Background: an optimization exercise with open tools, aiming at small area. Do not read the settings as production practice. At most, simulation tests tie the RTL to the original design; equivalence was not proved. Not every run is shown, and edits may drop behaviour that the tests do not exercise. No functional check of the RTL was part of runs 6 to 11. No activity file was given, so power comes from the tool's default toggle rates. The flow treats the clock pin as an ideal source, which a real chip does not have.

## design.v

```verilog
module fsm(
input clk,
input arst,
input [15:0]s_data,
input s_valid,
input s_last,
output s_ready,
input [7:0]s_keep,
output  reg [15:0] m_data,
output reg m_valid,
output reg m_last,
input  m_ready,
output reg [7:0]m_keep,
input rd_en,
input [11:0]block_len,
output reg last
    );
    reg [6:0]temp,temp1,temp2,tem;
    reg [3:0]fifo[127:0];reg[11:0]count; 
    reg [6:0]wr_ptr,rd_ptr;
    wire [6:0]wr_p1=wr_ptr+7'd1,wr_p2=wr_ptr+7'd2,wr_p3=wr_ptr+7'd3;
    wire [6:0]rd_p1=rd_ptr+7'd1,rd_p2=rd_ptr+7'd2,rd_p3=rd_ptr+7'd3;
    reg [3:0]state,next_state;
    parameter s0=3'd0,s1=3'd1,s2=3'd2,s3=3'd3,s4=3'd4,idle=3'd5;
    assign s_ready=m_ready;
    always@(posedge clk)
    begin
    if(~arst) begin
    state<=idle;end
    else
    state<=next_state;
    end
    always@(posedge clk)
    begin
    case(state)
    idle:begin
           next_state<=s0;
        end
    s0:begin
          if(s_valid & s_ready)
          begin
            if(s_keep==7'd0)
            next_state<=s0;
            else if(s_keep==7'd4)
            next_state<=s1;
            else if(s_keep==7'd8)
            next_state<=s2;
            else if(s_keep==7'd12)
            next_state<=s3;
            else if(s_keep==7'd16)
            next_state<=s4;
          end
        end
     s1:begin
           if(s_valid & s_ready)
              begin
                if(s_keep==7'd0)
                next_state<=s0;
                else if(s_keep==7'd4)
                next_state<=s1;
                else if(s_keep==7'd8)
                next_state<=s2;
                else if(s_keep==7'd12)
                next_state<=s3;
                else if(s_keep==7'd16)
                next_state<=s4;
              end
        end
     s2:begin
          if(s_valid & s_ready)
             begin
               if(s_keep==7'd0)
                 next_state<=s0;
                 else if(s_keep==7'd4)
                  next_state<=s1;
                  else if(s_keep==7'd8)
                  next_state<=s2;
                  else if(s_keep==7'd12)
                   next_state<=s3;
                   else if(s_keep==7'd16)
                  next_state<=s4;
               end
         end
   s3:begin
     if(s_valid & s_ready)
          begin
            if(s_keep==7'd0)
            next_state<=s0;
            else if(s_keep==7'd4)
            next_state<=s1;
            else if(s_keep==7'd8)
            next_state<=s2;
            else if(s_keep==7'd12)
            next_state<=s3;
            else if(s_keep==7'd16)
            next_state<=s4;
          end 
          end      
    s4:begin
    if(s_valid & s_ready)
              begin
                if(s_keep==7'd0)
                next_state<=s0;
                else if(s_keep==7'd4)
                next_state<=s1;
                else if(s_keep==7'd8)
                next_state<=s2;
                else if(s_keep==7'd12)
                next_state<=s3;
                else if(s_keep==7'd16)
                next_state<=s4;
              end
       end          
    endcase
    end
    always@(posedge clk)
    begin
    case(next_state)
    s0:begin
        wr_ptr<=0;
       end
    s1:begin
       fifo[wr_ptr]<=s_data[3:0];
       wr_ptr<=wr_ptr+1;   
       end
    s2:begin
       fifo[wr_ptr]<=s_data[3:0];
       fifo[wr_p1]<=s_data[7:4];
       wr_ptr<=wr_ptr+2;
       end
    s3:begin
       fifo[wr_ptr]<=s_data[3:0];
       fifo[wr_p1]<=s_data[7:4];
       fifo[wr_p2]<=s_data[12:8];
       wr_ptr<=wr_ptr+3;
       end
    s4:begin
          fifo[wr_ptr]<=s_data[3:0];
           fifo[wr_p1]<=s_data[7:4];
           fifo[wr_p2]<=s_data[11:8];
           fifo[wr_p3]<=s_data[15:12];
           wr_ptr<=wr_ptr+4;
       end
    endcase
    end
        always@(posedge clk)
          begin
			 if(s_last==1)
               begin
                 temp<=wr_ptr;
               end
               if(~arst) begin
               rd_ptr<=0;count<=0;
               end
            if(rd_en & m_ready)
              begin
                 if(temp==rd_ptr ) 
                    begin
                       m_data<={{fifo[rd_p3]},{fifo[rd_p2]},{fifo[rd_p1]},{fifo[rd_ptr]}};
                       rd_ptr<=rd_ptr+4;
                       m_keep<=7'd16;
                       m_valid<=1;
                       m_last<=1; 
                       count<=0;
                    end
               else if(temp==rd_ptr+1)
                    begin
                        m_data<={{4'b0},{4'b0},{4'b0},{fifo[rd_ptr]}};
                        rd_ptr<=rd_ptr+1;
                        m_keep<=7'd4;
                        m_valid<=1;m_last<=1;
                         temp<=0;  
                        count<=0;      
                    end
              else if(temp==rd_ptr+2)
                   begin
                       m_data<={{4'b0},{4'b0},{fifo[rd_p1]},{fifo[rd_ptr]}};
                       rd_ptr<=rd_ptr+2;
                       m_keep<=7'd8;
                       m_valid<=1;
                       m_last<=1; 
                       temp<=0; 
                       count<=0; 
                  end
             else if(temp==rd_ptr+3)
                   begin          
                      m_data<={{4'b0},{fifo[rd_p2]},{fifo[rd_p1]},{fifo[rd_ptr]}};
                      rd_ptr<=rd_ptr+3;
                      m_keep<=7'd12;
                      m_valid<=1;
                      m_last<=1; 
                       temp<=0; 
                      count<=0; 
                   end 
            else
                   begin 
                       if(count+4==block_len)
                       begin
                          m_data<={{4'b0},{4'b0},{4'b0},{fifo[rd_ptr]}};
                          rd_ptr<=rd_ptr+1;
                          m_keep<=7'd4;
                          m_valid<=1;
                          count<=0;
                         last<=1; 
                           m_last<=0; 
                       end
                       else if(count+8==block_len)
                                              begin
                                                 m_data<={{4'b0},{4'b0},{fifo[rd_p1]},{fifo[rd_ptr]}};
                                                 rd_ptr<=rd_ptr+2;
                                                 m_keep<=7'd8;
                                                 m_valid<=1;
                                                 count<=0;
                                                last<=1; 
                                                  m_last<=0; 
                                              end
                        else if(count+12==block_len)
                            begin
                                                                       m_data<={{4'b0},{fifo[rd_p2]},{fifo[rd_p1]},{fifo[rd_ptr]}};
                                                                       rd_ptr<=rd_ptr+3;
                                                                       m_keep<=7'd12;
                                                                       m_valid<=1;
                                                                       count<=0;
                                                                      last<=1; 
                                                                      m_last<=0; 
                                                                    end
                       else if(count<block_len)
                                              begin
                                              m_data<={{fifo[rd_p3],{fifo[rd_p2]},{fifo[rd_p1]},{fifo[rd_ptr]}}};
                                              rd_ptr<=rd_ptr+4;
                                              m_keep<=7'd16;
                                              m_valid<=1;
                                              last<=0;
                                              count<=count+16;
                                                m_last<=0; 
                                              end
                   end
        end
        else
                begin
                m_data<=0;
                m_valid<=0;
                m_last<=0;
                m_keep<=0;
                last<=0;
                end
        end
endmodule
```

## run.sh

```bash
#!/bin/bash
# synth_recipe.tcl (not shown) runs the flow's synth.tcl, then flattens the netlist and writes it again
# the make line also repeats each setting of config.mk as NAME=value (left out here)
make -C /OpenROAD-flow-scripts/flow DESIGN_CONFIG=/design/flow/config.mk WORK_HOME=/design/flow/orfs CLKGATE_MAP_FILE= SYNTH_SCRIPT=/design/flow/synth_recipe.tcl finish
```

## config.mk

```make
export PLATFORM = sky130hd
export DESIGN_NAME = fsm
export DESIGN_NICKNAME = fsm
export VERILOG_FILES = /design/flow/design.v
export SDC_FILE = /design/flow/constraint.sdc
export NUM_CORES = 8
export LEC_CHECK = 0
export CAP_MARGIN = 20
export CORE_MARGIN = 2
export CORE_UTILIZATION = 40
export SLEW_MARGIN = 20
```

## constraint.sdc

```tcl
create_clock -name core_clock -period 6.0 [get_ports {clk}]
set_input_delay 1.2000 -clock core_clock [delete_from_list [all_inputs] [get_ports {clk}]]
set_output_delay 1.2000 -clock core_clock [all_outputs]
set_load 0.01 [all_outputs]
```

==> run notes, run 1 <==
Clock power frac=20.6%; post-synthesis mux area share=37.57%; Synth Area in Simple Gates=14.05%; Worst EP required=6.55 ns; dpl ws=1.179 ns; Hold Path Depth=2; first-pass GRT wire length=397100 um; FF+latch count=573; Routed met3 length=45090 um; Seq area share=26.68%; 1st-iter DRT viols=9710; drt drc=0; worst path buffer plus inverter count=2; largest net degree at the start of global routing=137; Die Wd=383.9 um; switch share=47.88%; largest registers=fifo (512), m_data (16), count (12); top post-synthesis cells by area=edfxtp_1 (27%), mux4_2 (20%), mux2i_1 (10%); slowest stage cell, crit path=a21oi_1; Setup Skew=0.02732 ns; CP Cell Sequence=inv_1 > ha_4 > and2_2 > buf_4 > nand3_1 > a31oi_1 > nor3_1 > a21oi_1 > o21ai_0 > o31ai_1 > a21oi_1; post-DP HPWL=190400 um; Arrival @ worst endpoint=5.89 ns; Leading cell kind=multi-input combinational cells; Nets=5721; worst slew pin tran=1.401 ns; Pint=11.40 mW; Final ANT Viol Nets=0; main combinational cell family by area after synthesis=multiplexers; Die Y=383.9 um; grt met3 use=14.75%; antenna cells=13; clock sinks=573; worst vdd ir=0.4251 mV; Top pwr grp=combinational cells; Final Cycle Share=88.93%; Worst R2R Path Depth=11; Post-synth EDFFs=528; RSZ-0062 raised after global routing=false; post-synthesis sequential area ratio=29.03%; Async SR Flop Fraction=0%; R2R Path Start=rd_ptr[0]$_DFFE_PP_; Post-Syn Instances=5860; Pwr Total=21.87 mW; adder-cell share of the synthesized area=0.6503%; combinational power=12.4 mW; sw power=10.47 mW; most frequent cell after synthesis=nand2_1; initial antenna violation count=21; Worst setup EP type=flip-flop; Via Count=55990; Core Rows=139; most common cell after layout, fill and taps aside=nand2_1; final count of hold timing violations=0; sequential power=4.98 mW; Yosys reg bits=573; Synth Area in XOR/XNOR=1.394%; leak pwr=21.59 nW; global-route track usage on met1=46.65%; met2 wire length=115900 um; combinational power share=56.7%; Slew headroom=6.274%; Pre-antenna DRT Iters=6; # resized after CTS=0; GRT Overall Usage=37.63%; Syn Area/Cell=9.851 um^2; top sig layer=met5; clock tree buffer depth=3; Post-Route M1 WL=97730 um; yosys warns=1; worst hold slack=0.4521 ns; setup bufs post-CTS=0; Worst path max stage delay=0.92 ns; outcome=no timing/DRC/antenna violations; Non-Filler Instances=7623; Buffers, non-clock=222; tap cells=1903; Crit. Startpoint=rd_ptr[0]$_DFFE_PP_; CP max FO=25; pwr/cell area=348.1 nW/um^2; register share of total power=22.8%; clock distribution power=4.50 mW; CTS Hold Bufs=0; Die Area=147400 um^2; Final Slew Violations=0; RePlAce Congestion=1.132; vias in the first global route=51820; Reg clk slew, reported paths=0.06 ns; grt total ovfl=0; Core Area=143500 um^2; most crowded layer after global routing=met2; worst r2r dst=m_data[14]$_SDFFE_PN0P_; Worst path depth=11; Initial Utilization=40.23%
**Run 1: where the registers sit**

Other sequential cells in the stronger grey, the rest of the logic in the fainter grey.
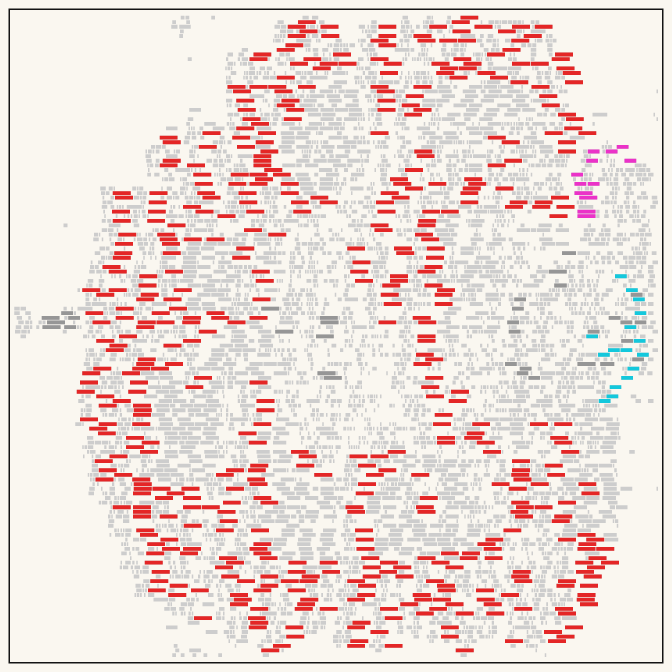
| netlist name | colour | sequential cells | where |
|---|---|---|---|
| count | magenta | 12 | upper right |
| fifo | red | 512 | all over the die |
| m_data | cyan | 16 | middle right |

**Run 1: path with the least slack**

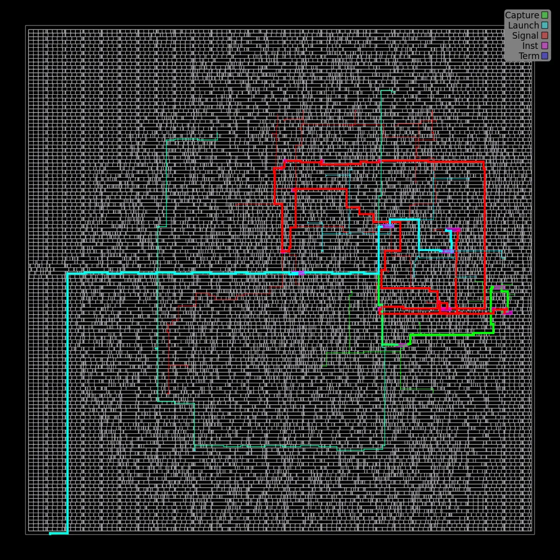
Tmin final: 5.336 ns
setup total negative slack: 0 ns
fin util: 43.80%
post-route setup slack: 0.6644 ns

**Run 1: gate-type map**

The bar under the picture is 100 um long.
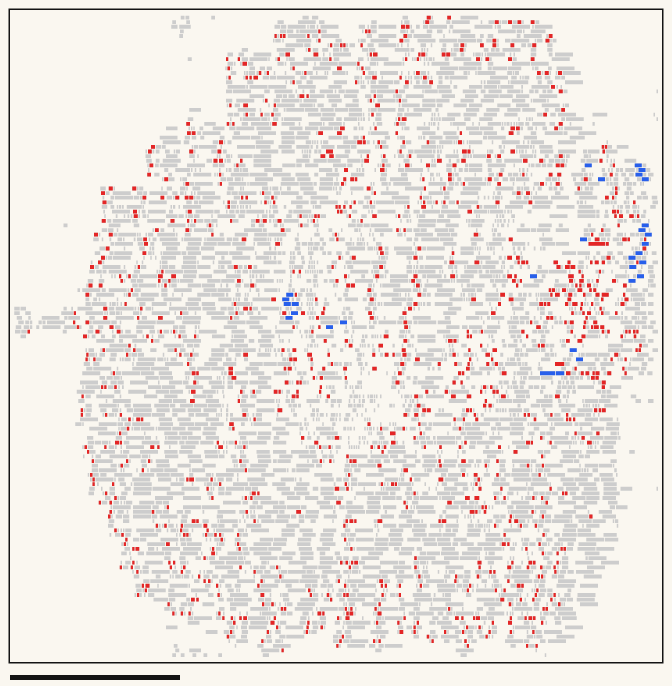
| family | colour | cells | most used |
|---|---|---|---|
| adder and majority cells | blue | 30 | ha_1 |
| inverting AOI/OAI gates | red | 988 | o21ai_0 |

**Run 1: clock wires, drivers and flops**

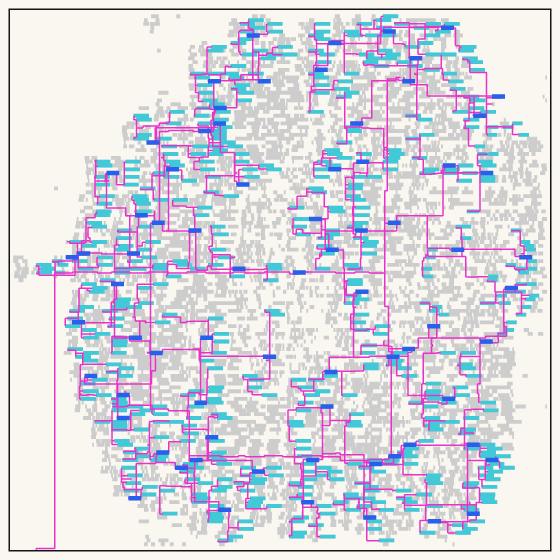

==> run 2: changes to the inputs <==
==> design.v (replaced) <==
module fsm(
input clk,
input arst,
input [15:0]s_data,
input s_valid,
input s_last,
output s_ready,
input [7:0]s_keep,
output reg [15:0] m_data,
output m_valid,
output reg m_last,
input  m_ready,
output [7:0]m_keep,
input rd_en,
input [11:0]block_len,
output reg last
    );
    assign s_ready = m_ready;
    reg        rst_q;         
    reg  [2:0] wn;            
    reg  [6:0] wr_ptr;
    reg  [6:0] temp;          
    reg  [6:0] rd_ptr;
    reg  [7:0] cnt;           
    reg  [2:0] kq;            
    always @(posedge clk) rst_q <= ~arst;
    always @(posedge clk)
      if (rst_q) wn <= 3'd0;
      else if (s_valid & m_ready & (s_keep[7:5] == 3'd0) & (s_keep[1:0] == 2'd0) &
               ~(s_keep[4] & |s_keep[3:2]))
        wn <= s_keep[4:2];
    always @(posedge clk)
      wr_ptr <= (wn == 3'd0) ? 7'd0 : wr_ptr + {4'd0, wn};
    reg [511:0] mem;    
    genvar b, r;
    generate
      for (b = 0; b < 4; b = b + 1) begin : g_wb
        localparam [1:0] B = b;
        wire [1:0] off = B - wr_ptr[1:0];           
        wire       ben = {1'b0, off} < wn;
        wire [4:0] row = wr_ptr[6:2] + {4'd0, (B < wr_ptr[1:0])};
        wire [3:0] d   = s_data[{off, 2'b00} +: 4];
        for (r = 0; r < 32; r = r + 1) begin : g_r
          always @(posedge clk)
            if (ben && row == r) mem[(b*32+r)*4 +: 4] <= d;
        end
      end
    endgenerate
    wire [3:0] rq [0:3];    
    generate
      for (b = 0; b < 4; b = b + 1) begin : g_rb
        localparam [1:0] B = b;
        wire [4:0] row = rd_ptr[6:2] + {4'd0, (B < rd_ptr[1:0])};
        wire [127:0] bk = mem[b*128 +: 128];
        assign rq[b] = bk[{row, 2'b00} +: 4];
      end
    endgenerate
    wire [1:0] ro1 = rd_ptr[1:0] + 2'd1, ro2 = rd_ptr[1:0] + 2'd2, ro3 = rd_ptr[1:0] + 2'd3;
    wire [3:0] n0 = rq[rd_ptr[1:0]];
    wire [3:0] n1 = rq[ro1];
    wire [3:0] n2 = rq[ro2];
    wire [3:0] n3 = rq[ro3];
    wire [7:0] diff = {1'b0, temp} - {1'b0, rd_ptr};
    wire pe   = diff[7:2] == 6'd0;                  
    wire hieq = block_len[11:4] == cnt;
    wire blk  = hieq & (block_len[1:0] == 2'd0) & (block_len[3:2] != 2'd0);
    wire lt   = (cnt < block_len[11:4]) | (hieq & (block_len[3:0] != 4'd0));
    wire go   = rd_en & m_ready;
    wire adv  = go & (pe | blk | lt);
    wire [1:0] k  = pe ? diff[1:0] : blk ? block_len[3:2] : 2'd0;
    wire [2:0] nk = {k == 2'd0, k};
    always @(posedge clk) begin
      if (s_last) temp <= wr_ptr;
      if (adv & pe & (diff[1:0] != 2'd0)) temp <= 7'd0;
    end
    always @(posedge clk) begin
      if (adv) begin
        rd_ptr <= rd_ptr + {5'd0, k} + {4'd0, k == 2'd0, 2'd0};
        cnt    <= (pe | blk) ? 8'd0 : cnt + 8'd1;
      end else if (~arst) begin
        rd_ptr <= 7'd0;
        cnt    <= 8'd0;
      end
    end
    always @(posedge clk) begin
      if (~go) begin
        m_data <= 16'd0;
        kq     <= 3'd0;
        m_last <= 1'b0;
        last   <= 1'b0;
      end else if (adv) begin
        m_data <= {(k == 2'd0) ? n3 : 4'd0,
                   (k == 2'd0 || k == 2'd3) ? n2 : 4'd0,
                   (k != 2'd1) ? n1 : 4'd0,
                   n0};
        kq     <= nk;
        m_last <= pe;
        if (~pe) last <= blk;
      end
    end
    assign m_keep  = {3'd0, kq, 2'd0};
    assign m_valid = |kq;
endmodule
--- a/config.mk
+++ b/config.mk
@@ -9,3 +9,4 @@
 export CORE_MARGIN = 2
-export CORE_UTILIZATION = 40
+export CORE_UTILIZATION = 60
+export CTS_BUF_LIST = sky130_fd_sc_hd__clkbuf_4
 export SLEW_MARGIN = 20
**Run 2: clock wires, drivers and flops**

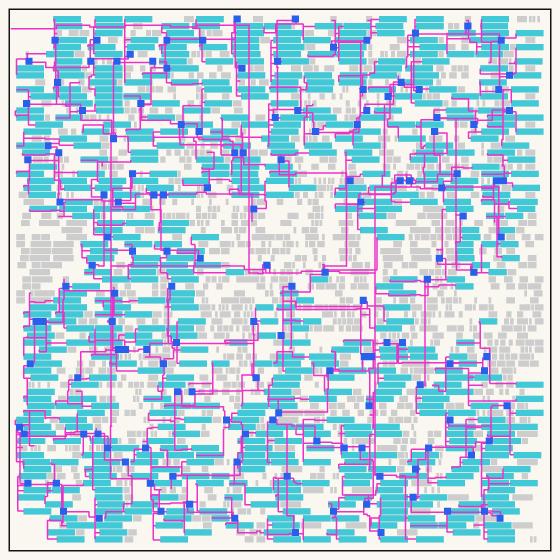
[cells driving clock nets] blue | count: 145
[clock wires] magenta | length: 7140 um
[flip-flops] cyan | count: 566
routed clock nets: 146

**Run 2: gate-type map**

The bar under the picture is 50 um long.
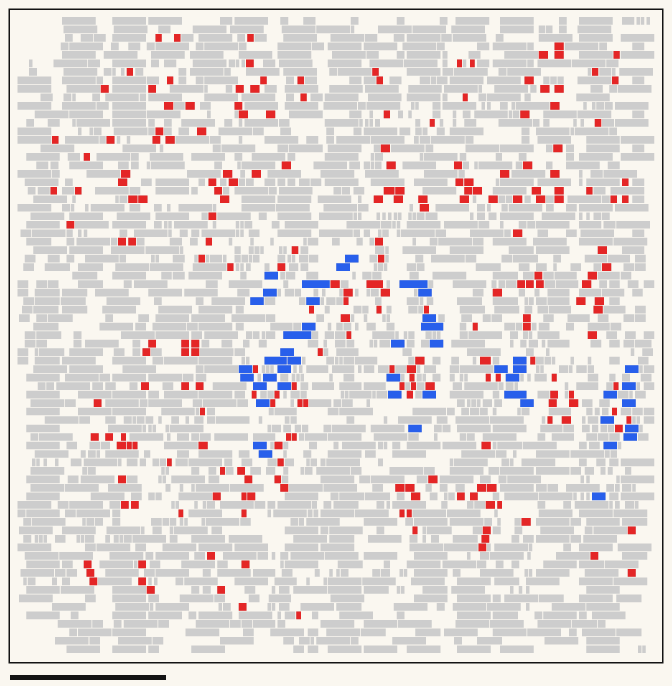
| family | colour | cells | most used |
|---|---|---|---|
| inverting AOI/OAI gates | red | 222 | a2111oi_0 |
| adder and majority cells | blue | 46 | ha_1 |

==> run 2 against run 1 <==
Register-to-register slack better by 0.51 ns. Routed wire length is 80% lower. Largest cell class is now sequential cells. Global-route usage is 11 points lower. Hold slack got worse by 0.0039 ns. Synthesized area decreased by 56%. Highest routed layer is now met4.
==> run notes, run 2 <==
outcome=no timing/DRC/antenna violations; Worst path depth=16; most frequent cell after synthesis=edfxtp_1; Die Area=43630 um^2; Yosys reg bits=566; Reg clk slew, reported paths=0.07 ns; Post-synth EDFFs=527; grt total ovfl=0; Async SR Flop Fraction=0%; met2 wire length=26600 um; Pwr Total=8.523 mW; clock tree buffer depth=3; Worst path max stage delay=0.51 ns; Hold Path Depth=1; GRT Overall Usage=26.66%; worst path buffer plus inverter count=4; final count of hold timing violations=0; combinational power share=11.8%; Nets=1921; yosys warns=1; Via Count=15140; RePlAce Congestion=0.8683; Die Y=208.9 um; slowest stage cell, crit path=nor2_1; Synth Area in XOR/XNOR=1.009%; leak pwr=9.342 nW; worst r2r dst=rd_ptr[6]$_SDFFCE_PP0P_; Routed met3 length=4149 um; Initial Utilization=60.44%; global-route track usage on met1=36.39%; worst hold slack=0.4482 ns; Crit. Startpoint=rd_ptr[5]$_SDFFCE_PP0P_; Syn Area/Cell=14.80 um^2; Worst EP required=6.60 ns; CP max FO=22; main combinational cell family by area after synthesis=multiplexers; Pre-antenna DRT Iters=5; first-pass GRT wire length=87770 um; Setup Skew=0.04594 ns; Leading cell kind=sequential cells; Final Cycle Share=80.49%; most crowded layer after global routing=met2; sw power=2.112 mW; Post-Route M1 WL=24760 um; Tmin final=4.829 ns; Worst setup EP type=flip-flop; Slew headroom=26.40%
**Run 2: path with the least slack**

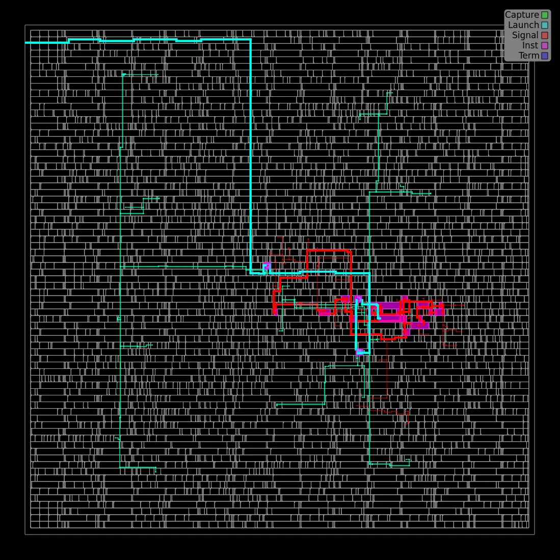
post-route setup slack: 1.171 ns
Non-Filler Instances: 2468
fin util: 67.05%

**Run 2: nets reached from selected ports**

The bar under the picture is 50 um long.
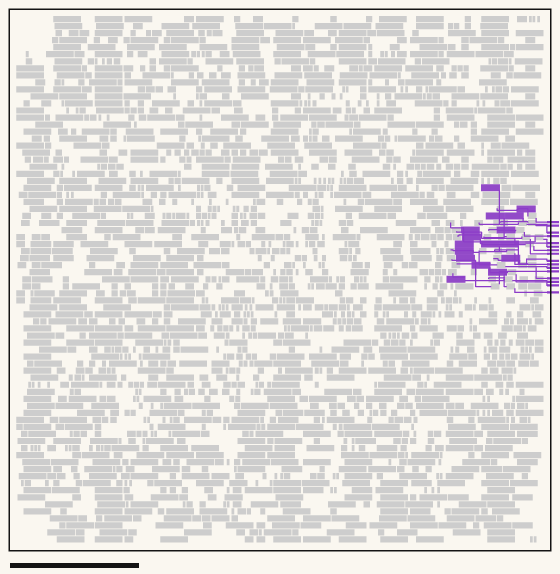

==> run 3: changes to the inputs <==
--- a/config.mk
+++ b/config.mk
@@ -10,3 +10,5 @@
 export CORE_UTILIZATION = 60
-export CTS_BUF_LIST = sky130_fd_sc_hd__clkbuf_4
+export CTS_BUF_LIST = sky130_fd_sc_hd__clkbuf_16
+export CTS_CLUSTER_DIAMETER = 100
+export CTS_CLUSTER_SIZE = 30
 export SLEW_MARGIN = 20
**Run 3: nets reached from selected ports**

The bar under the picture is 50 um long.
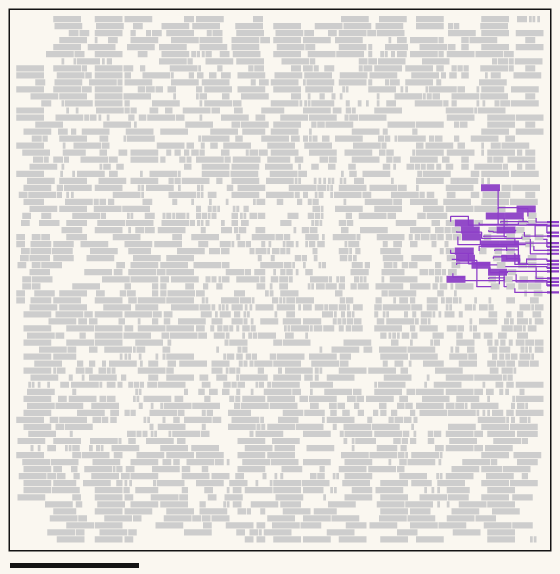
| port | colour | bits | direction | end cells | buffers | wire |
|---|---|---|---|---|---|---|
| m_data | purple | 16 | output | 16 | 16 | 548 um |
IO Pins: 70
PortBufs: 64

**Run 3: gate-type map**

The bar under the picture is 50 um long.
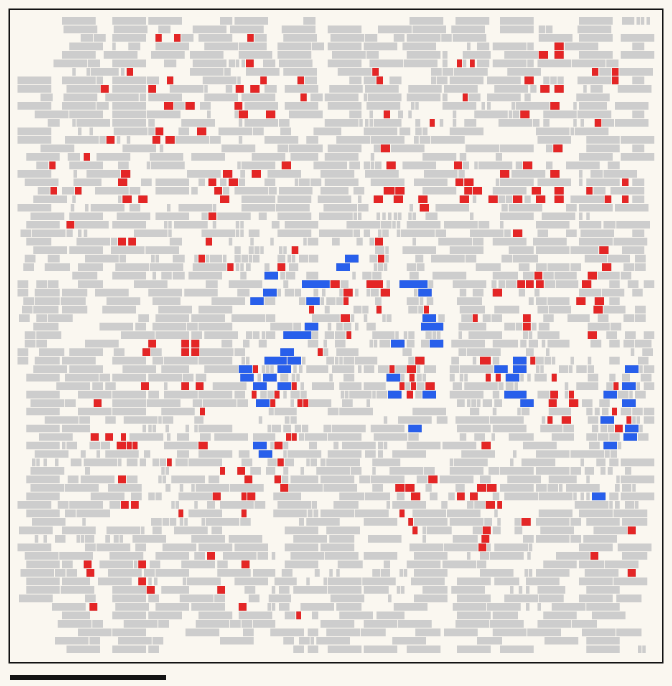
| family | colour | cells | most used |
|---|---|---|---|
| inverting AOI/OAI gates | red | 222 | a2111oi_0 |
| adder and majority cells | blue | 46 | ha_1 |
multi-input combinational area share: 29.86%
Non-Filler Instances: 2266
most common cell after layout, fill and taps aside: edfxtp_1

**Run 3: where the registers sit**

Other sequential cells in the stronger grey, the rest of the logic in the fainter grey.
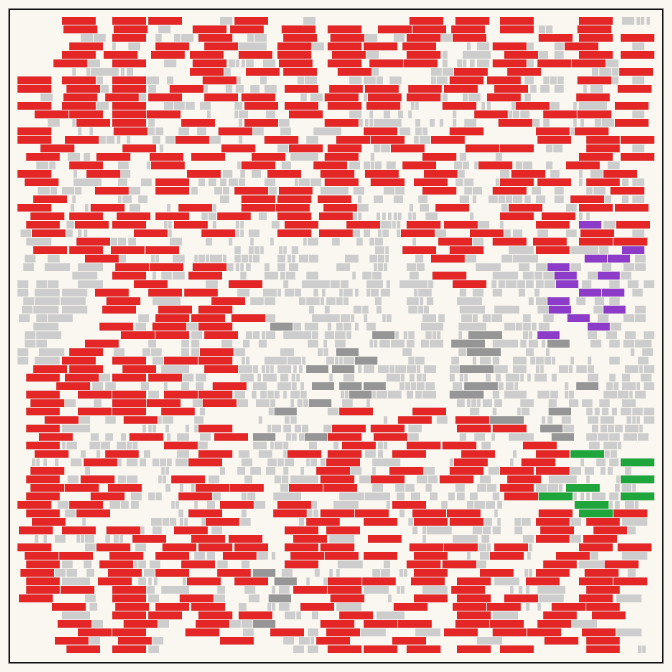
| netlist name | colour | sequential cells | where |
|---|---|---|---|
| mem | red | 512 | all over the die |
| cnt | green | 8 | lower right |
| m_data | purple | 16 | middle right |
not coloured: 30
sequential power: 4.35 mW
Reg area: 16610 um^2
fin util: 64.44%
Seq area share: 61.85%

==> run 3 against run 2 <==
First-iteration DRC count rose by 7.2%. Utilization fell by 2.6 points. Clock power fell by 41%. Critical path type unchanged. Largest cell class unchanged.
==> run notes, run 3 <==
outcome=no timing/DRC/antenna violations; tap cells=539; R2R Path Start=rd_ptr[5]$_SDFFCE_PP0P_; final count of hold timing violations=0; Worst path max stage delay=0.52 ns; post-synthesis sequential area ratio=65.94%; Worst path depth=16; # resized after CTS=0; Hold Path Depth=1; Syn Area/Cell=14.80 um^2; Post-Syn Instances=1702; met2 wire length=25860 um; Yosys reg bits=566; adder-cell share of the synthesized area=2.375%; Final ANT Viol Nets=0; worst path buffer plus inverter count=4; top sig layer=met4; clock tree buffer depth=3; GRT Overall Usage=25.28%; Post-Route M1 WL=24390 um; CTS Hold Bufs=0; sw power=1.760 mW; Worst setup EP type=flip-flop; Crit. Startpoint=rd_ptr[5]$_SDFFCE_PP0P_; post-DP HPWL=36930 um; initial antenna violation count=2; worst vdd ir=0.2255 mV; FF+latch count=566; most frequent cell after synthesis=edfxtp_1; clock sinks=566; antenna cells=1; 1st-iter DRT viols=1302; register share of total power=60.3%; combinational power share=13.9%; first-pass GRT wire length=84220 um; drt drc=0; worst hold slack=0.4577 ns; Nets=1798; CP max FO=22; final instance area=26850 um^2; Routed met3 length=3611 um; Leading cell kind=sequential cells; Synth Area in XOR/XNOR=1.009%; Post-synth EDFFs=527; Final Slew Violations=0; switch share=24.37%; Worst EP required=6.36 ns; Tmin final=4.829 ns; Reg clk slew, reported paths=0.12 ns; dpl ws=1.085 ns; most crowded layer after global routing=met2; Pint=5.463 mW; Buffers, non-clock=81; global-route track usage on met1=36.46%; Pwr Total=7.223 mW; Via Count=14440; slowest stage cell, crit path=nor2_1; Initial Utilization=60.44%; largest net degree at the start of global routing=84; post-synthesis mux area share=12.46%; setup total negative slack=0 ns; RePlAce Congestion=0.8683; Clock power frac=25.8%; worst r2r dst=rd_ptr[6]$_SDFFCE_PP0P_; Die Wd=208.9 um; top-area cell type share of the netlist area=62.84%; Die Y=208.9 um; post-route setup slack=1.171 ns; Final Cycle Share=80.49%; Pre-antenna DRT Iters=5; Core Area=41670 um^2; Die Area=43630 um^2; leak pwr=8.667 nW; Async SR Flop Fraction=0%; RSZ-0062 raised after global routing=false; yosys warns=1; clock distribution power=1.86 mW; Slew headroom=26.18%; vias in the first global route=14300; startpoint types=flip-flop; grt met3 use=3.998%; Arrival @ worst endpoint=5.19 ns; Top pwr grp=sequential cells; CP Cell Sequence=buf_4 > clkinv_1 > ha_1 > a2111oi_0 > o221ai_1 > nor2_1 > mux2_2 > inv_1 > ha_1 > inv_1 > fa_1 > nor2b_1 > o21ai_0 > nor3_1 > xnor2_1 > nor2_1; top post-synthesis cells by area=edfxtp_1 (63%), mux2i_1 (5.5%), mux4_2 (4.2%); largest registers=mem (512), m_data (16), cnt (8); setup bufs post-CTS=0; Worst R2R Path Depth=16; worst slew pin tran=1.107 ns; combinational power=1.00 mW; pwr/cell area=269.0 nW/um^2; main combinational cell family by area after synthesis=multiplexers; Setup Skew=0.02608 ns
**Run 3: clock wires, drivers and flops**

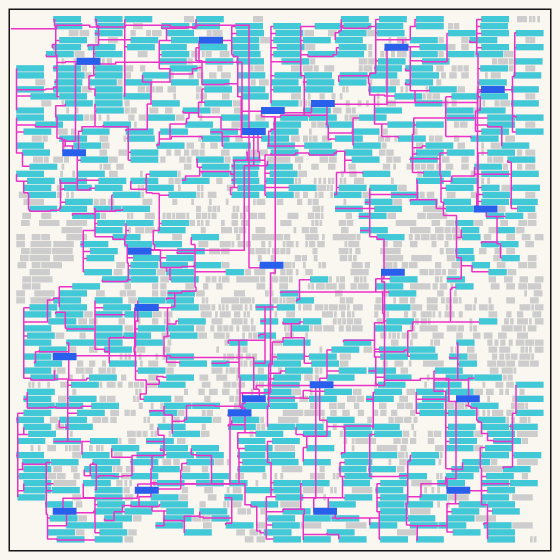

==> run 4: changes to the inputs <==
--- a/config.mk
+++ b/config.mk
@@ -10,5 +10,5 @@
 export CORE_UTILIZATION = 60
-export CTS_BUF_LIST = sky130_fd_sc_hd__clkbuf_16
+export CTS_BUF_LIST = sky130_fd_sc_hd__clkbuf_8
 export CTS_CLUSTER_DIAMETER = 100
-export CTS_CLUSTER_SIZE = 30
+export CTS_CLUSTER_SIZE = 18
 export SLEW_MARGIN = 20
**Run 4: clock wires, drivers and flops**

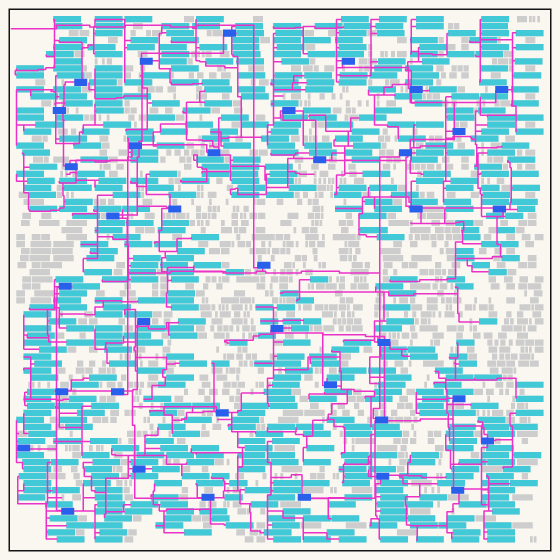
[flip-flops] cyan | count: 566
[clock wires] magenta | length: 5870 um
[cells driving clock nets] blue | count: 37
flops lie: all over the die
Clock power frac: 24.7%
Setup Skew: 0.02933 ns
clock distribution power: 1.76 mW
Clk Latency, worst-skew pair: 0.63 ns

**Run 4: nets reached from selected ports**

The bar under the picture is 50 um long.
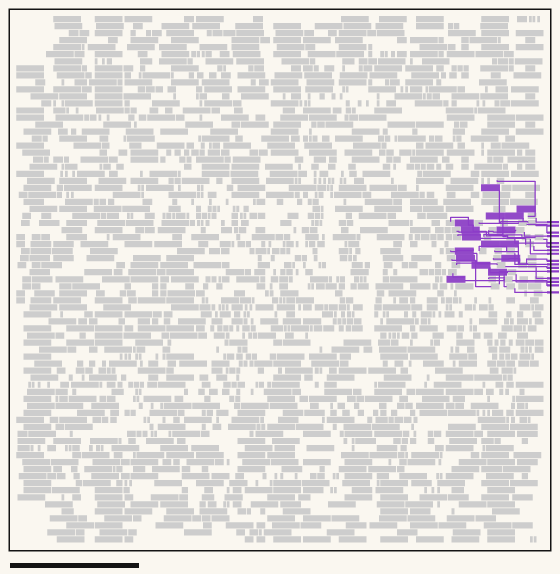
| port | colour | bits | direction | end cells | buffers | wire |
|---|---|---|---|---|---|---|
| m_data | purple | 16 | output | 16 | 16 | 553 um |

**Run 4: where the registers sit**

Other sequential cells in the stronger grey, the rest of the logic in the fainter grey.
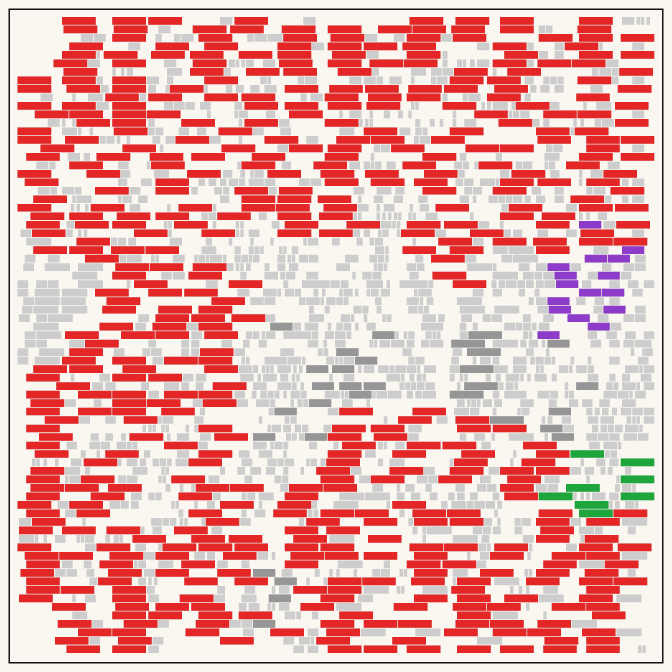
| netlist name | colour | sequential cells | where |
|---|---|---|---|
| cnt | green | 8 | lower right |
| mem | red | 512 | all over the die |
| m_data | purple | 16 | middle right |
not coloured: 30
Seq area share: 61.94%
fin util: 64.35%

==> run 4 against run 3 <==
First-iteration DRC count fell by 1.1%. Hold slack got worse by 0.00051 ns. Critical endpoint unchanged. Sequential power barely moved. Flip-flop and latch count did not move. Still clean on timing, DRC and antenna. Die area did not move. Non-clock buffer count did not move. Clock-buffer cell count rose by 13. Fmax rose by 0.14%. Sequential share of layout area rose by 0.089 points. Clock skew rose by 0.0033 ns. Largest cell class unchanged. Via count rose by 0.57%. Largest power group unchanged.
==> run notes, run 4 <==
outcome=no timing/DRC/antenna violations; Die Wd=208.9 um; largest net degree at the start of global routing=84; Non-Filler Instances=2291; Pwr Total=7.119 mW; Synth Area in XOR/XNOR=1.009%; Buffers, non-clock=81; Leading cell kind=sequential cells; first-pass GRT wire length=84880 um; main combinational cell family by area after synthesis=multiplexers; Reg area=16610 um^2; sw power=1.800 mW; Slew headroom=26.00%; grt met3 use=4.719%; most crowded layer after global routing=met2; Worst EP required=6.39 ns; CP max FO=22; Worst setup EP type=flip-flop; FF+latch count=566; leak pwr=8.702 nW; combinational power=1.01 mW; worst vdd ir=0.2090 mV; tap cells=539; Async SR Flop Fraction=0%; Worst R2R Path Depth=16; Syn Area/Cell=14.80 um^2; final count of hold timing violations=0; setup bufs post-CTS=0; vias in the first global route=14460; met2 wire length=25920 um; combinational power share=14.1%; Crit. Startpoint=rd_ptr[5]$_SDFFCE_PP0P_; clock tree buffer depth=3; worst hold slack=0.4572 ns; Top pwr grp=sequential cells; Post-Syn Instances=1702; clock sinks=566; register share of total power=61.2%; Core Rows=75; top sig layer=met4; R2R Path Start=rd_ptr[5]$_SDFFCE_PP0P_; switch share=25.29%; most frequent cell after synthesis=edfxtp_1; Tmin final=4.822 ns; Post-synth EDFFs=527; worst path buffer plus inverter count=4; Core Area=41670 um^2; Pint=5.318 mW; Nets=1813; CTS Hold Bufs=0; # resized after CTS=0; Post-Route M1 WL=24030 um; Synth Area in Simple Gates=7.865%; adder-cell share of the synthesized area=2.375%; global-route track usage on met1=36.68%; startpoint types=flip-flop; sequential power=4.35 mW; Final Cycle Share=80.37%; Via Count=14520; Routed met3 length=4220 um; Reg clk slew, reported paths=0.12 ns; Final Slew Violations=0; IO Pins=70; slowest stage cell, crit path=nor2_1; Initial Utilization=60.44%; drt drc=0; worst r2r dst=rd_ptr[6]$_SDFFCE_PP0P_; Worst path max stage delay=0.50 ns; most common cell after layout, fill and taps aside=edfxtp_1; dpl ws=1.085 ns; CP Cell Sequence=buf_4 > clkinv_1 > ha_1 > a2111oi_0 > o221ai_1 > nor2_1 > mux2_2 > inv_1 > ha_1 > inv_1 > fa_1 > nor2b_1 > o21ai_0 > nor3_1 > xnor2_1 > nor2_1; post-DP HPWL=36930 um; post-route setup slack=1.178 ns; final instance area=26810 um^2; Pre-antenna DRT Iters=5; PortBufs=64; grt total ovfl=0; Arrival @ worst endpoint=5.21 ns
**Run 4: gate-type map**

The bar under the picture is 50 um long.
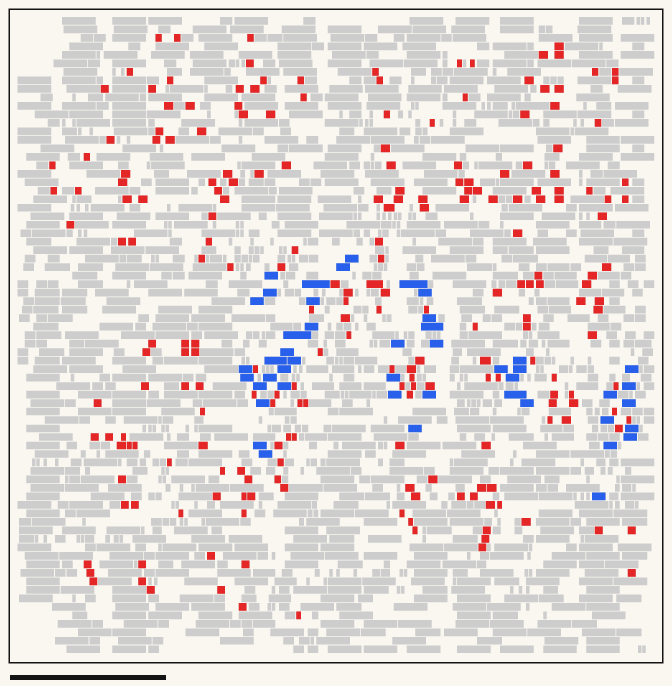

==> run 5: changes to the inputs <==
--- a/config.mk
+++ b/config.mk
@@ -9,6 +9,3 @@
 export CORE_MARGIN = 2
-export CORE_UTILIZATION = 60
-export CTS_BUF_LIST = sky130_fd_sc_hd__clkbuf_8
-export CTS_CLUSTER_DIAMETER = 100
-export CTS_CLUSTER_SIZE = 18
+export CORE_UTILIZATION = 40
 export SLEW_MARGIN = 20
**Run 5: gate-type map**

The bar under the picture is 100 um long.
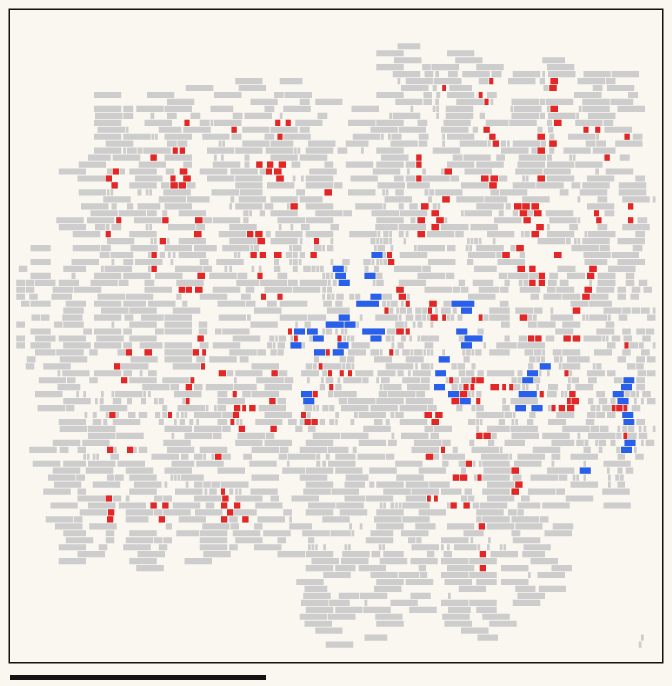
| family | colour | cells | most used |
|---|---|---|---|
| inverting AOI/OAI gates | red | 222 | a2111oi_0 |
| adder and majority cells | blue | 46 | ha_1 |

**Run 5: clock wires, drivers and flops**

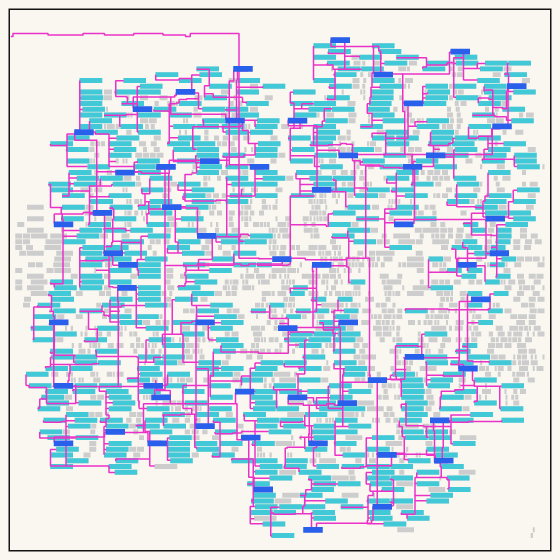
[cells driving clock nets] blue | count: 59
[clock wires] magenta | length: 6870 um
[flip-flops] cyan | count: 566
routed clock nets: 60
Clk Latency, worst-skew pair: 0.62 ns
clock distribution power: 3.44 mW
Setup Skew: 0.01964 ns
Clock power frac: 39.0%

**Run 5: nets reached from selected ports**

The bar under the picture is 100 um long.
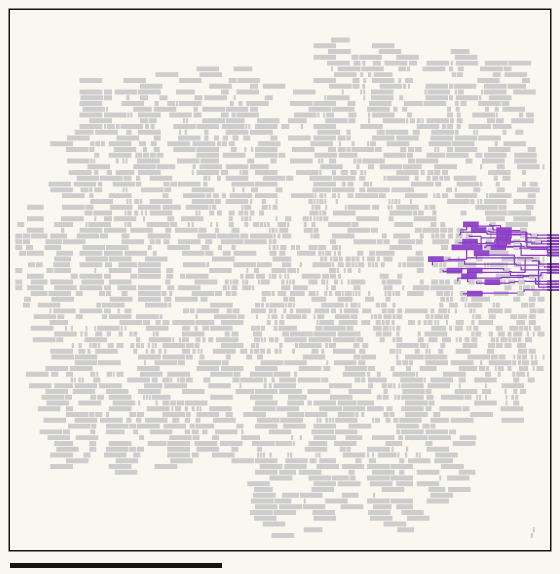
| port | colour | bits | direction | end cells | buffers | wire |
|---|---|---|---|---|---|---|
| m_data | purple | 16 | output | 16 | 16 | 691 um |

==> run 5 against run 4 <==
Clock power grew 95%. Synthesized area unchanged. First-iteration DRC count up 16%. Non-clock buffer count grew 4. Hold slack lost 0.015 ns. Fmax decreased by 0.27%. Cell count increased by 15%. Die area increased by 49%. Largest cell class unchanged. Still clean on timing, DRC and antenna. Combinational power barely moved. Routed wire length rose by 7.4%. Flip-flop and latch count is the same. Via count increased by 1.4%.
==> run notes, run 5 <==
clock tree buffer depth=3; Top pwr grp=sequential cells; Synth Area in Simple Gates=7.865%; main combinational cell family by area after synthesis=multiplexers; Post-synth EDFFs=527; most frequent cell after synthesis=edfxtp_1; top sig layer=met4; Buffers, non-clock=85; startpoint types=flip-flop; setup bufs post-CTS=0; grt met3 use=3.356%; GRT Overall Usage=18.35%; Initial Utilization=40.66%; Crit. Startpoint=rd_ptr[3]$_SDFFCE_PP0P_; slowest stage cell, crit path=edfxtp_1; R2R Path Start=rd_ptr[3]$_SDFFCE_PP0P_; Hold Path Depth=1; sequential power=4.37 mW; first-pass GRT wire length=89940 um; worst path buffer plus inverter count=3; CP max FO=18; RePlAce Congestion=0.8394; Die Area=64980 um^2; tap cells=837; global-route track usage on met1=26.61%; leak pwr=9.176 nW; worst r2r dst=rd_ptr[6]$_SDFFCE_PP0P_; # resized after CTS=0; Reg area=16610 um^2; sw power=2.124 mW; met2 wire length=26420 um; Worst path depth=15; worst slew pin tran=1.196 ns; Final Slew Violations=0; worst vdd ir=0.2180 mV; largest net degree at the start of global routing=84; Arrival @ worst endpoint=5.18 ns; Worst setup EP type=flip-flop; clock sinks=566; Core Area=61940 um^2; post-DP HPWL=39420 um; multi-input combinational area share=28.19%; Syn Area/Cell=14.80 um^2; grt total ovfl=0; Pwr Total=8.833 mW; top post-synthesis cells by area=edfxtp_1 (63%), mux2i_1 (5.5%), mux4_2 (4.2%); Async SR Flop Fraction=0%; register share of total power=49.4%; most common cell after layout, fill and taps aside=edfxtp_1; fin util=45.82%; Worst EP required=6.35 ns; Post-Route M1 WL=27240 um; Tmin final=4.836 ns; largest registers=mem (512), m_data (16), cnt (8); post-synthesis mux area share=12.46%; Worst R2R Path Depth=15; CTS Hold Bufs=0; dpl ws=1.143 ns; combinational power share=11.6%; post-route setup slack=1.164 ns; initial antenna violation count=1; PortBufs=64; Seq area share=58.52%; Die Wd=254.9 um; most crowded layer after global routing=met2; outcome=no timing/DRC/antenna violations; setup total negative slack=0 ns; combinational power=1.02 mW; worst hold slack=0.4424 ns; Synth Area in XOR/XNOR=1.009%; Leading cell kind=sequential cells; top-area cell type share of the netlist area=62.84%; 1st-iter DRT viols=1491; adder-cell share of the synthesized area=2.375%; IO Pins=70; final instance area=28380 um^2; yosys warns=1; RSZ-0062 raised after global routing=false
**Run 5: path with the least slack**

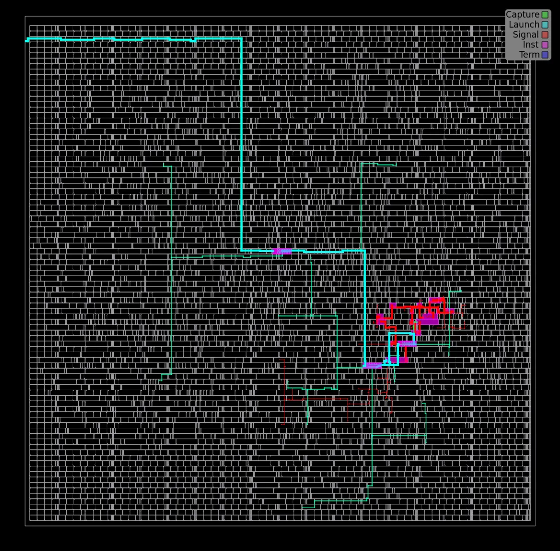

==> run 6: changes to the inputs <==
--- a/design.v
+++ b/design.v
@@ -48,3 +48,12 @@
     endgenerate
+    function [3:0] m4(input [15:0] x, input [1:0] s);
+      case (s)
+        2'd0: m4 = x[3:0];
+        2'd1: m4 = x[7:4];
+        2'd2: m4 = x[11:8];
+        default: m4 = x[15:12];
+      endcase
+    endfunction
     wire [3:0] rq [0:3];    
+    genvar i;
     generate
@@ -54,10 +63,15 @@
         wire [127:0] bk = mem[b*128 +: 128];
-        assign rq[b] = bk[{row, 2'b00} +: 4];
+        wire [31:0] l1;
+        for (i = 0; i < 8; i = i + 1) begin : g_l1
+          assign l1[i*4 +: 4] = m4(bk[i*16 +: 16], row[1:0]);
+        end
+        wire [7:0] l2 = {m4(l1[31:16], row[3:2]), m4(l1[15:0], row[3:2])};
+        assign rq[b] = row[4] ? l2[7:4] : l2[3:0];
       end
     endgenerate
-    wire [1:0] ro1 = rd_ptr[1:0] + 2'd1, ro2 = rd_ptr[1:0] + 2'd2, ro3 = rd_ptr[1:0] + 2'd3;
-    wire [3:0] n0 = rq[rd_ptr[1:0]];
-    wire [3:0] n1 = rq[ro1];
-    wire [3:0] n2 = rq[ro2];
-    wire [3:0] n3 = rq[ro3];
+    wire [1:0] ro = rd_ptr[1:0];
+    wire [3:0] n0 = m4({rq[3], rq[2], rq[1], rq[0]}, ro);
+    wire [3:0] n1 = m4({rq[0], rq[3], rq[2], rq[1]}, ro);
+    wire [3:0] n2 = m4({rq[1], rq[0], rq[3], rq[2]}, ro);
+    wire [3:0] n3 = m4({rq[2], rq[1], rq[0], rq[3]}, ro);
     wire [7:0] diff = {1'b0, temp} - {1'b0, rd_ptr};
--- a/config.mk
+++ b/config.mk
@@ -9,3 +9,6 @@
 export CORE_MARGIN = 2
-export CORE_UTILIZATION = 40
+export CORE_UTILIZATION = 60
+export CTS_BUF_LIST = sky130_fd_sc_hd__clkbuf_16
+export CTS_CLUSTER_DIAMETER = 100
+export CTS_CLUSTER_SIZE = 30
 export SLEW_MARGIN = 20
**Run 6: path with the least slack**

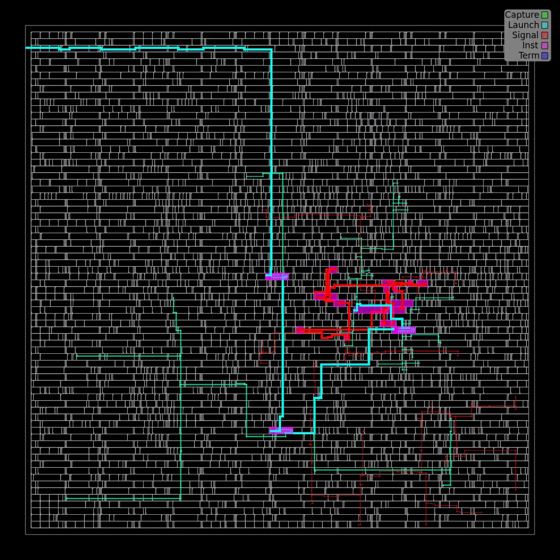
fin util: 65.12%
Tmin final: 4.591 ns
Non-Filler Instances: 2119

**Run 6: where the registers sit**

Other sequential cells in the stronger grey, the rest of the logic in the fainter grey.
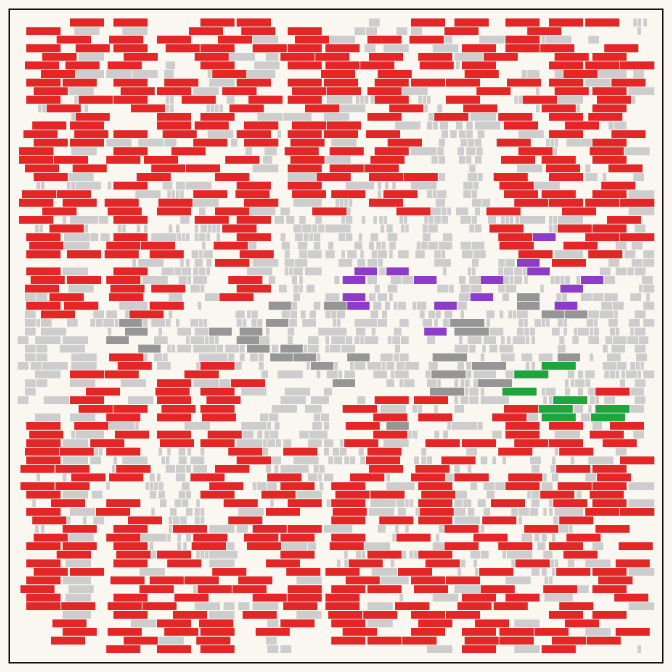
| netlist name | colour | sequential cells |
|---|---|---|
| cnt | green | 8 |
| m_data | purple | 16 |
| mem | red | 512 |
not coloured: 30
Seq area share: 62.74%
sequential power: 4.37 mW

==> run 6 against run 5 <==
Largest power group unchanged. Clock skew grew 0.0015 ns. Fmax grew 5.3%. Synthesized area shrank 2.2%. Worst setup slack gained 0.24 ns.
==> run notes, run 6 <==
outcome=no timing/DRC/antenna violations; Die Area=42680 um^2; Synth Area in Simple Gates=7.732%; adder-cell share of the synthesized area=2.428%; Routed met3 length=3597 um; most common cell after layout, fill and taps aside=edfxtp_1; vias in the first global route=12940; Leading cell kind=sequential cells; clock tree buffer depth=3; Worst path depth=17; Pre-antenna DRT Iters=7; Core Area=40650 um^2; Die Wd=206.6 um; top sig layer=met4; worst path buffer plus inverter count=4; Worst setup EP type=flip-flop; Slew headroom=27.42%; Post-Syn Instances=1531; most crowded layer after global routing=met2; CP Cell Sequence=buf_4 > inv_1 > ha_1 > o2111ai_1 > o41ai_1 > o2111a_1 > o21ai_1 > mux2_2 > inv_1 > ha_1 > inv_1 > fa_1 > nor2b_1 > o21ai_0 > nor2_1 > xnor2_1 > nor2_1; Arrival @ worst endpoint=4.93 ns; Pwr Total=7.178 mW; RSZ-0062 raised after global routing=false; setup total negative slack=0 ns; Syn Area/Cell=16.09 um^2; final instance area=26470 um^2; drt drc=0; worst hold slack=0.4736 ns; Setup Skew=0.02110 ns; FF+latch count=566; worst slew pin tran=1.061 ns; final count of hold timing violations=0; Post-synth EDFFs=527; Reg clk slew, reported paths=0.12 ns; Clk Latency, worst-skew pair=0.59 ns; post-synthesis sequential area ratio=67.43%; startpoint types=flip-flop; Initial Utilization=60.59%; tap cells=532; sw power=1.688 mW; initial antenna violation count=0
**Run 6: gate-type map**

The bar under the picture is 50 um long.
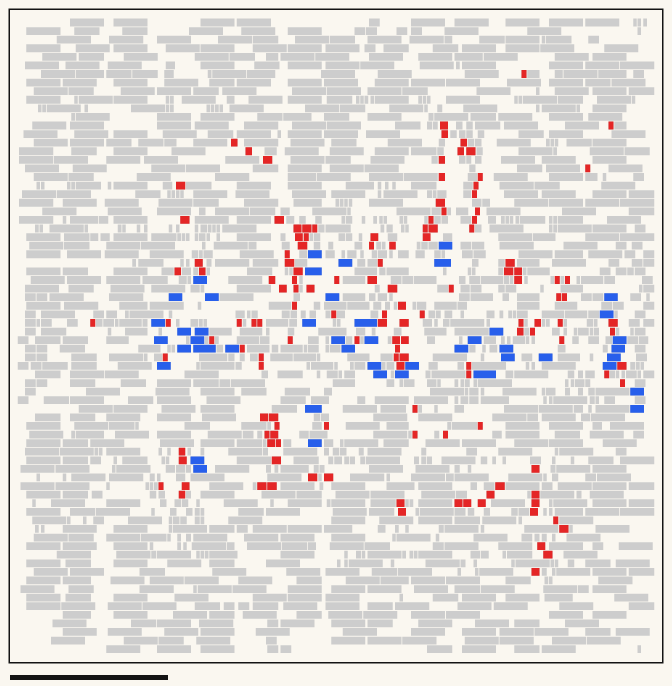
| family | colour | cells | most used |
|---|---|---|---|
| adder and majority cells | blue | 46 | ha_1 |
| inverting AOI/OAI gates | red | 137 | o21ai_0 |
multi-input combinational area share: 28.57%

**Run 6: nets reached from selected ports**

The bar under the picture is 50 um long.
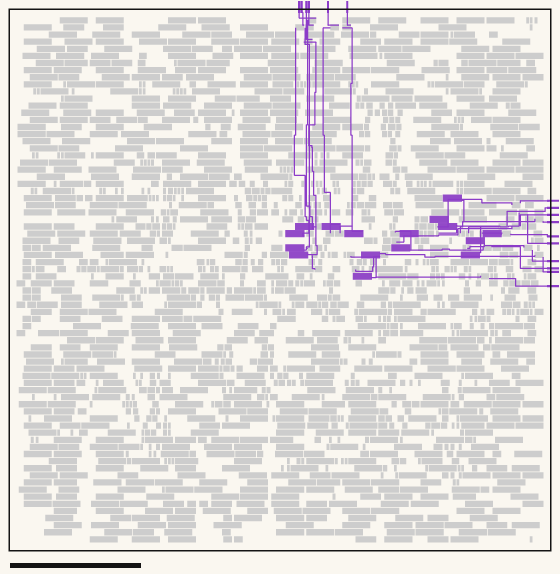

==> run 7: changes to the inputs <==
--- a/config.mk
+++ b/config.mk
@@ -9,6 +9,6 @@
 export CORE_MARGIN = 2
-export CORE_UTILIZATION = 60
+export CORE_UTILIZATION = 70
 export CTS_BUF_LIST = sky130_fd_sc_hd__clkbuf_16
 export CTS_CLUSTER_DIAMETER = 100
-export CTS_CLUSTER_SIZE = 30
+export CTS_CLUSTER_SIZE = 25
 export SLEW_MARGIN = 20
**Run 7: nets reached from selected ports**

The bar under the picture is 50 um long.
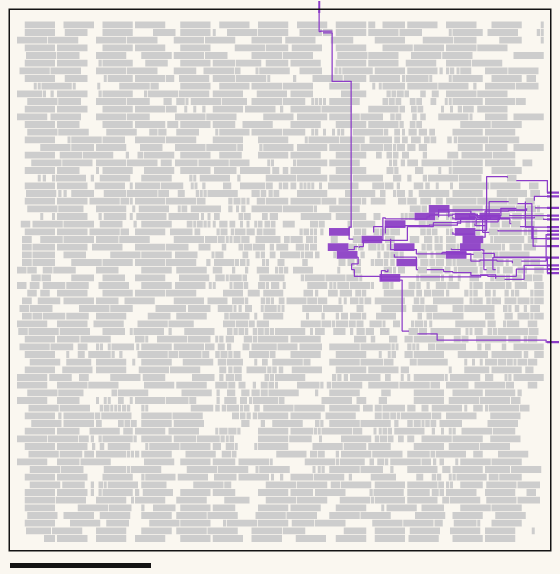
| port | colour | bits | direction | end cells | buffers | wire |
|---|---|---|---|---|---|---|
| m_data | purple | 16 | output | 16 | 16 | 963 um |

**Run 7: path with the least slack**

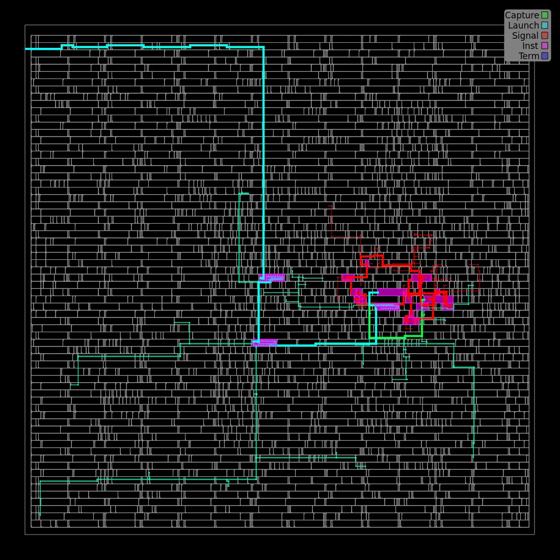
Non-Filler Instances: 2048
fin util: 76.42%
post-route setup slack: 1.220 ns

==> run 7 against run 6 <==
Synthesized cell count stayed put. Hold slack better by 0.0046 ns. Routed wire length is 0.39% lower. Highest routed layer unchanged. Still clean on timing, DRC and antenna.
==> run notes, run 7 <==
final count of hold timing violations=0; pwr/cell area=275.7 nW/um^2; post-synthesis mux area share=14.42%; most frequent cell after synthesis=edfxtp_1; drt drc=0; sequential power=4.36 mW; combinational power=0.961 mW; worst hold slack=0.4782 ns; final instance area=26460 um^2; startpoint types=flip-flop; first-pass GRT wire length=81310 um; yosys warns=1; vias in the first global route=13630; global-route track usage on met1=45.24%; clock distribution power=1.97 mW; Nets=1661; Pre-antenna DRT Iters=5; top sig layer=met4; Leading cell kind=sequential cells; Routed met3 length=5443 um; Worst R2R Path Depth=16; worst vdd ir=0.3386 mV; Worst path depth=16; setup bufs post-CTS=0; Post-synth EDFFs=527; Worst EP required=6.34 ns; Hold Path Depth=1; worst r2r dst=rd_ptr[6]$_SDFFCE_PP0P_; Buffers, non-clock=88; outcome=no timing/DRC/antenna violations; Final Slew Violations=0; combinational power share=13.2%; GRT Overall Usage=29.96%; Yosys reg bits=566; register share of total power=59.8%; Post-Syn Instances=1531; switch share=23.45%; Syn Area/Cell=16.09 um^2; slowest stage cell, crit path=edfxtp_1; Core Rows=68; 1st-iter DRT viols=1664; Die Area=36700 um^2; PortBufs=64; Clk Latency, worst-skew pair=0.59 ns; Worst path max stage delay=0.75 ns
**Run 7: gate-type map**

The bar under the picture is 50 um long.
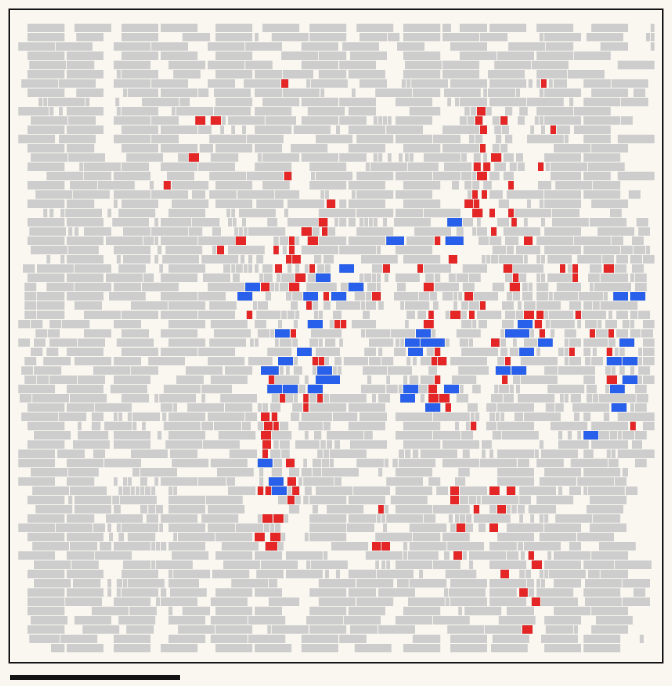
| family | colour | cells | most used |
|---|---|---|---|
| inverting AOI/OAI gates | red | 137 | o21ai_0 |
| adder and majority cells | blue | 46 | ha_1 |
multi-input combinational area share: 28.55%

**Run 7: where the registers sit**

Other sequential cells in the stronger grey, the rest of the logic in the fainter grey.
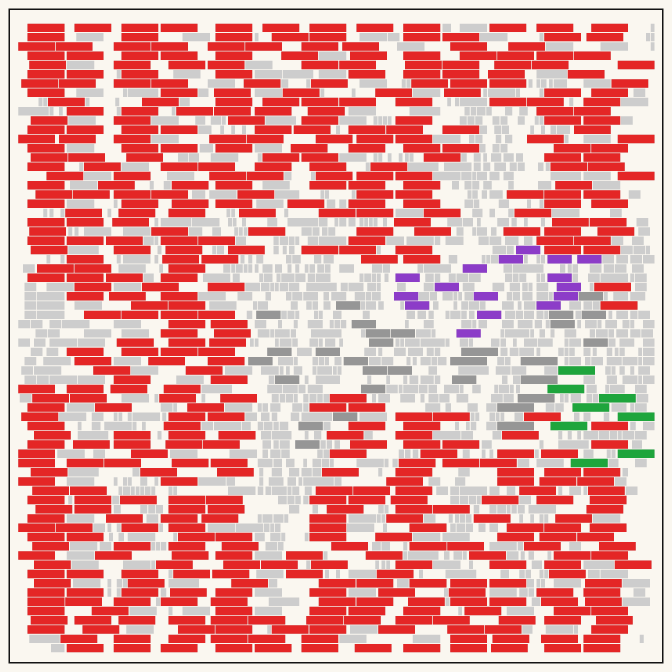

==> run 8: changes to the inputs <==
--- a/config.mk
+++ b/config.mk
@@ -9,6 +9,6 @@
 export CORE_MARGIN = 2
-export CORE_UTILIZATION = 70
-export CTS_BUF_LIST = sky130_fd_sc_hd__clkbuf_16
-export CTS_CLUSTER_DIAMETER = 100
-export CTS_CLUSTER_SIZE = 25
+export CORE_UTILIZATION = 60
+export CTS_BUF_LIST = sky130_fd_sc_hd__clkbuf_8 sky130_fd_sc_hd__clkbuf_16
+export CTS_CLUSTER_DIAMETER = 80
+export CTS_CLUSTER_SIZE = 22
 export SLEW_MARGIN = 20
**Run 8: where the registers sit**

Other sequential cells in the stronger grey, the rest of the logic in the fainter grey.
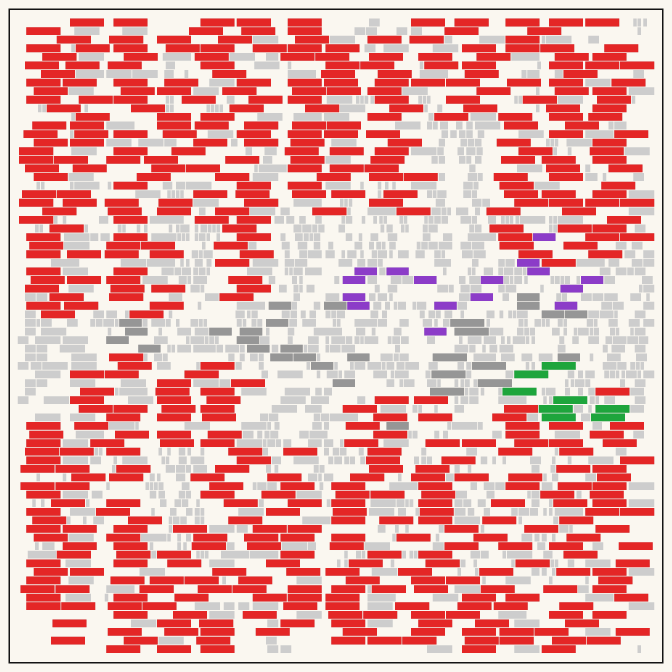
| netlist name | colour | sequential cells |
|---|---|---|
| cnt | green | 8 |
| m_data | purple | 16 |
| mem | red | 512 |
not coloured: 30

**Run 8: nets reached from selected ports**

The bar under the picture is 50 um long.
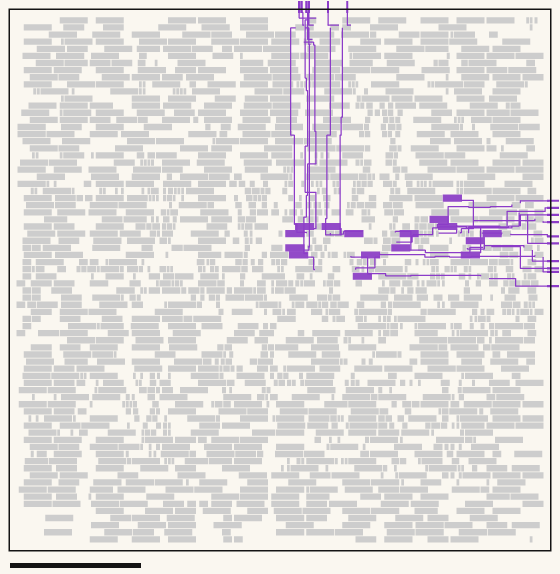
| port | colour | bits | direction | end cells | buffers | wire |
|---|---|---|---|---|---|---|
| m_data | purple | 16 | output | 16 | 16 | 1170 um |

**Run 8: gate-type map**

The bar under the picture is 50 um long.
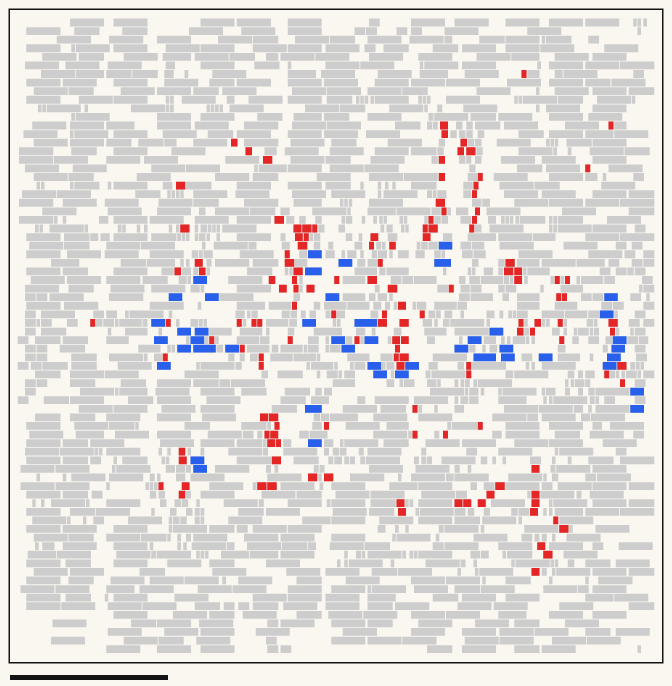
| family | colour | cells | most used |
|---|---|---|---|
| adder and majority cells | blue | 46 | ha_1 |
| inverting AOI/OAI gates | red | 137 | o21ai_0 |

==> run 8 against run 7 <==
Via count is 3.1% lower. Sequential power hardly changed. Power is 2.9% higher. Combinational power hardly changed. Non-clock buffer count is 2 higher. Clock power is 11% higher. Flip-flop and latch count stayed put.
==> run notes, run 8 <==
outcome=no timing/DRC/antenna violations; Final Cycle Share=76.54%; multi-input combinational area share=28.30%; Tmin final=4.592 ns; most common cell after layout, fill and taps aside=edfxtp_1; drt drc=0; Post-Route M1 WL=23220 um; Synth Area in XOR/XNOR=0.9907%; slowest stage cell, crit path=edfxtp_1; met2 wire length=25330 um; most frequent cell after synthesis=edfxtp_1; Buffers, non-clock=90; GRT Overall Usage=25.87%; CTS Hold Bufs=0; Reg area=16610 um^2; sequential power=4.36 mW; top sig layer=met4; FF+latch count=566; leak pwr=8.631 nW; Die Y=206.6 um; sw power=1.762 mW; initial antenna violation count=0; tap cells=532; Leading cell kind=sequential cells; Slew headroom=24.81%; 1st-iter DRT viols=1414; Clock power frac=29.1%; crit-path leading delay family=compound AO/OA/AOI/OAI gates; top-area cell type share of the netlist area=64.26%; largest registers=mem (512), m_data (16), cnt (8); Worst setup EP type=flip-flop; Reg clk slew, reported paths=0.09 ns; Pwr Total=7.505 mW; startpoint types=flip-flop; Crit. Startpoint=rd_ptr[3]$_SDFFCE_PP0P_; Post-synth EDFFs=527; CP max FO=34; Nets=1667; post-route setup slack=1.408 ns; Via Count=13630; clock distribution power=2.18 mW; combinational power share=12.8%; Die Area=42680 um^2; largest net degree at the start of global routing=35; Yosys cell types=69; Final Slew Violations=0; worst hold slack=0.4719 ns; setup bufs post-CTS=0; Routed met3 length=4387 um; first-pass GRT wire length=80720 um; final instance area=26720 um^2; Worst path max stage delay=0.58 ns; Arrival @ worst endpoint=4.95 ns; Yosys reg bits=566; adder-cell share of the synthesized area=2.428%; Core Area=40650 um^2; IO Pins=70; # resized after CTS=0; Pint=5.743 mW; antenna cells=0; CP Cell Sequence=buf_4 > inv_1 > ha_1 > o2111ai_1 > o41ai_1 > o2111a_1 > o21ai_1 > mux2_2 > inv_1 > ha_1 > inv_1 > fa_1 > nor2b_1 > o21ai_0 > nor2_1 > xnor2_1 > nor2_1; main combinational cell family by area after synthesis=multiplexers; setup total negative slack=0 ns; Non-Filler Instances=2135; post-synthesis mux area share=14.42%; Syn Area/Cell=16.09 um^2; Synth Area in Simple Gates=7.732%; global-route track usage on met1=38.95%; grt met3 use=3.673%; Worst EP required=6.36 ns; clock sinks=566; Worst path depth=17; worst slew pin tran=1.099 ns; Top pwr grp=sequential cells; combinational power=0.958 mW; dpl ws=1.201 ns; switch share=23.48%; post-synthesis sequential area ratio=67.43%; worst path buffer plus inverter count=4; Pre-antenna DRT Iters=5; worst vdd ir=0.2878 mV; Post-Syn Instances=1531; RSZ-0062 raised after global routing=false; Hold Path Depth=2; worst r2r dst=rd_ptr[6]$_SDFFCE_PP0P_; post-DP HPWL=37230 um; yosys warns=1; RePlAce Congestion=0.8545; Final ANT Viol Nets=0; Async SR Flop Fraction=0%; R2R Path Start=rd_ptr[3]$_SDFFCE_PP0P_; Setup Skew=0.01859 ns; Die Wd=206.6 um; Clk Latency, worst-skew pair=0.61 ns; PortBufs=64; Worst R2R Path Depth=17
**Run 8: clock wires, drivers and flops**

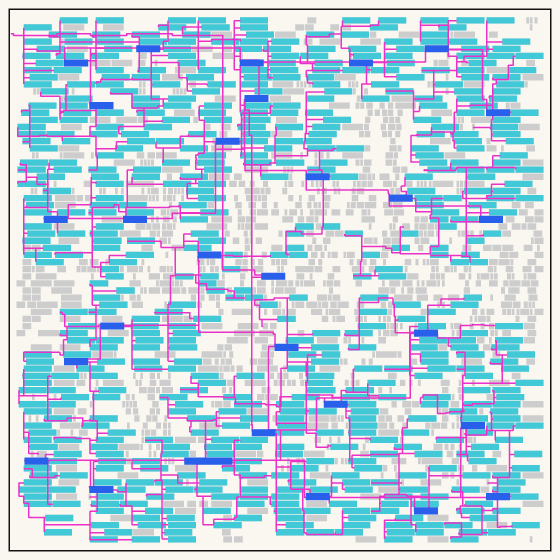

==> run 9: changes to the inputs <==
==> flow/run.sh (new file) <==
#!/bin/bash
# Standard ORFS layout, with single-strength port buffers and a clock tree without dummy loads.
set -euo pipefail
export BUFFER_PORTS_ARGS="-buffer_cell sky130_fd_sc_hd__buf_1"
export CTS_ARGS="-sink_clustering_enable -repair_clock_nets -sink_clustering_size 30 -sink_clustering_max_diameter 100 -buf_list sky130_fd_sc_hd__clkbuf_16 -dont_use_dummy_load"
bash standard.sh synth > synth.log 2>&1
bash standard.sh > layout.log 2>&1
==> standard.sh (new file) <==
#!/bin/bash
# synth_recipe.tcl (not shown) runs the flow's synth.tcl, then flattens the netlist and writes it again
# the make line also repeats each setting of config.mk as NAME=value (left out here)
make -C /OpenROAD-flow-scripts/flow DESIGN_CONFIG=/design/flow/config.mk WORK_HOME=/design/flow/orfs CLKGATE_MAP_FILE= SYNTH_SCRIPT=/design/flow/synth_recipe.tcl "${@:-finish}"
--- a/config.mk
+++ b/config.mk
@@ -10,5 +10,2 @@
 export CORE_UTILIZATION = 60
-export CTS_BUF_LIST = sky130_fd_sc_hd__clkbuf_8 sky130_fd_sc_hd__clkbuf_16
-export CTS_CLUSTER_DIAMETER = 80
-export CTS_CLUSTER_SIZE = 22
 export SLEW_MARGIN = 20
removed: run.sh
**Run 9: clock wires, drivers and flops**

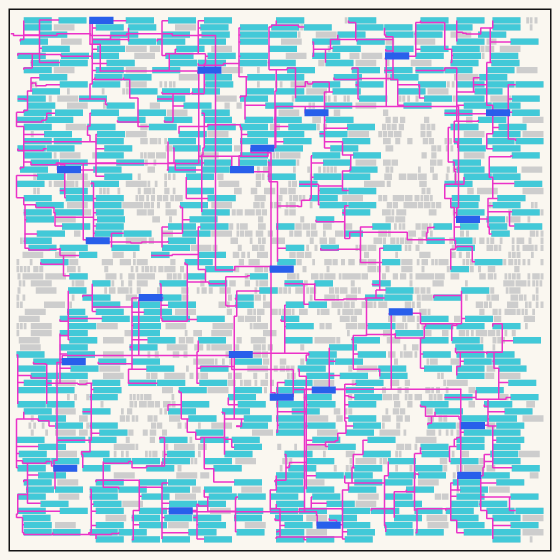
[clock wires] magenta | length: 5340 um
[flip-flops] cyan | count: 566
[cells driving clock nets] blue | count: 22
flops lie: all over the die
routed clock nets: 23

**Run 9: gate-type map**

The bar under the picture is 50 um long.
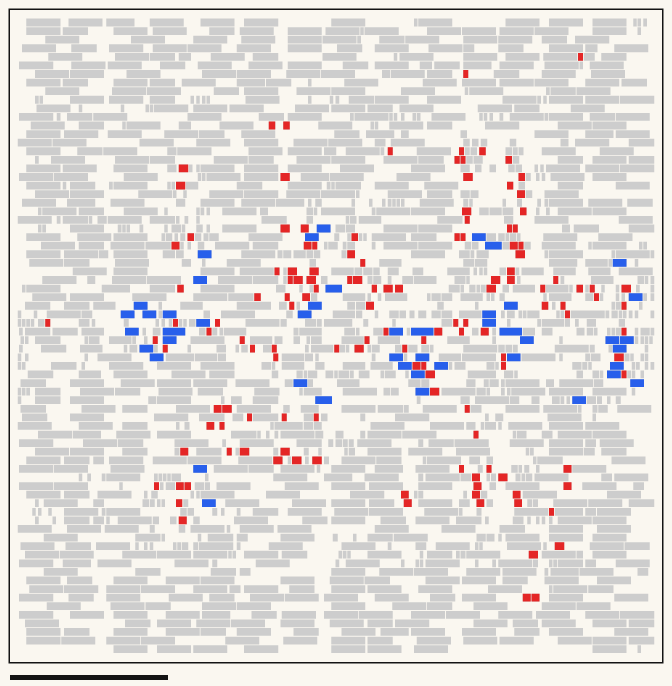
| family | colour | cells | most used |
|---|---|---|---|
| inverting AOI/OAI gates | red | 137 | o21ai_0 |
| adder and majority cells | blue | 46 | ha_1 |
Non-Filler Instances: 2099
multi-input combinational area share: 29.15%

**Run 9: where the registers sit**

Other sequential cells in the stronger grey, the rest of the logic in the fainter grey.
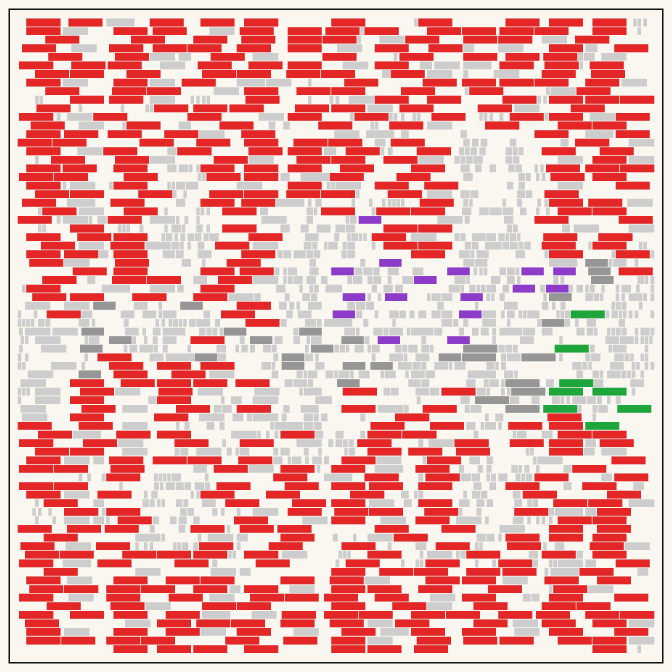
| netlist name | colour | sequential cells |
|---|---|---|
| m_data | purple | 16 |
| mem | red | 512 |
| cnt | green | 8 |
not coloured: 30

==> run 9 against run 8 <==
Global-route usage hardly changed. Power is 6.3% lower. Clock power is about 20% lower. Cell count is 1.7% lower. First-iteration DRC count is 10% lower. Critical endpoint unchanged.
==> run notes, run 9 <==
outcome=no timing/DRC/antenna violations; switch share=23.48%; adder-cell share of the synthesized area=2.428%; register share of total power=62.0%; Final ANT Viol Nets=0; Worst path max stage delay=0.74 ns; pwr/cell area=271.2 nW/um^2; dpl ws=1.272 ns; Async SR Flop Fraction=0%; vias in the first global route=13160; top sig layer=met4; sequential power=4.36 mW; post-synthesis sequential area ratio=67.43%; Die Y=206.6 um; FMAX=0.2083 GHz; drt drc=0; Reg area=16610 um^2; startpoint types=flip-flop; IO Pins=70; combinational power=0.920 mW; top post-synthesis cells by area=edfxtp_1 (64%), mux4_2 (12%), dfxtp_1 (3.2%); most common cell after layout, fill and taps aside=edfxtp_1; Tmin final=4.800 ns; post-synthesis mux area share=14.42%; RePlAce Congestion=0.8784; Synth Area in Simple Gates=7.732%; Reg clk slew, reported paths=0.11 ns; Die Area=42680 um^2; Worst path depth=16; 1st-iter DRT viols=1273; worst path buffer plus inverter count=3; Worst setup EP type=flip-flop; combinational power share=13.1%; largest registers=mem (512), m_data (16), cnt (8); CP max FO=16; Nets=1656; Yosys cell types=69; Initial Utilization=60.59%; setup total negative slack=0 ns; global-route track usage on met1=38.22%; first-pass GRT wire length=81040 um; grt met3 use=3.987%; clock sinks=566; fin util=63.81%; Post-Syn Instances=1531; yosys warns=1; Leading cell kind=sequential cells; worst slew pin tran=1.072 ns; RSZ-0062 raised after global routing=false; Pwr Total=7.035 mW; final count of hold timing violations=0; worst hold slack=0.4577 ns; slowest stage cell, crit path=edfxtp_1; main combinational cell family by area after synthesis=multiplexers; post-route setup slack=1.200 ns; Pre-antenna DRT Iters=5; final instance area=25940 um^2; Arrival @ worst endpoint=5.13 ns; Syn Area/Cell=16.09 um^2; Buffers, non-clock=87; Core Rows=74; Synth top cells by count=edfxtp_1 (527), nor2_1 (184), mux4_2 (134); largest net degree at the start of global routing=42; Top pwr grp=sequential cells; Core Area=40650 um^2; FF+latch count=566; Routed met3 length=3705 um; grt total ovfl=0; most frequent cell after synthesis=edfxtp_1; Slew headroom=28.54%; CP Cell Sequence=clkinv_1 > ha_1 > nor2b_1 > o21ai_0 > a21boi_0 > o21ai_1 > mux2_2 > inv_1 > ha_1 > inv_1 > fa_1 > nor2b_1 > o21ai_0 > nor2_1 > xnor2_1 > nor2_1; Pint=5.383 mW; post-DP HPWL=37340 um; Synth Area in XOR/XNOR=0.9907%; most crowded layer after global routing=met2; GRT Overall Usage=25.91%; setup bufs post-CTS=0; top-area cell type share of the netlist area=64.26%; initial antenna violation count=1; Worst R2R Path Depth=16; Post-Route M1 WL=23480 um; sw power=1.652 mW; Post-synth EDFFs=527; CTS Hold Bufs=0; # resized after CTS=0; Setup Skew=0.02630 ns
**Run 9: nets reached from selected ports**

The bar under the picture is 50 um long.
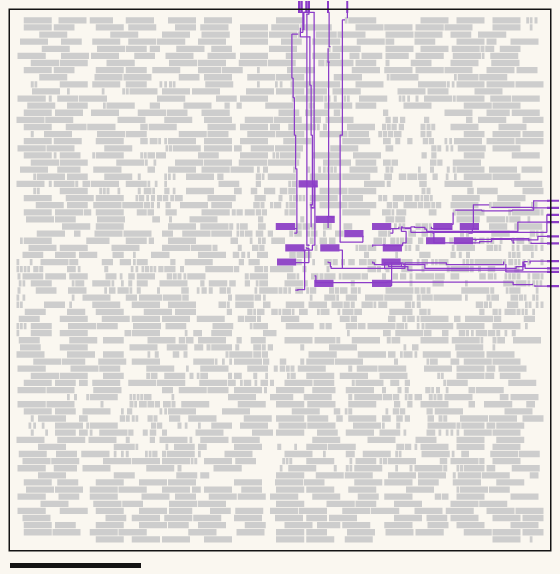

## Run 10: files that changed since run 9, shown whole
==> design.v <==
module fsm_rdmux(
input  [511:0] mem,     
input  [31:0]  hb,      
input  [15:0]  la,      
input  [3:0]   rot,     
output [15:0]  n        
    );
    reg [3:0] rq [0:3];
    reg [15:0] nn;
    integer b, h, l, i;
    always @* begin
      for (b = 0; b < 4; b = b + 1) begin
        rq[b] = 4'd0;
        for (h = 0; h < 8; h = h + 1)
          for (l = 0; l < 4; l = l + 1)
            rq[b] = rq[b] | ({4{hb[b*8+h] & la[b*4+l]}} & mem[(b*32+h*4+l)*4 +: 4]);
      end
      for (i = 0; i < 4; i = i + 1) begin
        nn[i*4 +: 4] = 4'd0;
        for (b = 0; b < 4; b = b + 1)
          nn[i*4 +: 4] = nn[i*4 +: 4] | ({4{rot[(b - i + 4) % 4]}} & rq[b]);
      end
    end
    assign n = nn;
endmodule
module fsm(
input clk,
input arst,
input [15:0]s_data,
input s_valid,
input s_last,
output s_ready,
input [7:0]s_keep,
output reg [15:0] m_data,
output m_valid,
output reg m_last,
input  m_ready,
output [7:0]m_keep,
input rd_en,
input [11:0]block_len,
output reg last
    );
    assign s_ready = m_ready;
    reg        rst_q;         
    reg  [2:0] wn;            
    reg  [6:0] wr_ptr;
    reg  [6:0] temp;          
    reg  [6:0] rd_ptr;
    reg  [7:0] cnt;           
    reg  [2:0] kq;            
    reg  [511:0] mem;         
    always @(posedge clk) rst_q <= ~arst;
    always @(posedge clk)
      if (rst_q) wn <= 3'd0;
      else if (s_valid & m_ready & (s_keep[7:5] == 3'd0) & (s_keep[1:0] == 2'd0) &
               ~(s_keep[4] & |s_keep[3:2]))
        wn <= s_keep[4:2];
    always @(posedge clk)
      wr_ptr <= (wn == 3'd0) ? 7'd0 : wr_ptr + {4'd0, wn};
    genvar b, r;
    generate
      for (b = 0; b < 4; b = b + 1) begin : g_wb
        localparam [1:0] B = b;
        wire [1:0] off = B - wr_ptr[1:0];           
        wire       ben = {1'b0, off} < wn;
        wire [4:0] row = wr_ptr[6:2] + {4'd0, (B < wr_ptr[1:0])};
        wire [3:0] d   = s_data[{off, 2'b00} +: 4];
        for (r = 0; r < 32; r = r + 1) begin : g_r
          always @(posedge clk)
            if (ben && row == r) mem[(b*32+r)*4 +: 4] <= d;
        end
      end
    endgenerate
    wire [31:0] hb;
    wire [15:0] la;
    generate
      for (b = 0; b < 4; b = b + 1) begin : g_rb
        localparam [1:0] B = b;
        wire       inc = B < rd_ptr[1:0];
        wire [1:0] l   = rd_ptr[3:2] + {1'b0, inc};
        wire [2:0] h   = rd_ptr[6:4] + {2'd0, inc & (rd_ptr[3:2] == 2'd3)};
        assign la[b*4 +: 4] = 4'd1 << l;
        assign hb[b*8 +: 8] = 8'd1 << h;
      end
    endgenerate
    wire [3:0]  rot = 4'd1 << rd_ptr[1:0];
    wire [15:0] nx;
    fsm_rdmux u_rd (.mem(mem), .hb(hb), .la(la), .rot(rot), .n(nx));
    wire [3:0] n0 = nx[3:0], n1 = nx[7:4], n2 = nx[11:8], n3 = nx[15:12];
    wire [7:0] diff = {1'b0, temp} - {1'b0, rd_ptr};
    wire pe   = diff[7:2] == 6'd0;                  
    wire [8:0] cdf = {1'b0, block_len[11:4]} - {1'b0, cnt};
    wire hieq = cdf == 9'd0;
    wire blk  = hieq & (block_len[1:0] == 2'd0) & (block_len[3:2] != 2'd0);
    wire lt   = (~cdf[8] & ~hieq) | (hieq & (block_len[3:0] != 4'd0));
    wire go   = rd_en & m_ready;
    wire adv  = go & (pe | blk | lt);
    wire [1:0] k  = pe ? diff[1:0] : blk ? block_len[3:2] : 2'd0;
    wire [2:0] nk = {k == 2'd0, k};
    always @(posedge clk) begin
      if (s_last) temp <= wr_ptr;
      if (adv & pe & (diff[1:0] != 2'd0)) temp <= 7'd0;
    end
    always @(posedge clk) begin
      if (adv) begin
        rd_ptr <= rd_ptr + {5'd0, k} + {4'd0, k == 2'd0, 2'd0};
        cnt    <= (pe | blk) ? 8'd0 : cnt + 8'd1;
      end else if (~arst) begin
        rd_ptr <= 7'd0;
        cnt    <= 8'd0;
      end
    end
    always @(posedge clk) begin
      if (~go) begin
        m_data <= 16'd0;
        kq     <= 3'd0;
        m_last <= 1'b0;
        last   <= 1'b0;
      end else if (adv) begin
        m_data <= {(k == 2'd0) ? n3 : 4'd0,
                   (k == 2'd0 || k == 2'd3) ? n2 : 4'd0,
                   (k != 2'd1) ? n1 : 4'd0,
                   n0};
        kq     <= nk;
        m_last <= pe;
        if (~pe) last <= blk;
      end
    end
    assign m_keep  = {3'd0, kq, 2'd0};
    assign m_valid = |kq;
endmodule
==> flow/run.sh <==
#!/bin/bash
# Layout flow: the standard synthesis for reference, then the same synthesis with the read
# mux (module fsm_rdmux) mapped by hand to cells; if both give the same flip-flops the mapped
# netlist is laid out, else the standard one. The layout is ORFS's, with buf_1 port buffers
# and a clock tree without dummy loads.
set -euo pipefail
W=$PWD
R=$W/orfs/results/$FLOW_PLATFORM/fsm/base
export BUFFER_PORTS_ARGS="-buffer_cell sky130_fd_sc_hd__buf_1"
export CTS_ARGS="-sink_clustering_enable -repair_clock_nets -sink_clustering_size 30 -sink_clustering_max_diameter 100 -buf_list sky130_fd_sc_hd__clkbuf_16 -dont_use_dummy_load"

bash standard.sh synth > std_synth.log 2>&1
cp $R/1_2_yosys.v std_1_2_yosys.v

python3 flow/gen_rdmux.py rdmux_cells.v > gen.log 2>&1
python3 flow/swap.py design.v rdmux_cells.v design_mapped.v >> gen.log 2>&1
sed -e "s#WORK_HOME=[^ ]*#WORK_HOME=$W/orfs_map VERILOG_FILES=$W/design_mapped.v#" standard.sh > mapped.sh
bash mapped.sh synth > map_synth.log 2>&1
M=$W/orfs_map/results/$FLOW_PLATFORM/fsm/base
if python3 flow/regs.py std_1_2_yosys.v $M/1_2_yosys.v mapped_1_2_yosys.v > regs.log 2>&1; then
  echo "using the mapped netlist" >> regs.log
  cp mapped_1_2_yosys.v $R/1_2_yosys.v
  rm -f $R/1_synth.odb
else
  echo "flip-flops differ: using the standard netlist" >> regs.log
fi
bash standard.sh > layout.log 2>&1
==> flow/gen_rdmux.py <==
#!/usr/bin/env python3
"""Writes module fsm_rdmux of rtl/fsm.v built from sky130_fd_sc_hd cells (argv[1]).

Per bank b, bit j and low row bits l: the 8 rows 4h+l go through a222oi, a222oi and a22oi
under the one-hot hb lines, and a nand3 gives their OR; two a22oi and a nand2 pick one of
the four under the one-hot la lines. The output rotation is a one-hot 4:1 AND-OR (two a22oi
and a nand2) per output bit.
"""
import sys

P = "sky130_fd_sc_hd__"
out = []
w = out.append
n = [0]


def inst(cell, pins):
    n[0] += 1
    w(f"  {P}{cell} c{n[0]} ({', '.join(f'.{k}({v})' for k, v in pins)});")


def andor(pairs, y):
    """y = NOT OR of (s AND d) over 2 or 3 pairs."""
    pins = []
    for (s, d), (a, c) in zip(pairs, [("A1", "A2"), ("B1", "B2"), ("C1", "C2")]):
        pins += [(a, s), (c, d)]
    inst("a222oi_1" if len(pairs) == 3 else "a22oi_1", pins + [("Y", y)])


def mux4(sel, data, y, pre):
    """y = OR of sel[k] AND data[k], k < 4, for one-hot sel."""
    w(f"  wire {pre}_a, {pre}_b;")
    andor(list(zip(sel[:2], data[:2])), f"{pre}_a")
    andor(list(zip(sel[2:], data[2:])), f"{pre}_b")
    inst("nand2_1", [("A", f"{pre}_a"), ("B", f"{pre}_b"), ("Y", y)])


w("module fsm_rdmux(mem, hb, la, rot, n);")
w("  input [511:0] mem;")
w("  input [31:0] hb;")
w("  input [15:0] la;")
w("  input [3:0] rot;")
w("  output [15:0] n;")
w("  wire [15:0] rq;")
for b in range(4):
    for j in range(4):
        ys = []
        for l in range(4):
            pre = f"b{b}_{j}_{l}"
            pairs = [(f"hb[{b*8+h}]", f"mem[{(b*32+h*4+l)*4+j}]") for h in range(8)]
            w(f"  wire {pre}_z0, {pre}_z1, {pre}_z2, {pre}_y;")
            andor(pairs[0:3], f"{pre}_z0")
            andor(pairs[3:6], f"{pre}_z1")
            andor(pairs[6:8], f"{pre}_z2")
            inst("nand3_1", [("A", f"{pre}_z0"), ("B", f"{pre}_z1"), ("C", f"{pre}_z2"), ("Y", f"{pre}_y")])
            ys.append(f"{pre}_y")
        mux4([f"la[{b*4+l}]" for l in range(4)], ys, f"rq[{b*4+j}]", f"b{b}_{j}")
for i in range(4):
    for j in range(4):
        # output nibble i takes bank b when rot[(b - i) mod 4]
        mux4([f"rot[{(b - i) % 4}]" for b in range(4)], [f"rq[{b*4+j}]" for b in range(4)],
             f"n[{i*4+j}]", f"o{i}_{j}")
w("endmodule")
open(sys.argv[1], "w").write("\n".join(out) + "\n")
==> flow/regs.py <==
#!/usr/bin/env python3
"""regs.py STD MAPPED OUT: if netlist MAPPED has the same flip-flops as STD (same register
names, up to the Yosys cell-type suffix after '$', and the same cells), write MAPPED to OUT
with its flip-flop instances renamed to STD's names and exit 0; else exit 1."""
import re
import sys

PAT = re.compile(r"^(\s*)(sky130_fd_sc_hd__\w*(?:df|dl)\w*)(\s+)(\S+)(\s*\()", re.M)


def regs(text):
    d = {}
    for _, cell, _, name, _ in PAT.findall(text):
        base = name.split("$")[0]
        if base in d:
            sys.exit(f"regs.py: register {base} twice")
        d[base] = (name, cell)
    return d


std_text, map_text = open(sys.argv[1]).read(), open(sys.argv[2]).read()
a, b = regs(std_text), regs(map_text)
print(f"regs.py: {len(a)} and {len(b)} flip-flops")
if not a or a.keys() != b.keys() or any(a[k][1] != b[k][1] for k in a):
    sys.exit(1)
renamed = PAT.sub(lambda m: m.group(1) + m.group(2) + m.group(3) + a[m.group(4).split("$")[0]][0]
                  + m.group(5), map_text)
if regs(renamed) != a:
    sys.exit(1)
open(sys.argv[3], "w").write(renamed)
==> flow/swap.py <==
#!/usr/bin/env python3
"""swap.py DESIGN CELLS OUT: copy DESIGN with module fsm_rdmux replaced by the one in CELLS."""
import re
import sys

design = open(sys.argv[1]).read()
m = re.search(r"^\s*module\s+fsm_rdmux\b.*?^\s*endmodule\b", design, re.S | re.M)
if not m:
    sys.exit("swap.py: module fsm_rdmux not found")
open(sys.argv[3], "w").write(design[:m.start()] + "\n" + open(sys.argv[2]).read() + design[m.end():])
**Run 10: nets reached from selected ports**

The bar under the picture is 50 um long.
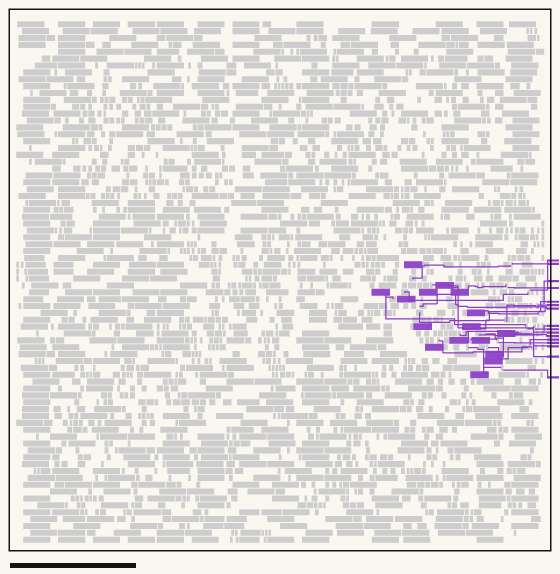
| port | colour | bits | direction | end cells | buffers | wire |
|---|---|---|---|---|---|---|
| m_data | purple | 16 | output | 16 | 16 | 796 um |

**Run 10: clock wires, drivers and flops**

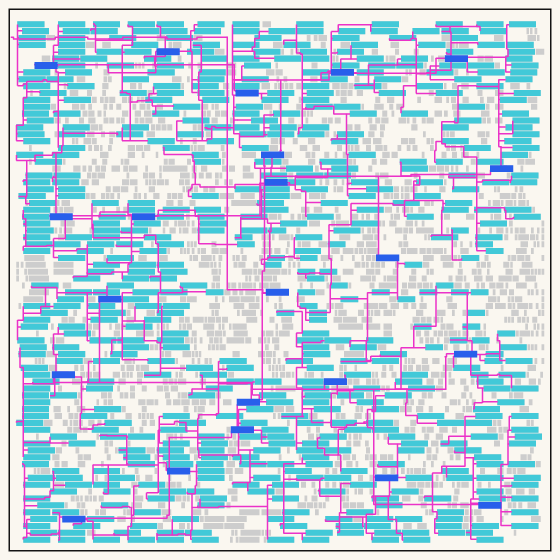
[flip-flops] cyan | count: 566
[clock wires] magenta | length: 5620 um
[cells driving clock nets] blue | count: 22
flops lie: all over the die
routed clock nets: 23

==> run 10 against run 9 <==
Still clean. Utilization increased by 0.054 points. Cell area rose by 6.5%. Sequential power about the same. Hold slack improved by 0.021 ns. Register-to-register slack worse by 0.18 ns. Via count is 34% higher. Power up 3.7%. Global-route usage rose by 6.2 points. Critical path depth unchanged. Worst setup slack worse by 0.18 ns. Clock-buffer cell count unchanged. Fmax down 3.6%. Critical path type unchanged. Critical endpoint is now rd_ptr[6]$_SDFFCE_PN0P_. Largest power group unchanged.
==> run notes, run 10 <==
worst hold slack=0.4786 ns; RePlAce Congestion=0.9354; pwr/cell area=264.1 nW/um^2; Core Area=43270 um^2; RSZ-0062 raised after global routing=false; outcome=no timing/DRC/antenna violations; grt total ovfl=0; main combinational cell family by area after synthesis=simple AND/OR/NAND/NOR gates; Slew headroom=23.58%; startpoint types=flip-flop; top post-synthesis cells by area=edfxtp_1 (60%), nor2_1 (3.0%), dfxtp_1 (3.0%); dpl ws=0.8775 ns; Post-Syn Instances=2094; Crit. Startpoint=rd_ptr[3]$_SDFFCE_PN0P_; setup total negative slack=0 ns; CTS Hold Bufs=0; Die Y=213.7 um; top sig layer=met4; Clk Latency, worst-skew pair=0.60 ns; CP max FO=41; final instance area=27630 um^2; global-route track usage on met1=46.93%; Reg clk slew, reported paths=0.12 ns; Synth Area in XOR/XNOR=1.327%; Setup Skew=0.03038 ns; 1st-iter DRT viols=2394; antenna cells=0; Syn Area/Cell=12.60 um^2; Arrival @ worst endpoint=5.33 ns; Yosys cell types=90; FMAX=0.2008 GHz; yosys warns=3; leak pwr=8.827 nW; Final ANT Viol Nets=0; Worst path depth=16; final count of hold timing violations=0; Pint=5.357 mW; largest registers=mem (512), m_data (16), cnt (8); Worst R2R Path Depth=16; Die Wd=213.7 um; Synth top cells by count=edfxtp_1 (527), nor2_1 (209), nand2_1 (139); Worst setup EP type=flip-flop; sequential power=4.35 mW; IO Pins=70; post-synthesis mux area share=5.774%
**Run 10: path with the least slack**

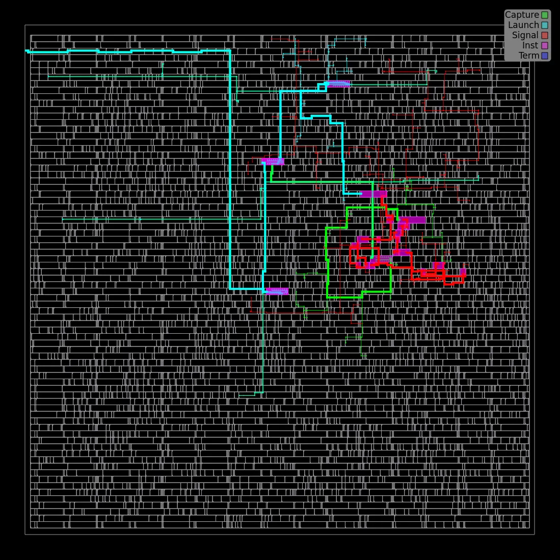
fin util: 63.87%
Non-Filler Instances: 2660
post-route setup slack: 1.021 ns
Tmin final: 4.979 ns

**Run 10: where the registers sit**

Other sequential cells in the stronger grey, the rest of the logic in the fainter grey.
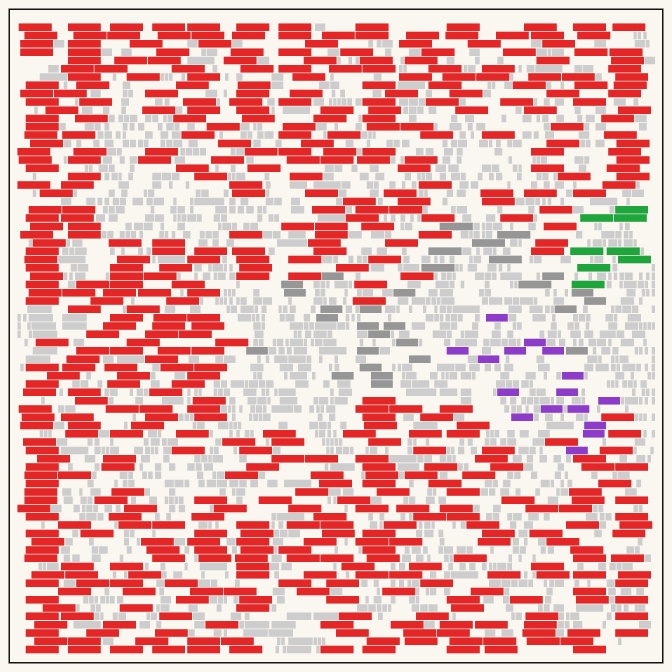

==> run 11: changes to the inputs <==
--- a/flow/regs.py
+++ b/flow/regs.py
@@ -7,3 +7,3 @@
 
-PAT = re.compile(r"^(\s*)(sky130_fd_sc_hd__\w*(?:df|dl)\w*)(\s+)(\S+)(\s*\()", re.M)
+PAT = re.compile(r"^(\s*)(sky130_fd_sc_hd__(?:s?e?df|dl[xr]|s?dlclkp)\w*)(\s+)(\S+)(\s*\()", re.M)
 
**Run 11: where the registers sit**

Other sequential cells in the stronger grey, the rest of the logic in the fainter grey.
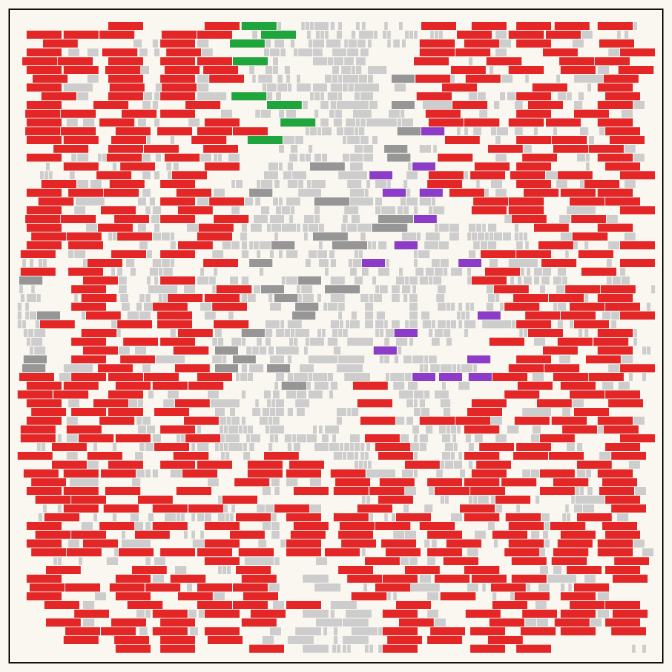
| netlist name | colour | sequential cells |
|---|---|---|
| cnt | green | 8 |
| mem | red | 512 |
| m_data | purple | 16 |
not coloured: 30
Reg area: 16610 um^2
fin util: 64.56%

**Run 11: clock wires, drivers and flops**

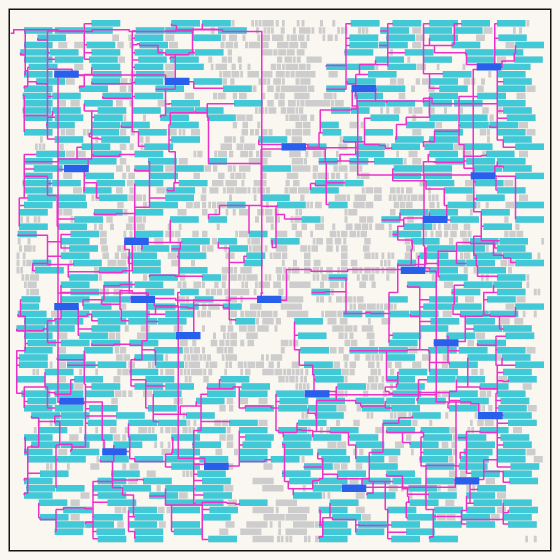
[cells driving clock nets] blue | count: 22
[flip-flops] cyan | count: 566
[clock wires] magenta | length: 5240 um
routed clock nets: 23
flops lie: all over the die
Setup Skew: 0.04153 ns
clock distribution power: 1.75 mW
Clock power frac: 25.7%
Clk Latency, worst-skew pair: 0.58 ns

**Run 11: path with the least slack**

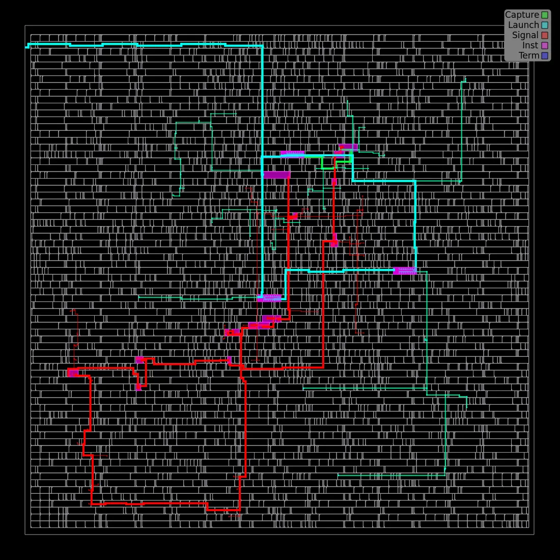
Tmin final: 4.134 ns
post-route setup slack: 1.866 ns
Non-Filler Instances: 2180

==> run 11 against run 10 <==
Utilization increased by 0.69 points. Still clean on timing, DRC and antenna. Fmax increased by 20%. First-iteration DRC count shrank 18%. Cell area shrank 9.5%. Critical path depth decreased by 1. Sequential share of layout area rose by 6.3 points. Global-route usage is 5.1 points lower. Sequential power is essentially flat. Die area down 11%. Via count fell by 19%. Clock skew rose by 0.011 ns.
==> run notes, run 11 <==
final instance area=25010 um^2; yosys warns=3; Final ANT Viol Nets=0; slowest stage cell, crit path=edfxtp_1; top sig layer=met5; largest net degree at the start of global routing=41; Pwr Total=6.829 mW; switch share=23.49%; Worst EP required=6.48 ns; Worst setup EP type=flip-flop; RePlAce Congestion=0.8662; grt met3 use=3.886%; Syn Area/Cell=14.82 um^2; Routed met3 length=4362 um; sw power=1.604 mW; Die Y=202.2 um; global-route track usage on met1=38.65%; worst hold slack=0.4641 ns; Core Area=38740 um^2; 1st-iter DRT viols=1952; Initial Utilization=60.83%; CP max FO=16; Crit. Startpoint=rd_ptr[3]$_SDFFCE_PN0P_; worst r2r dst=m_data[14]$_SDFFE_PN0P_; initial antenna violation count=4; leak pwr=7.987 nW; Seq area share=66.40%; Leading cell kind=sequential cells; R2R Path Start=rd_ptr[3]$_SDFFCE_PN0P_; setup total negative slack=0 ns; PortBufs=64; CP Cell Sequence=nand2_1 > nor2b_1 > ha_1 > ha_1 > xor2_1 > nor2_1 > buf_4 > a222oi_1 > nand3_1 > a22oi_1 > nand2_1 > a22oi_1 > nand2_1 > nand3_1 > mux2i_1; Buffers, non-clock=88; combinational power=0.722 mW; Die Wd=202.2 um; combinational power share=10.6%; most crowded layer after global routing=met2; Post-Syn Instances=1590; Worst path max stage delay=0.77 ns; largest registers=mem (512), m_data (16), cnt (8); GRT Overall Usage=27.08%; most common cell after layout, fill and taps aside=edfxtp_1; Core Rows=72; Reg clk slew, reported paths=0.12 ns; # resized after CTS=0; CTS Hold Bufs=0; FMAX=0.2419 GHz; tap cells=518; worst slew pin tran=1.016 ns; drt drc=0; IO Pins=70; crit-path leading delay family=simple AND/OR/NAND/NOR gates; worst path buffer plus inverter count=1; RSZ-0062 raised after global routing=false; dpl ws=1.442 ns; Pre-antenna DRT Iters=10; Final Cycle Share=68.89%; Hold Path Depth=1; clock tree buffer depth=3; outcome=no timing/DRC/antenna violations; met2 wire length=26940 um; multi-input combinational area share=26.66%; final count of hold timing violations=0; setup bufs post-CTS=0; Nets=1754; vias in the first global route=14080; pwr/cell area=273.1 nW/um^2; Die Area=40880 um^2; Final Slew Violations=0; Worst R2R Path Depth=15; worst vdd ir=0.2784 mV; Via Count=14520; first-pass GRT wire length=83940 um; startpoint types=flip-flop; Slew headroom=32.15%; grt total ovfl=0
**Run 11: nets reached from selected ports**

The bar under the picture is 50 um long.
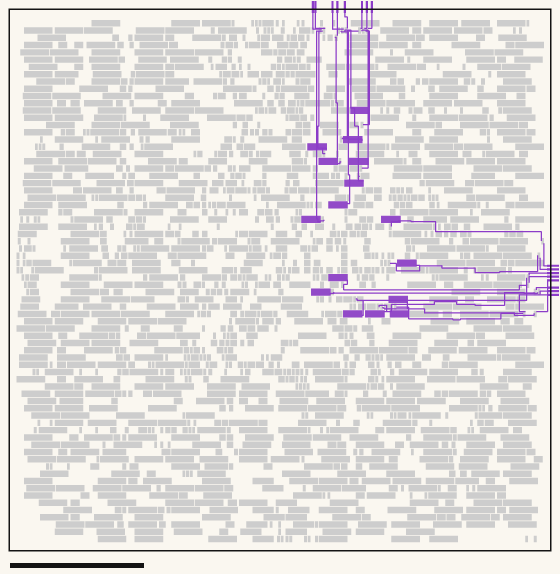

==> run 12: changes to the inputs <==
--- a/design.v
+++ b/design.v
@@ -2,4 +2,3 @@
 input  [511:0] mem,     
-input  [31:0]  hb,      
-input  [15:0]  la,      
+input  [127:0] rsel,    
 input  [3:0]   rot,     
@@ -9,3 +8,3 @@
     reg [15:0] nn;
-    integer b, h, l, i;
+    integer b, r, i;
     always @* begin
@@ -13,5 +12,4 @@
         rq[b] = 4'd0;
-        for (h = 0; h < 8; h = h + 1)
-          for (l = 0; l < 4; l = l + 1)
-            rq[b] = rq[b] | ({4{hb[b*8+h] & la[b*4+l]}} & mem[(b*32+h*4+l)*4 +: 4]);
+        for (r = 0; r < 32; r = r + 1)
+          rq[b] = rq[b] | ({4{rsel[b*32+r]}} & mem[(b*32+r)*4 +: 4]);
       end
@@ -73,4 +71,3 @@
     endgenerate
-    wire [31:0] hb;
-    wire [15:0] la;
+    wire [127:0] rsel;
     generate
@@ -78,7 +75,4 @@
         localparam [1:0] B = b;
-        wire       inc = B < rd_ptr[1:0];
-        wire [1:0] l   = rd_ptr[3:2] + {1'b0, inc};
-        wire [2:0] h   = rd_ptr[6:4] + {2'd0, inc & (rd_ptr[3:2] == 2'd3)};
-        assign la[b*4 +: 4] = 4'd1 << l;
-        assign hb[b*8 +: 8] = 8'd1 << h;
+        wire [4:0] row = rd_ptr[6:2] + {4'd0, (B < rd_ptr[1:0])};
+        assign rsel[b*32 +: 32] = 32'd1 << row;
       end
@@ -87,3 +81,3 @@
     wire [15:0] nx;
-    fsm_rdmux u_rd (.mem(mem), .hb(hb), .la(la), .rot(rot), .n(nx));
+    fsm_rdmux u_rd (.mem(mem), .rsel(rsel), .rot(rot), .n(nx));
     wire [3:0] n0 = nx[3:0], n1 = nx[7:4], n2 = nx[11:8], n3 = nx[15:12];
==> flow/gen_rdmux.py (replaced) <==
#!/usr/bin/env python3
"""Writes module fsm_rdmux of rtl/fsm.v built from sky130_fd_sc_hd cells (argv[1]).

Per bank b and bit j: the 32 rows' (rsel, data) pairs go through ten a222oi and one a22oi
(active-low partial ORs); nand4/nand4/nand3 and an or3 give the bank's bit. The output
rotation is a one-hot 4:1 AND-OR (two a22oi and a nand2) per output bit.
"""
import sys

P = "sky130_fd_sc_hd__"
out = []
w = out.append
n = [0]


def inst(cell, pins):
    n[0] += 1
    w(f"  {P}{cell} c{n[0]} ({', '.join(f'.{k}({v})' for k, v in pins)});")


w("module fsm_rdmux(mem, rsel, rot, n);")
w("  input [511:0] mem;")
w("  input [127:0] rsel;")
w("  input [3:0] rot;")
w("  output [15:0] n;")
w("  wire [15:0] rq;")
for b in range(4):
    for j in range(4):
        pre = f"b{b}_{j}"
        ys = []
        pairs = [(f"rsel[{b*32+r}]", f"mem[{(b*32+r)*4+j}]") for r in range(32)]
        groups = [pairs[i:i + 3] for i in range(0, 30, 3)] + [pairs[30:32]]
        for g, grp in enumerate(groups):
            y = f"{pre}_y{g}"
            w(f"  wire {y};")
            ys.append(y)
            pins = []
            for (s, d), (a, c) in zip(grp, [("A1", "A2"), ("B1", "B2"), ("C1", "C2")]):
                pins += [(a, s), (c, d)]
            inst("a222oi_1" if len(grp) == 3 else "a22oi_1", pins + [("Y", y)])
        w(f"  wire {pre}_p0, {pre}_p1, {pre}_p2;")
        inst("nand4_1", [("A", ys[0]), ("B", ys[1]), ("C", ys[2]), ("D", ys[3]), ("Y", f"{pre}_p0")])
        inst("nand4_1", [("A", ys[4]), ("B", ys[5]), ("C", ys[6]), ("D", ys[7]), ("Y", f"{pre}_p1")])
        inst("nand3_1", [("A", ys[8]), ("B", ys[9]), ("C", ys[10]), ("Y", f"{pre}_p2")])
        inst("or3_1", [("A", f"{pre}_p0"), ("B", f"{pre}_p1"), ("C", f"{pre}_p2"), ("X", f"rq[{b*4+j}]")])
for i in range(4):
    for j in range(4):
        pre = f"o{i}_{j}"
        w(f"  wire {pre}_a, {pre}_b;")
        # output nibble i takes bank b when rot[(b - i) mod 4]
        t = [(f"rot[{(b - i) % 4}]", f"rq[{b*4+j}]") for b in range(4)]
        inst("a22oi_1", [("A1", t[0][0]), ("A2", t[0][1]), ("B1", t[1][0]), ("B2", t[1][1]), ("Y", f"{pre}_a")])
        inst("a22oi_1", [("A1", t[2][0]), ("A2", t[2][1]), ("B1", t[3][0]), ("B2", t[3][1]), ("Y", f"{pre}_b")])
        inst("nand2_1", [("A", f"{pre}_a"), ("B", f"{pre}_b"), ("Y", f"n[{i*4+j}]")])
w("endmodule")
open(sys.argv[1], "w").write("\n".join(out) + "\n")
--- a/flow/regs.py
+++ b/flow/regs.py
@@ -7,3 +7,3 @@
 
-PAT = re.compile(r"^(\s*)(sky130_fd_sc_hd__(?:s?e?df|dl[xr]|s?dlclkp)\w*)(\s+)(\S+)(\s*\()", re.M)
+PAT = re.compile(r"^(\s*)(sky130_fd_sc_hd__\w*(?:df|dl)\w*)(\s+)(\S+)(\s*\()", re.M)
 
**Run 12: nets reached from selected ports**

The bar under the picture is 50 um long.
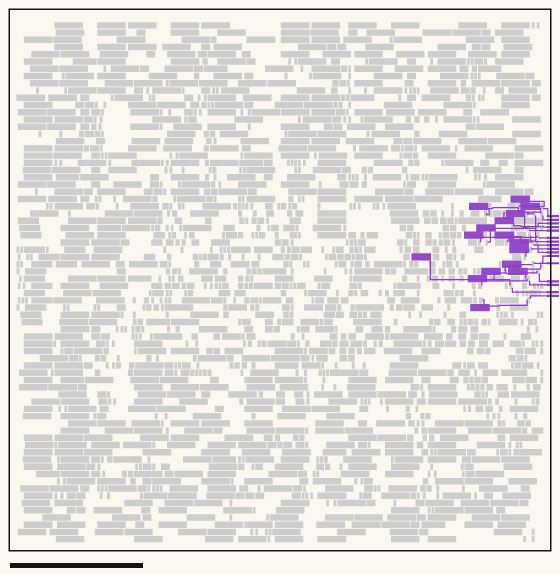
| port | colour | bits | direction | end cells | buffers | wire |
|---|---|---|---|---|---|---|
| m_data | purple | 16 | output | 16 | 16 | 376 um |

**Run 12: path with the least slack**

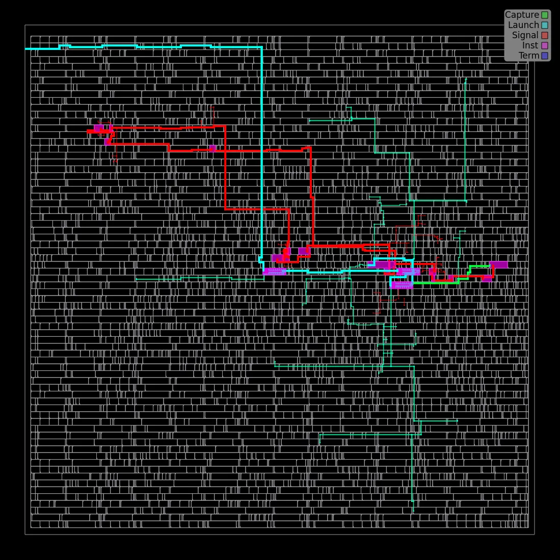
Tmin final: 4.645 ns
post-route setup slack: 1.355 ns
Non-Filler Instances: 2236
fin util: 64.39%

==> run 12 against run 11 <==
Still clean. Combinational power decreased by 12%. Global-route usage increased by 1.0 points. Worst setup slack got worse by 0.51 ns. Critical path type unchanged.
==> run notes, run 12 <==
1st-iter DRT viols=1990; setup bufs post-CTS=0; Worst R2R Path Depth=13; Hold Path Depth=2; largest net degree at the start of global routing=33; Final ANT Viol Nets=0; Pwr Total=6.734 mW; worst r2r dst=m_data[14]$_SDFFE_PN0P_; sequential power=4.35 mW; Worst setup EP type=flip-flop; Initial Utilization=61.18%; CP max FO=17; most crowded layer after global routing=met2; yosys warns=3; Die Wd=203.0 um; Seq area share=66.43%; Reg area=16610 um^2; startpoint types=flip-flop; Die Y=203.0 um; Crit. Startpoint=rd_ptr[1]$_SDFFCE_PN0P_; Arrival @ worst endpoint=5.09 ns; RePlAce Congestion=0.9230; Nets=1807; worst slew pin tran=1.088 ns; setup total negative slack=0 ns; register share of total power=64.5%; clock distribution power=1.75 mW; combinational power share=9.4%; Die Area=41200 um^2; Pint=5.174 mW; Pre-antenna DRT Iters=10; met2 wire length=26930 um; most common cell after layout, fill and taps aside=edfxtp_1; Leading cell kind=sequential cells; worst vdd ir=0.2459 mV; global-route track usage on met1=40.45%; CTS Hold Bufs=0; combinational power=0.635 mW; CP Cell Sequence=and2_1 > ha_1 > ha_1 > nor3_1 > a31oi_1 > nor2_1 > a222oi_1 > nand4_1 > or3_1 > a22oi_1 > nand2_1 > nand3_1 > mux2i_1; tap cells=518; outcome=no timing/DRC/antenna violations; Reg clk slew, reported paths=0.11 ns; Slew headroom=26.42%; first-pass GRT wire length=87080 um; IO Pins=70; Routed met3 length=5418 um; grt met3 use=4.109%; switch share=23.16%; Clock power frac=26.0%; sw power=1.560 mW; final instance area=25000 um^2; post-DP HPWL=39720 um; Worst path max stage delay=0.78 ns; Post-Syn Instances=1676; leak pwr=7.891 nW; dpl ws=1.056 ns; Top pwr grp=sequential cells; slowest stage cell, crit path=a31oi_1; Final Slew Violations=0; vias in the first global route=14710; worst hold slack=0.4618 ns; drt drc=0; Core Rows=72; Buffers, non-clock=67; Syn Area/Cell=14.17 um^2; clock sinks=566; grt total ovfl=0; crit-path leading delay family=simple AND/OR/NAND/NOR gates; top sig layer=met4; pwr/cell area=269.4 nW/um^2; antenna cells=1
**Run 12: gate-type map**

The bar under the picture is 50 um long.
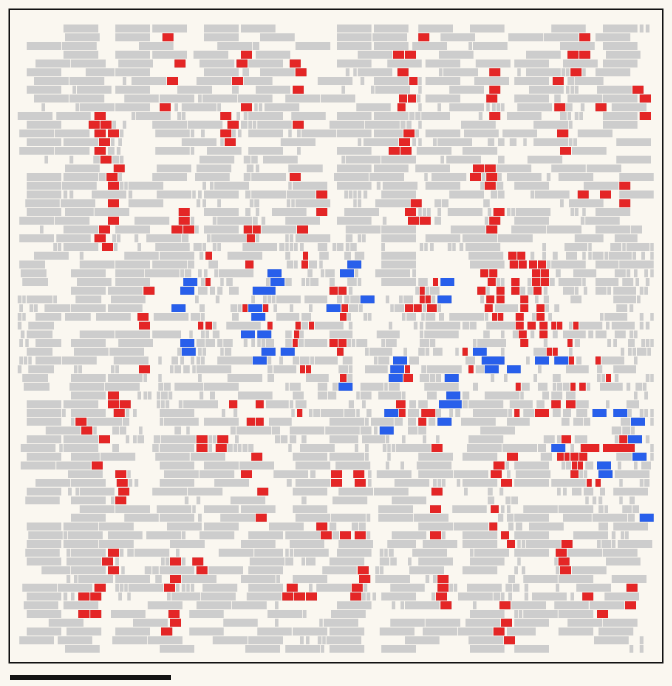
| family | colour | cells | most used | where |
|---|---|---|---|---|
| inverting AOI/OAI gates | red | 278 | a222oi_1 | all over the die |
| adder and majority cells | blue | 46 | ha_1 | a horizontal strip, middle |
multi-input combinational area share: 27.25%

## static timing again, ports no longer ideal
The flow's constraints put no driver on any port. The routed layouts listed below were extracted and timed again, unchanged, in two steps.
Step 1, drivers: a clkbuf_16 drives clk and a buf_2 each remaining input, both assumed.
Step 2 adds t to the input delays and takes it off the output delays; t is the mean of the earliest and latest rising clock arrival at the registers after step 1. Input paths then give back, and output paths get back, about the clock's delay inside the block.
Three values: no drivers, after step 1, after step 2; two values: the first two.
run	shift t [ns]	setup WS [ns]	worst setup path at the end
run 1	0.784	0.664 / 0.664 / 0.664	register to register
run 2	0.888	1.171 / 1.171 / 1.048	input to register
run 3	0.636	1.171 / 1.171 / 1.057	input to register
run 4	0.665	1.178 / 1.178 / 1.031	input to register
run 5	0.665	1.164 / 1.164 / 1.069	input to register
run 6	0.631	1.409 / 1.409 / 1.196	input to register
run 7	0.633	1.220 / 1.220 / 1.194	input to register
run 8	0.653	1.408 / 1.408 / 1.199	input to register
run 9	0.619	1.200 / 1.200 / 1.200	register to register
run 10	0.641	1.021 / 1.021 / 0.844	input to register
run 11	0.615	1.866 / 1.866 / 1.457	input to register
run 12	0.614	1.355 / 1.355 / 1.062	input to register
After both steps setup and hold are still met in every run listed. For run 11, which loses most, drivers alone change the setup slack by 0.000 ns; drivers and shift together by -0.409 ns.
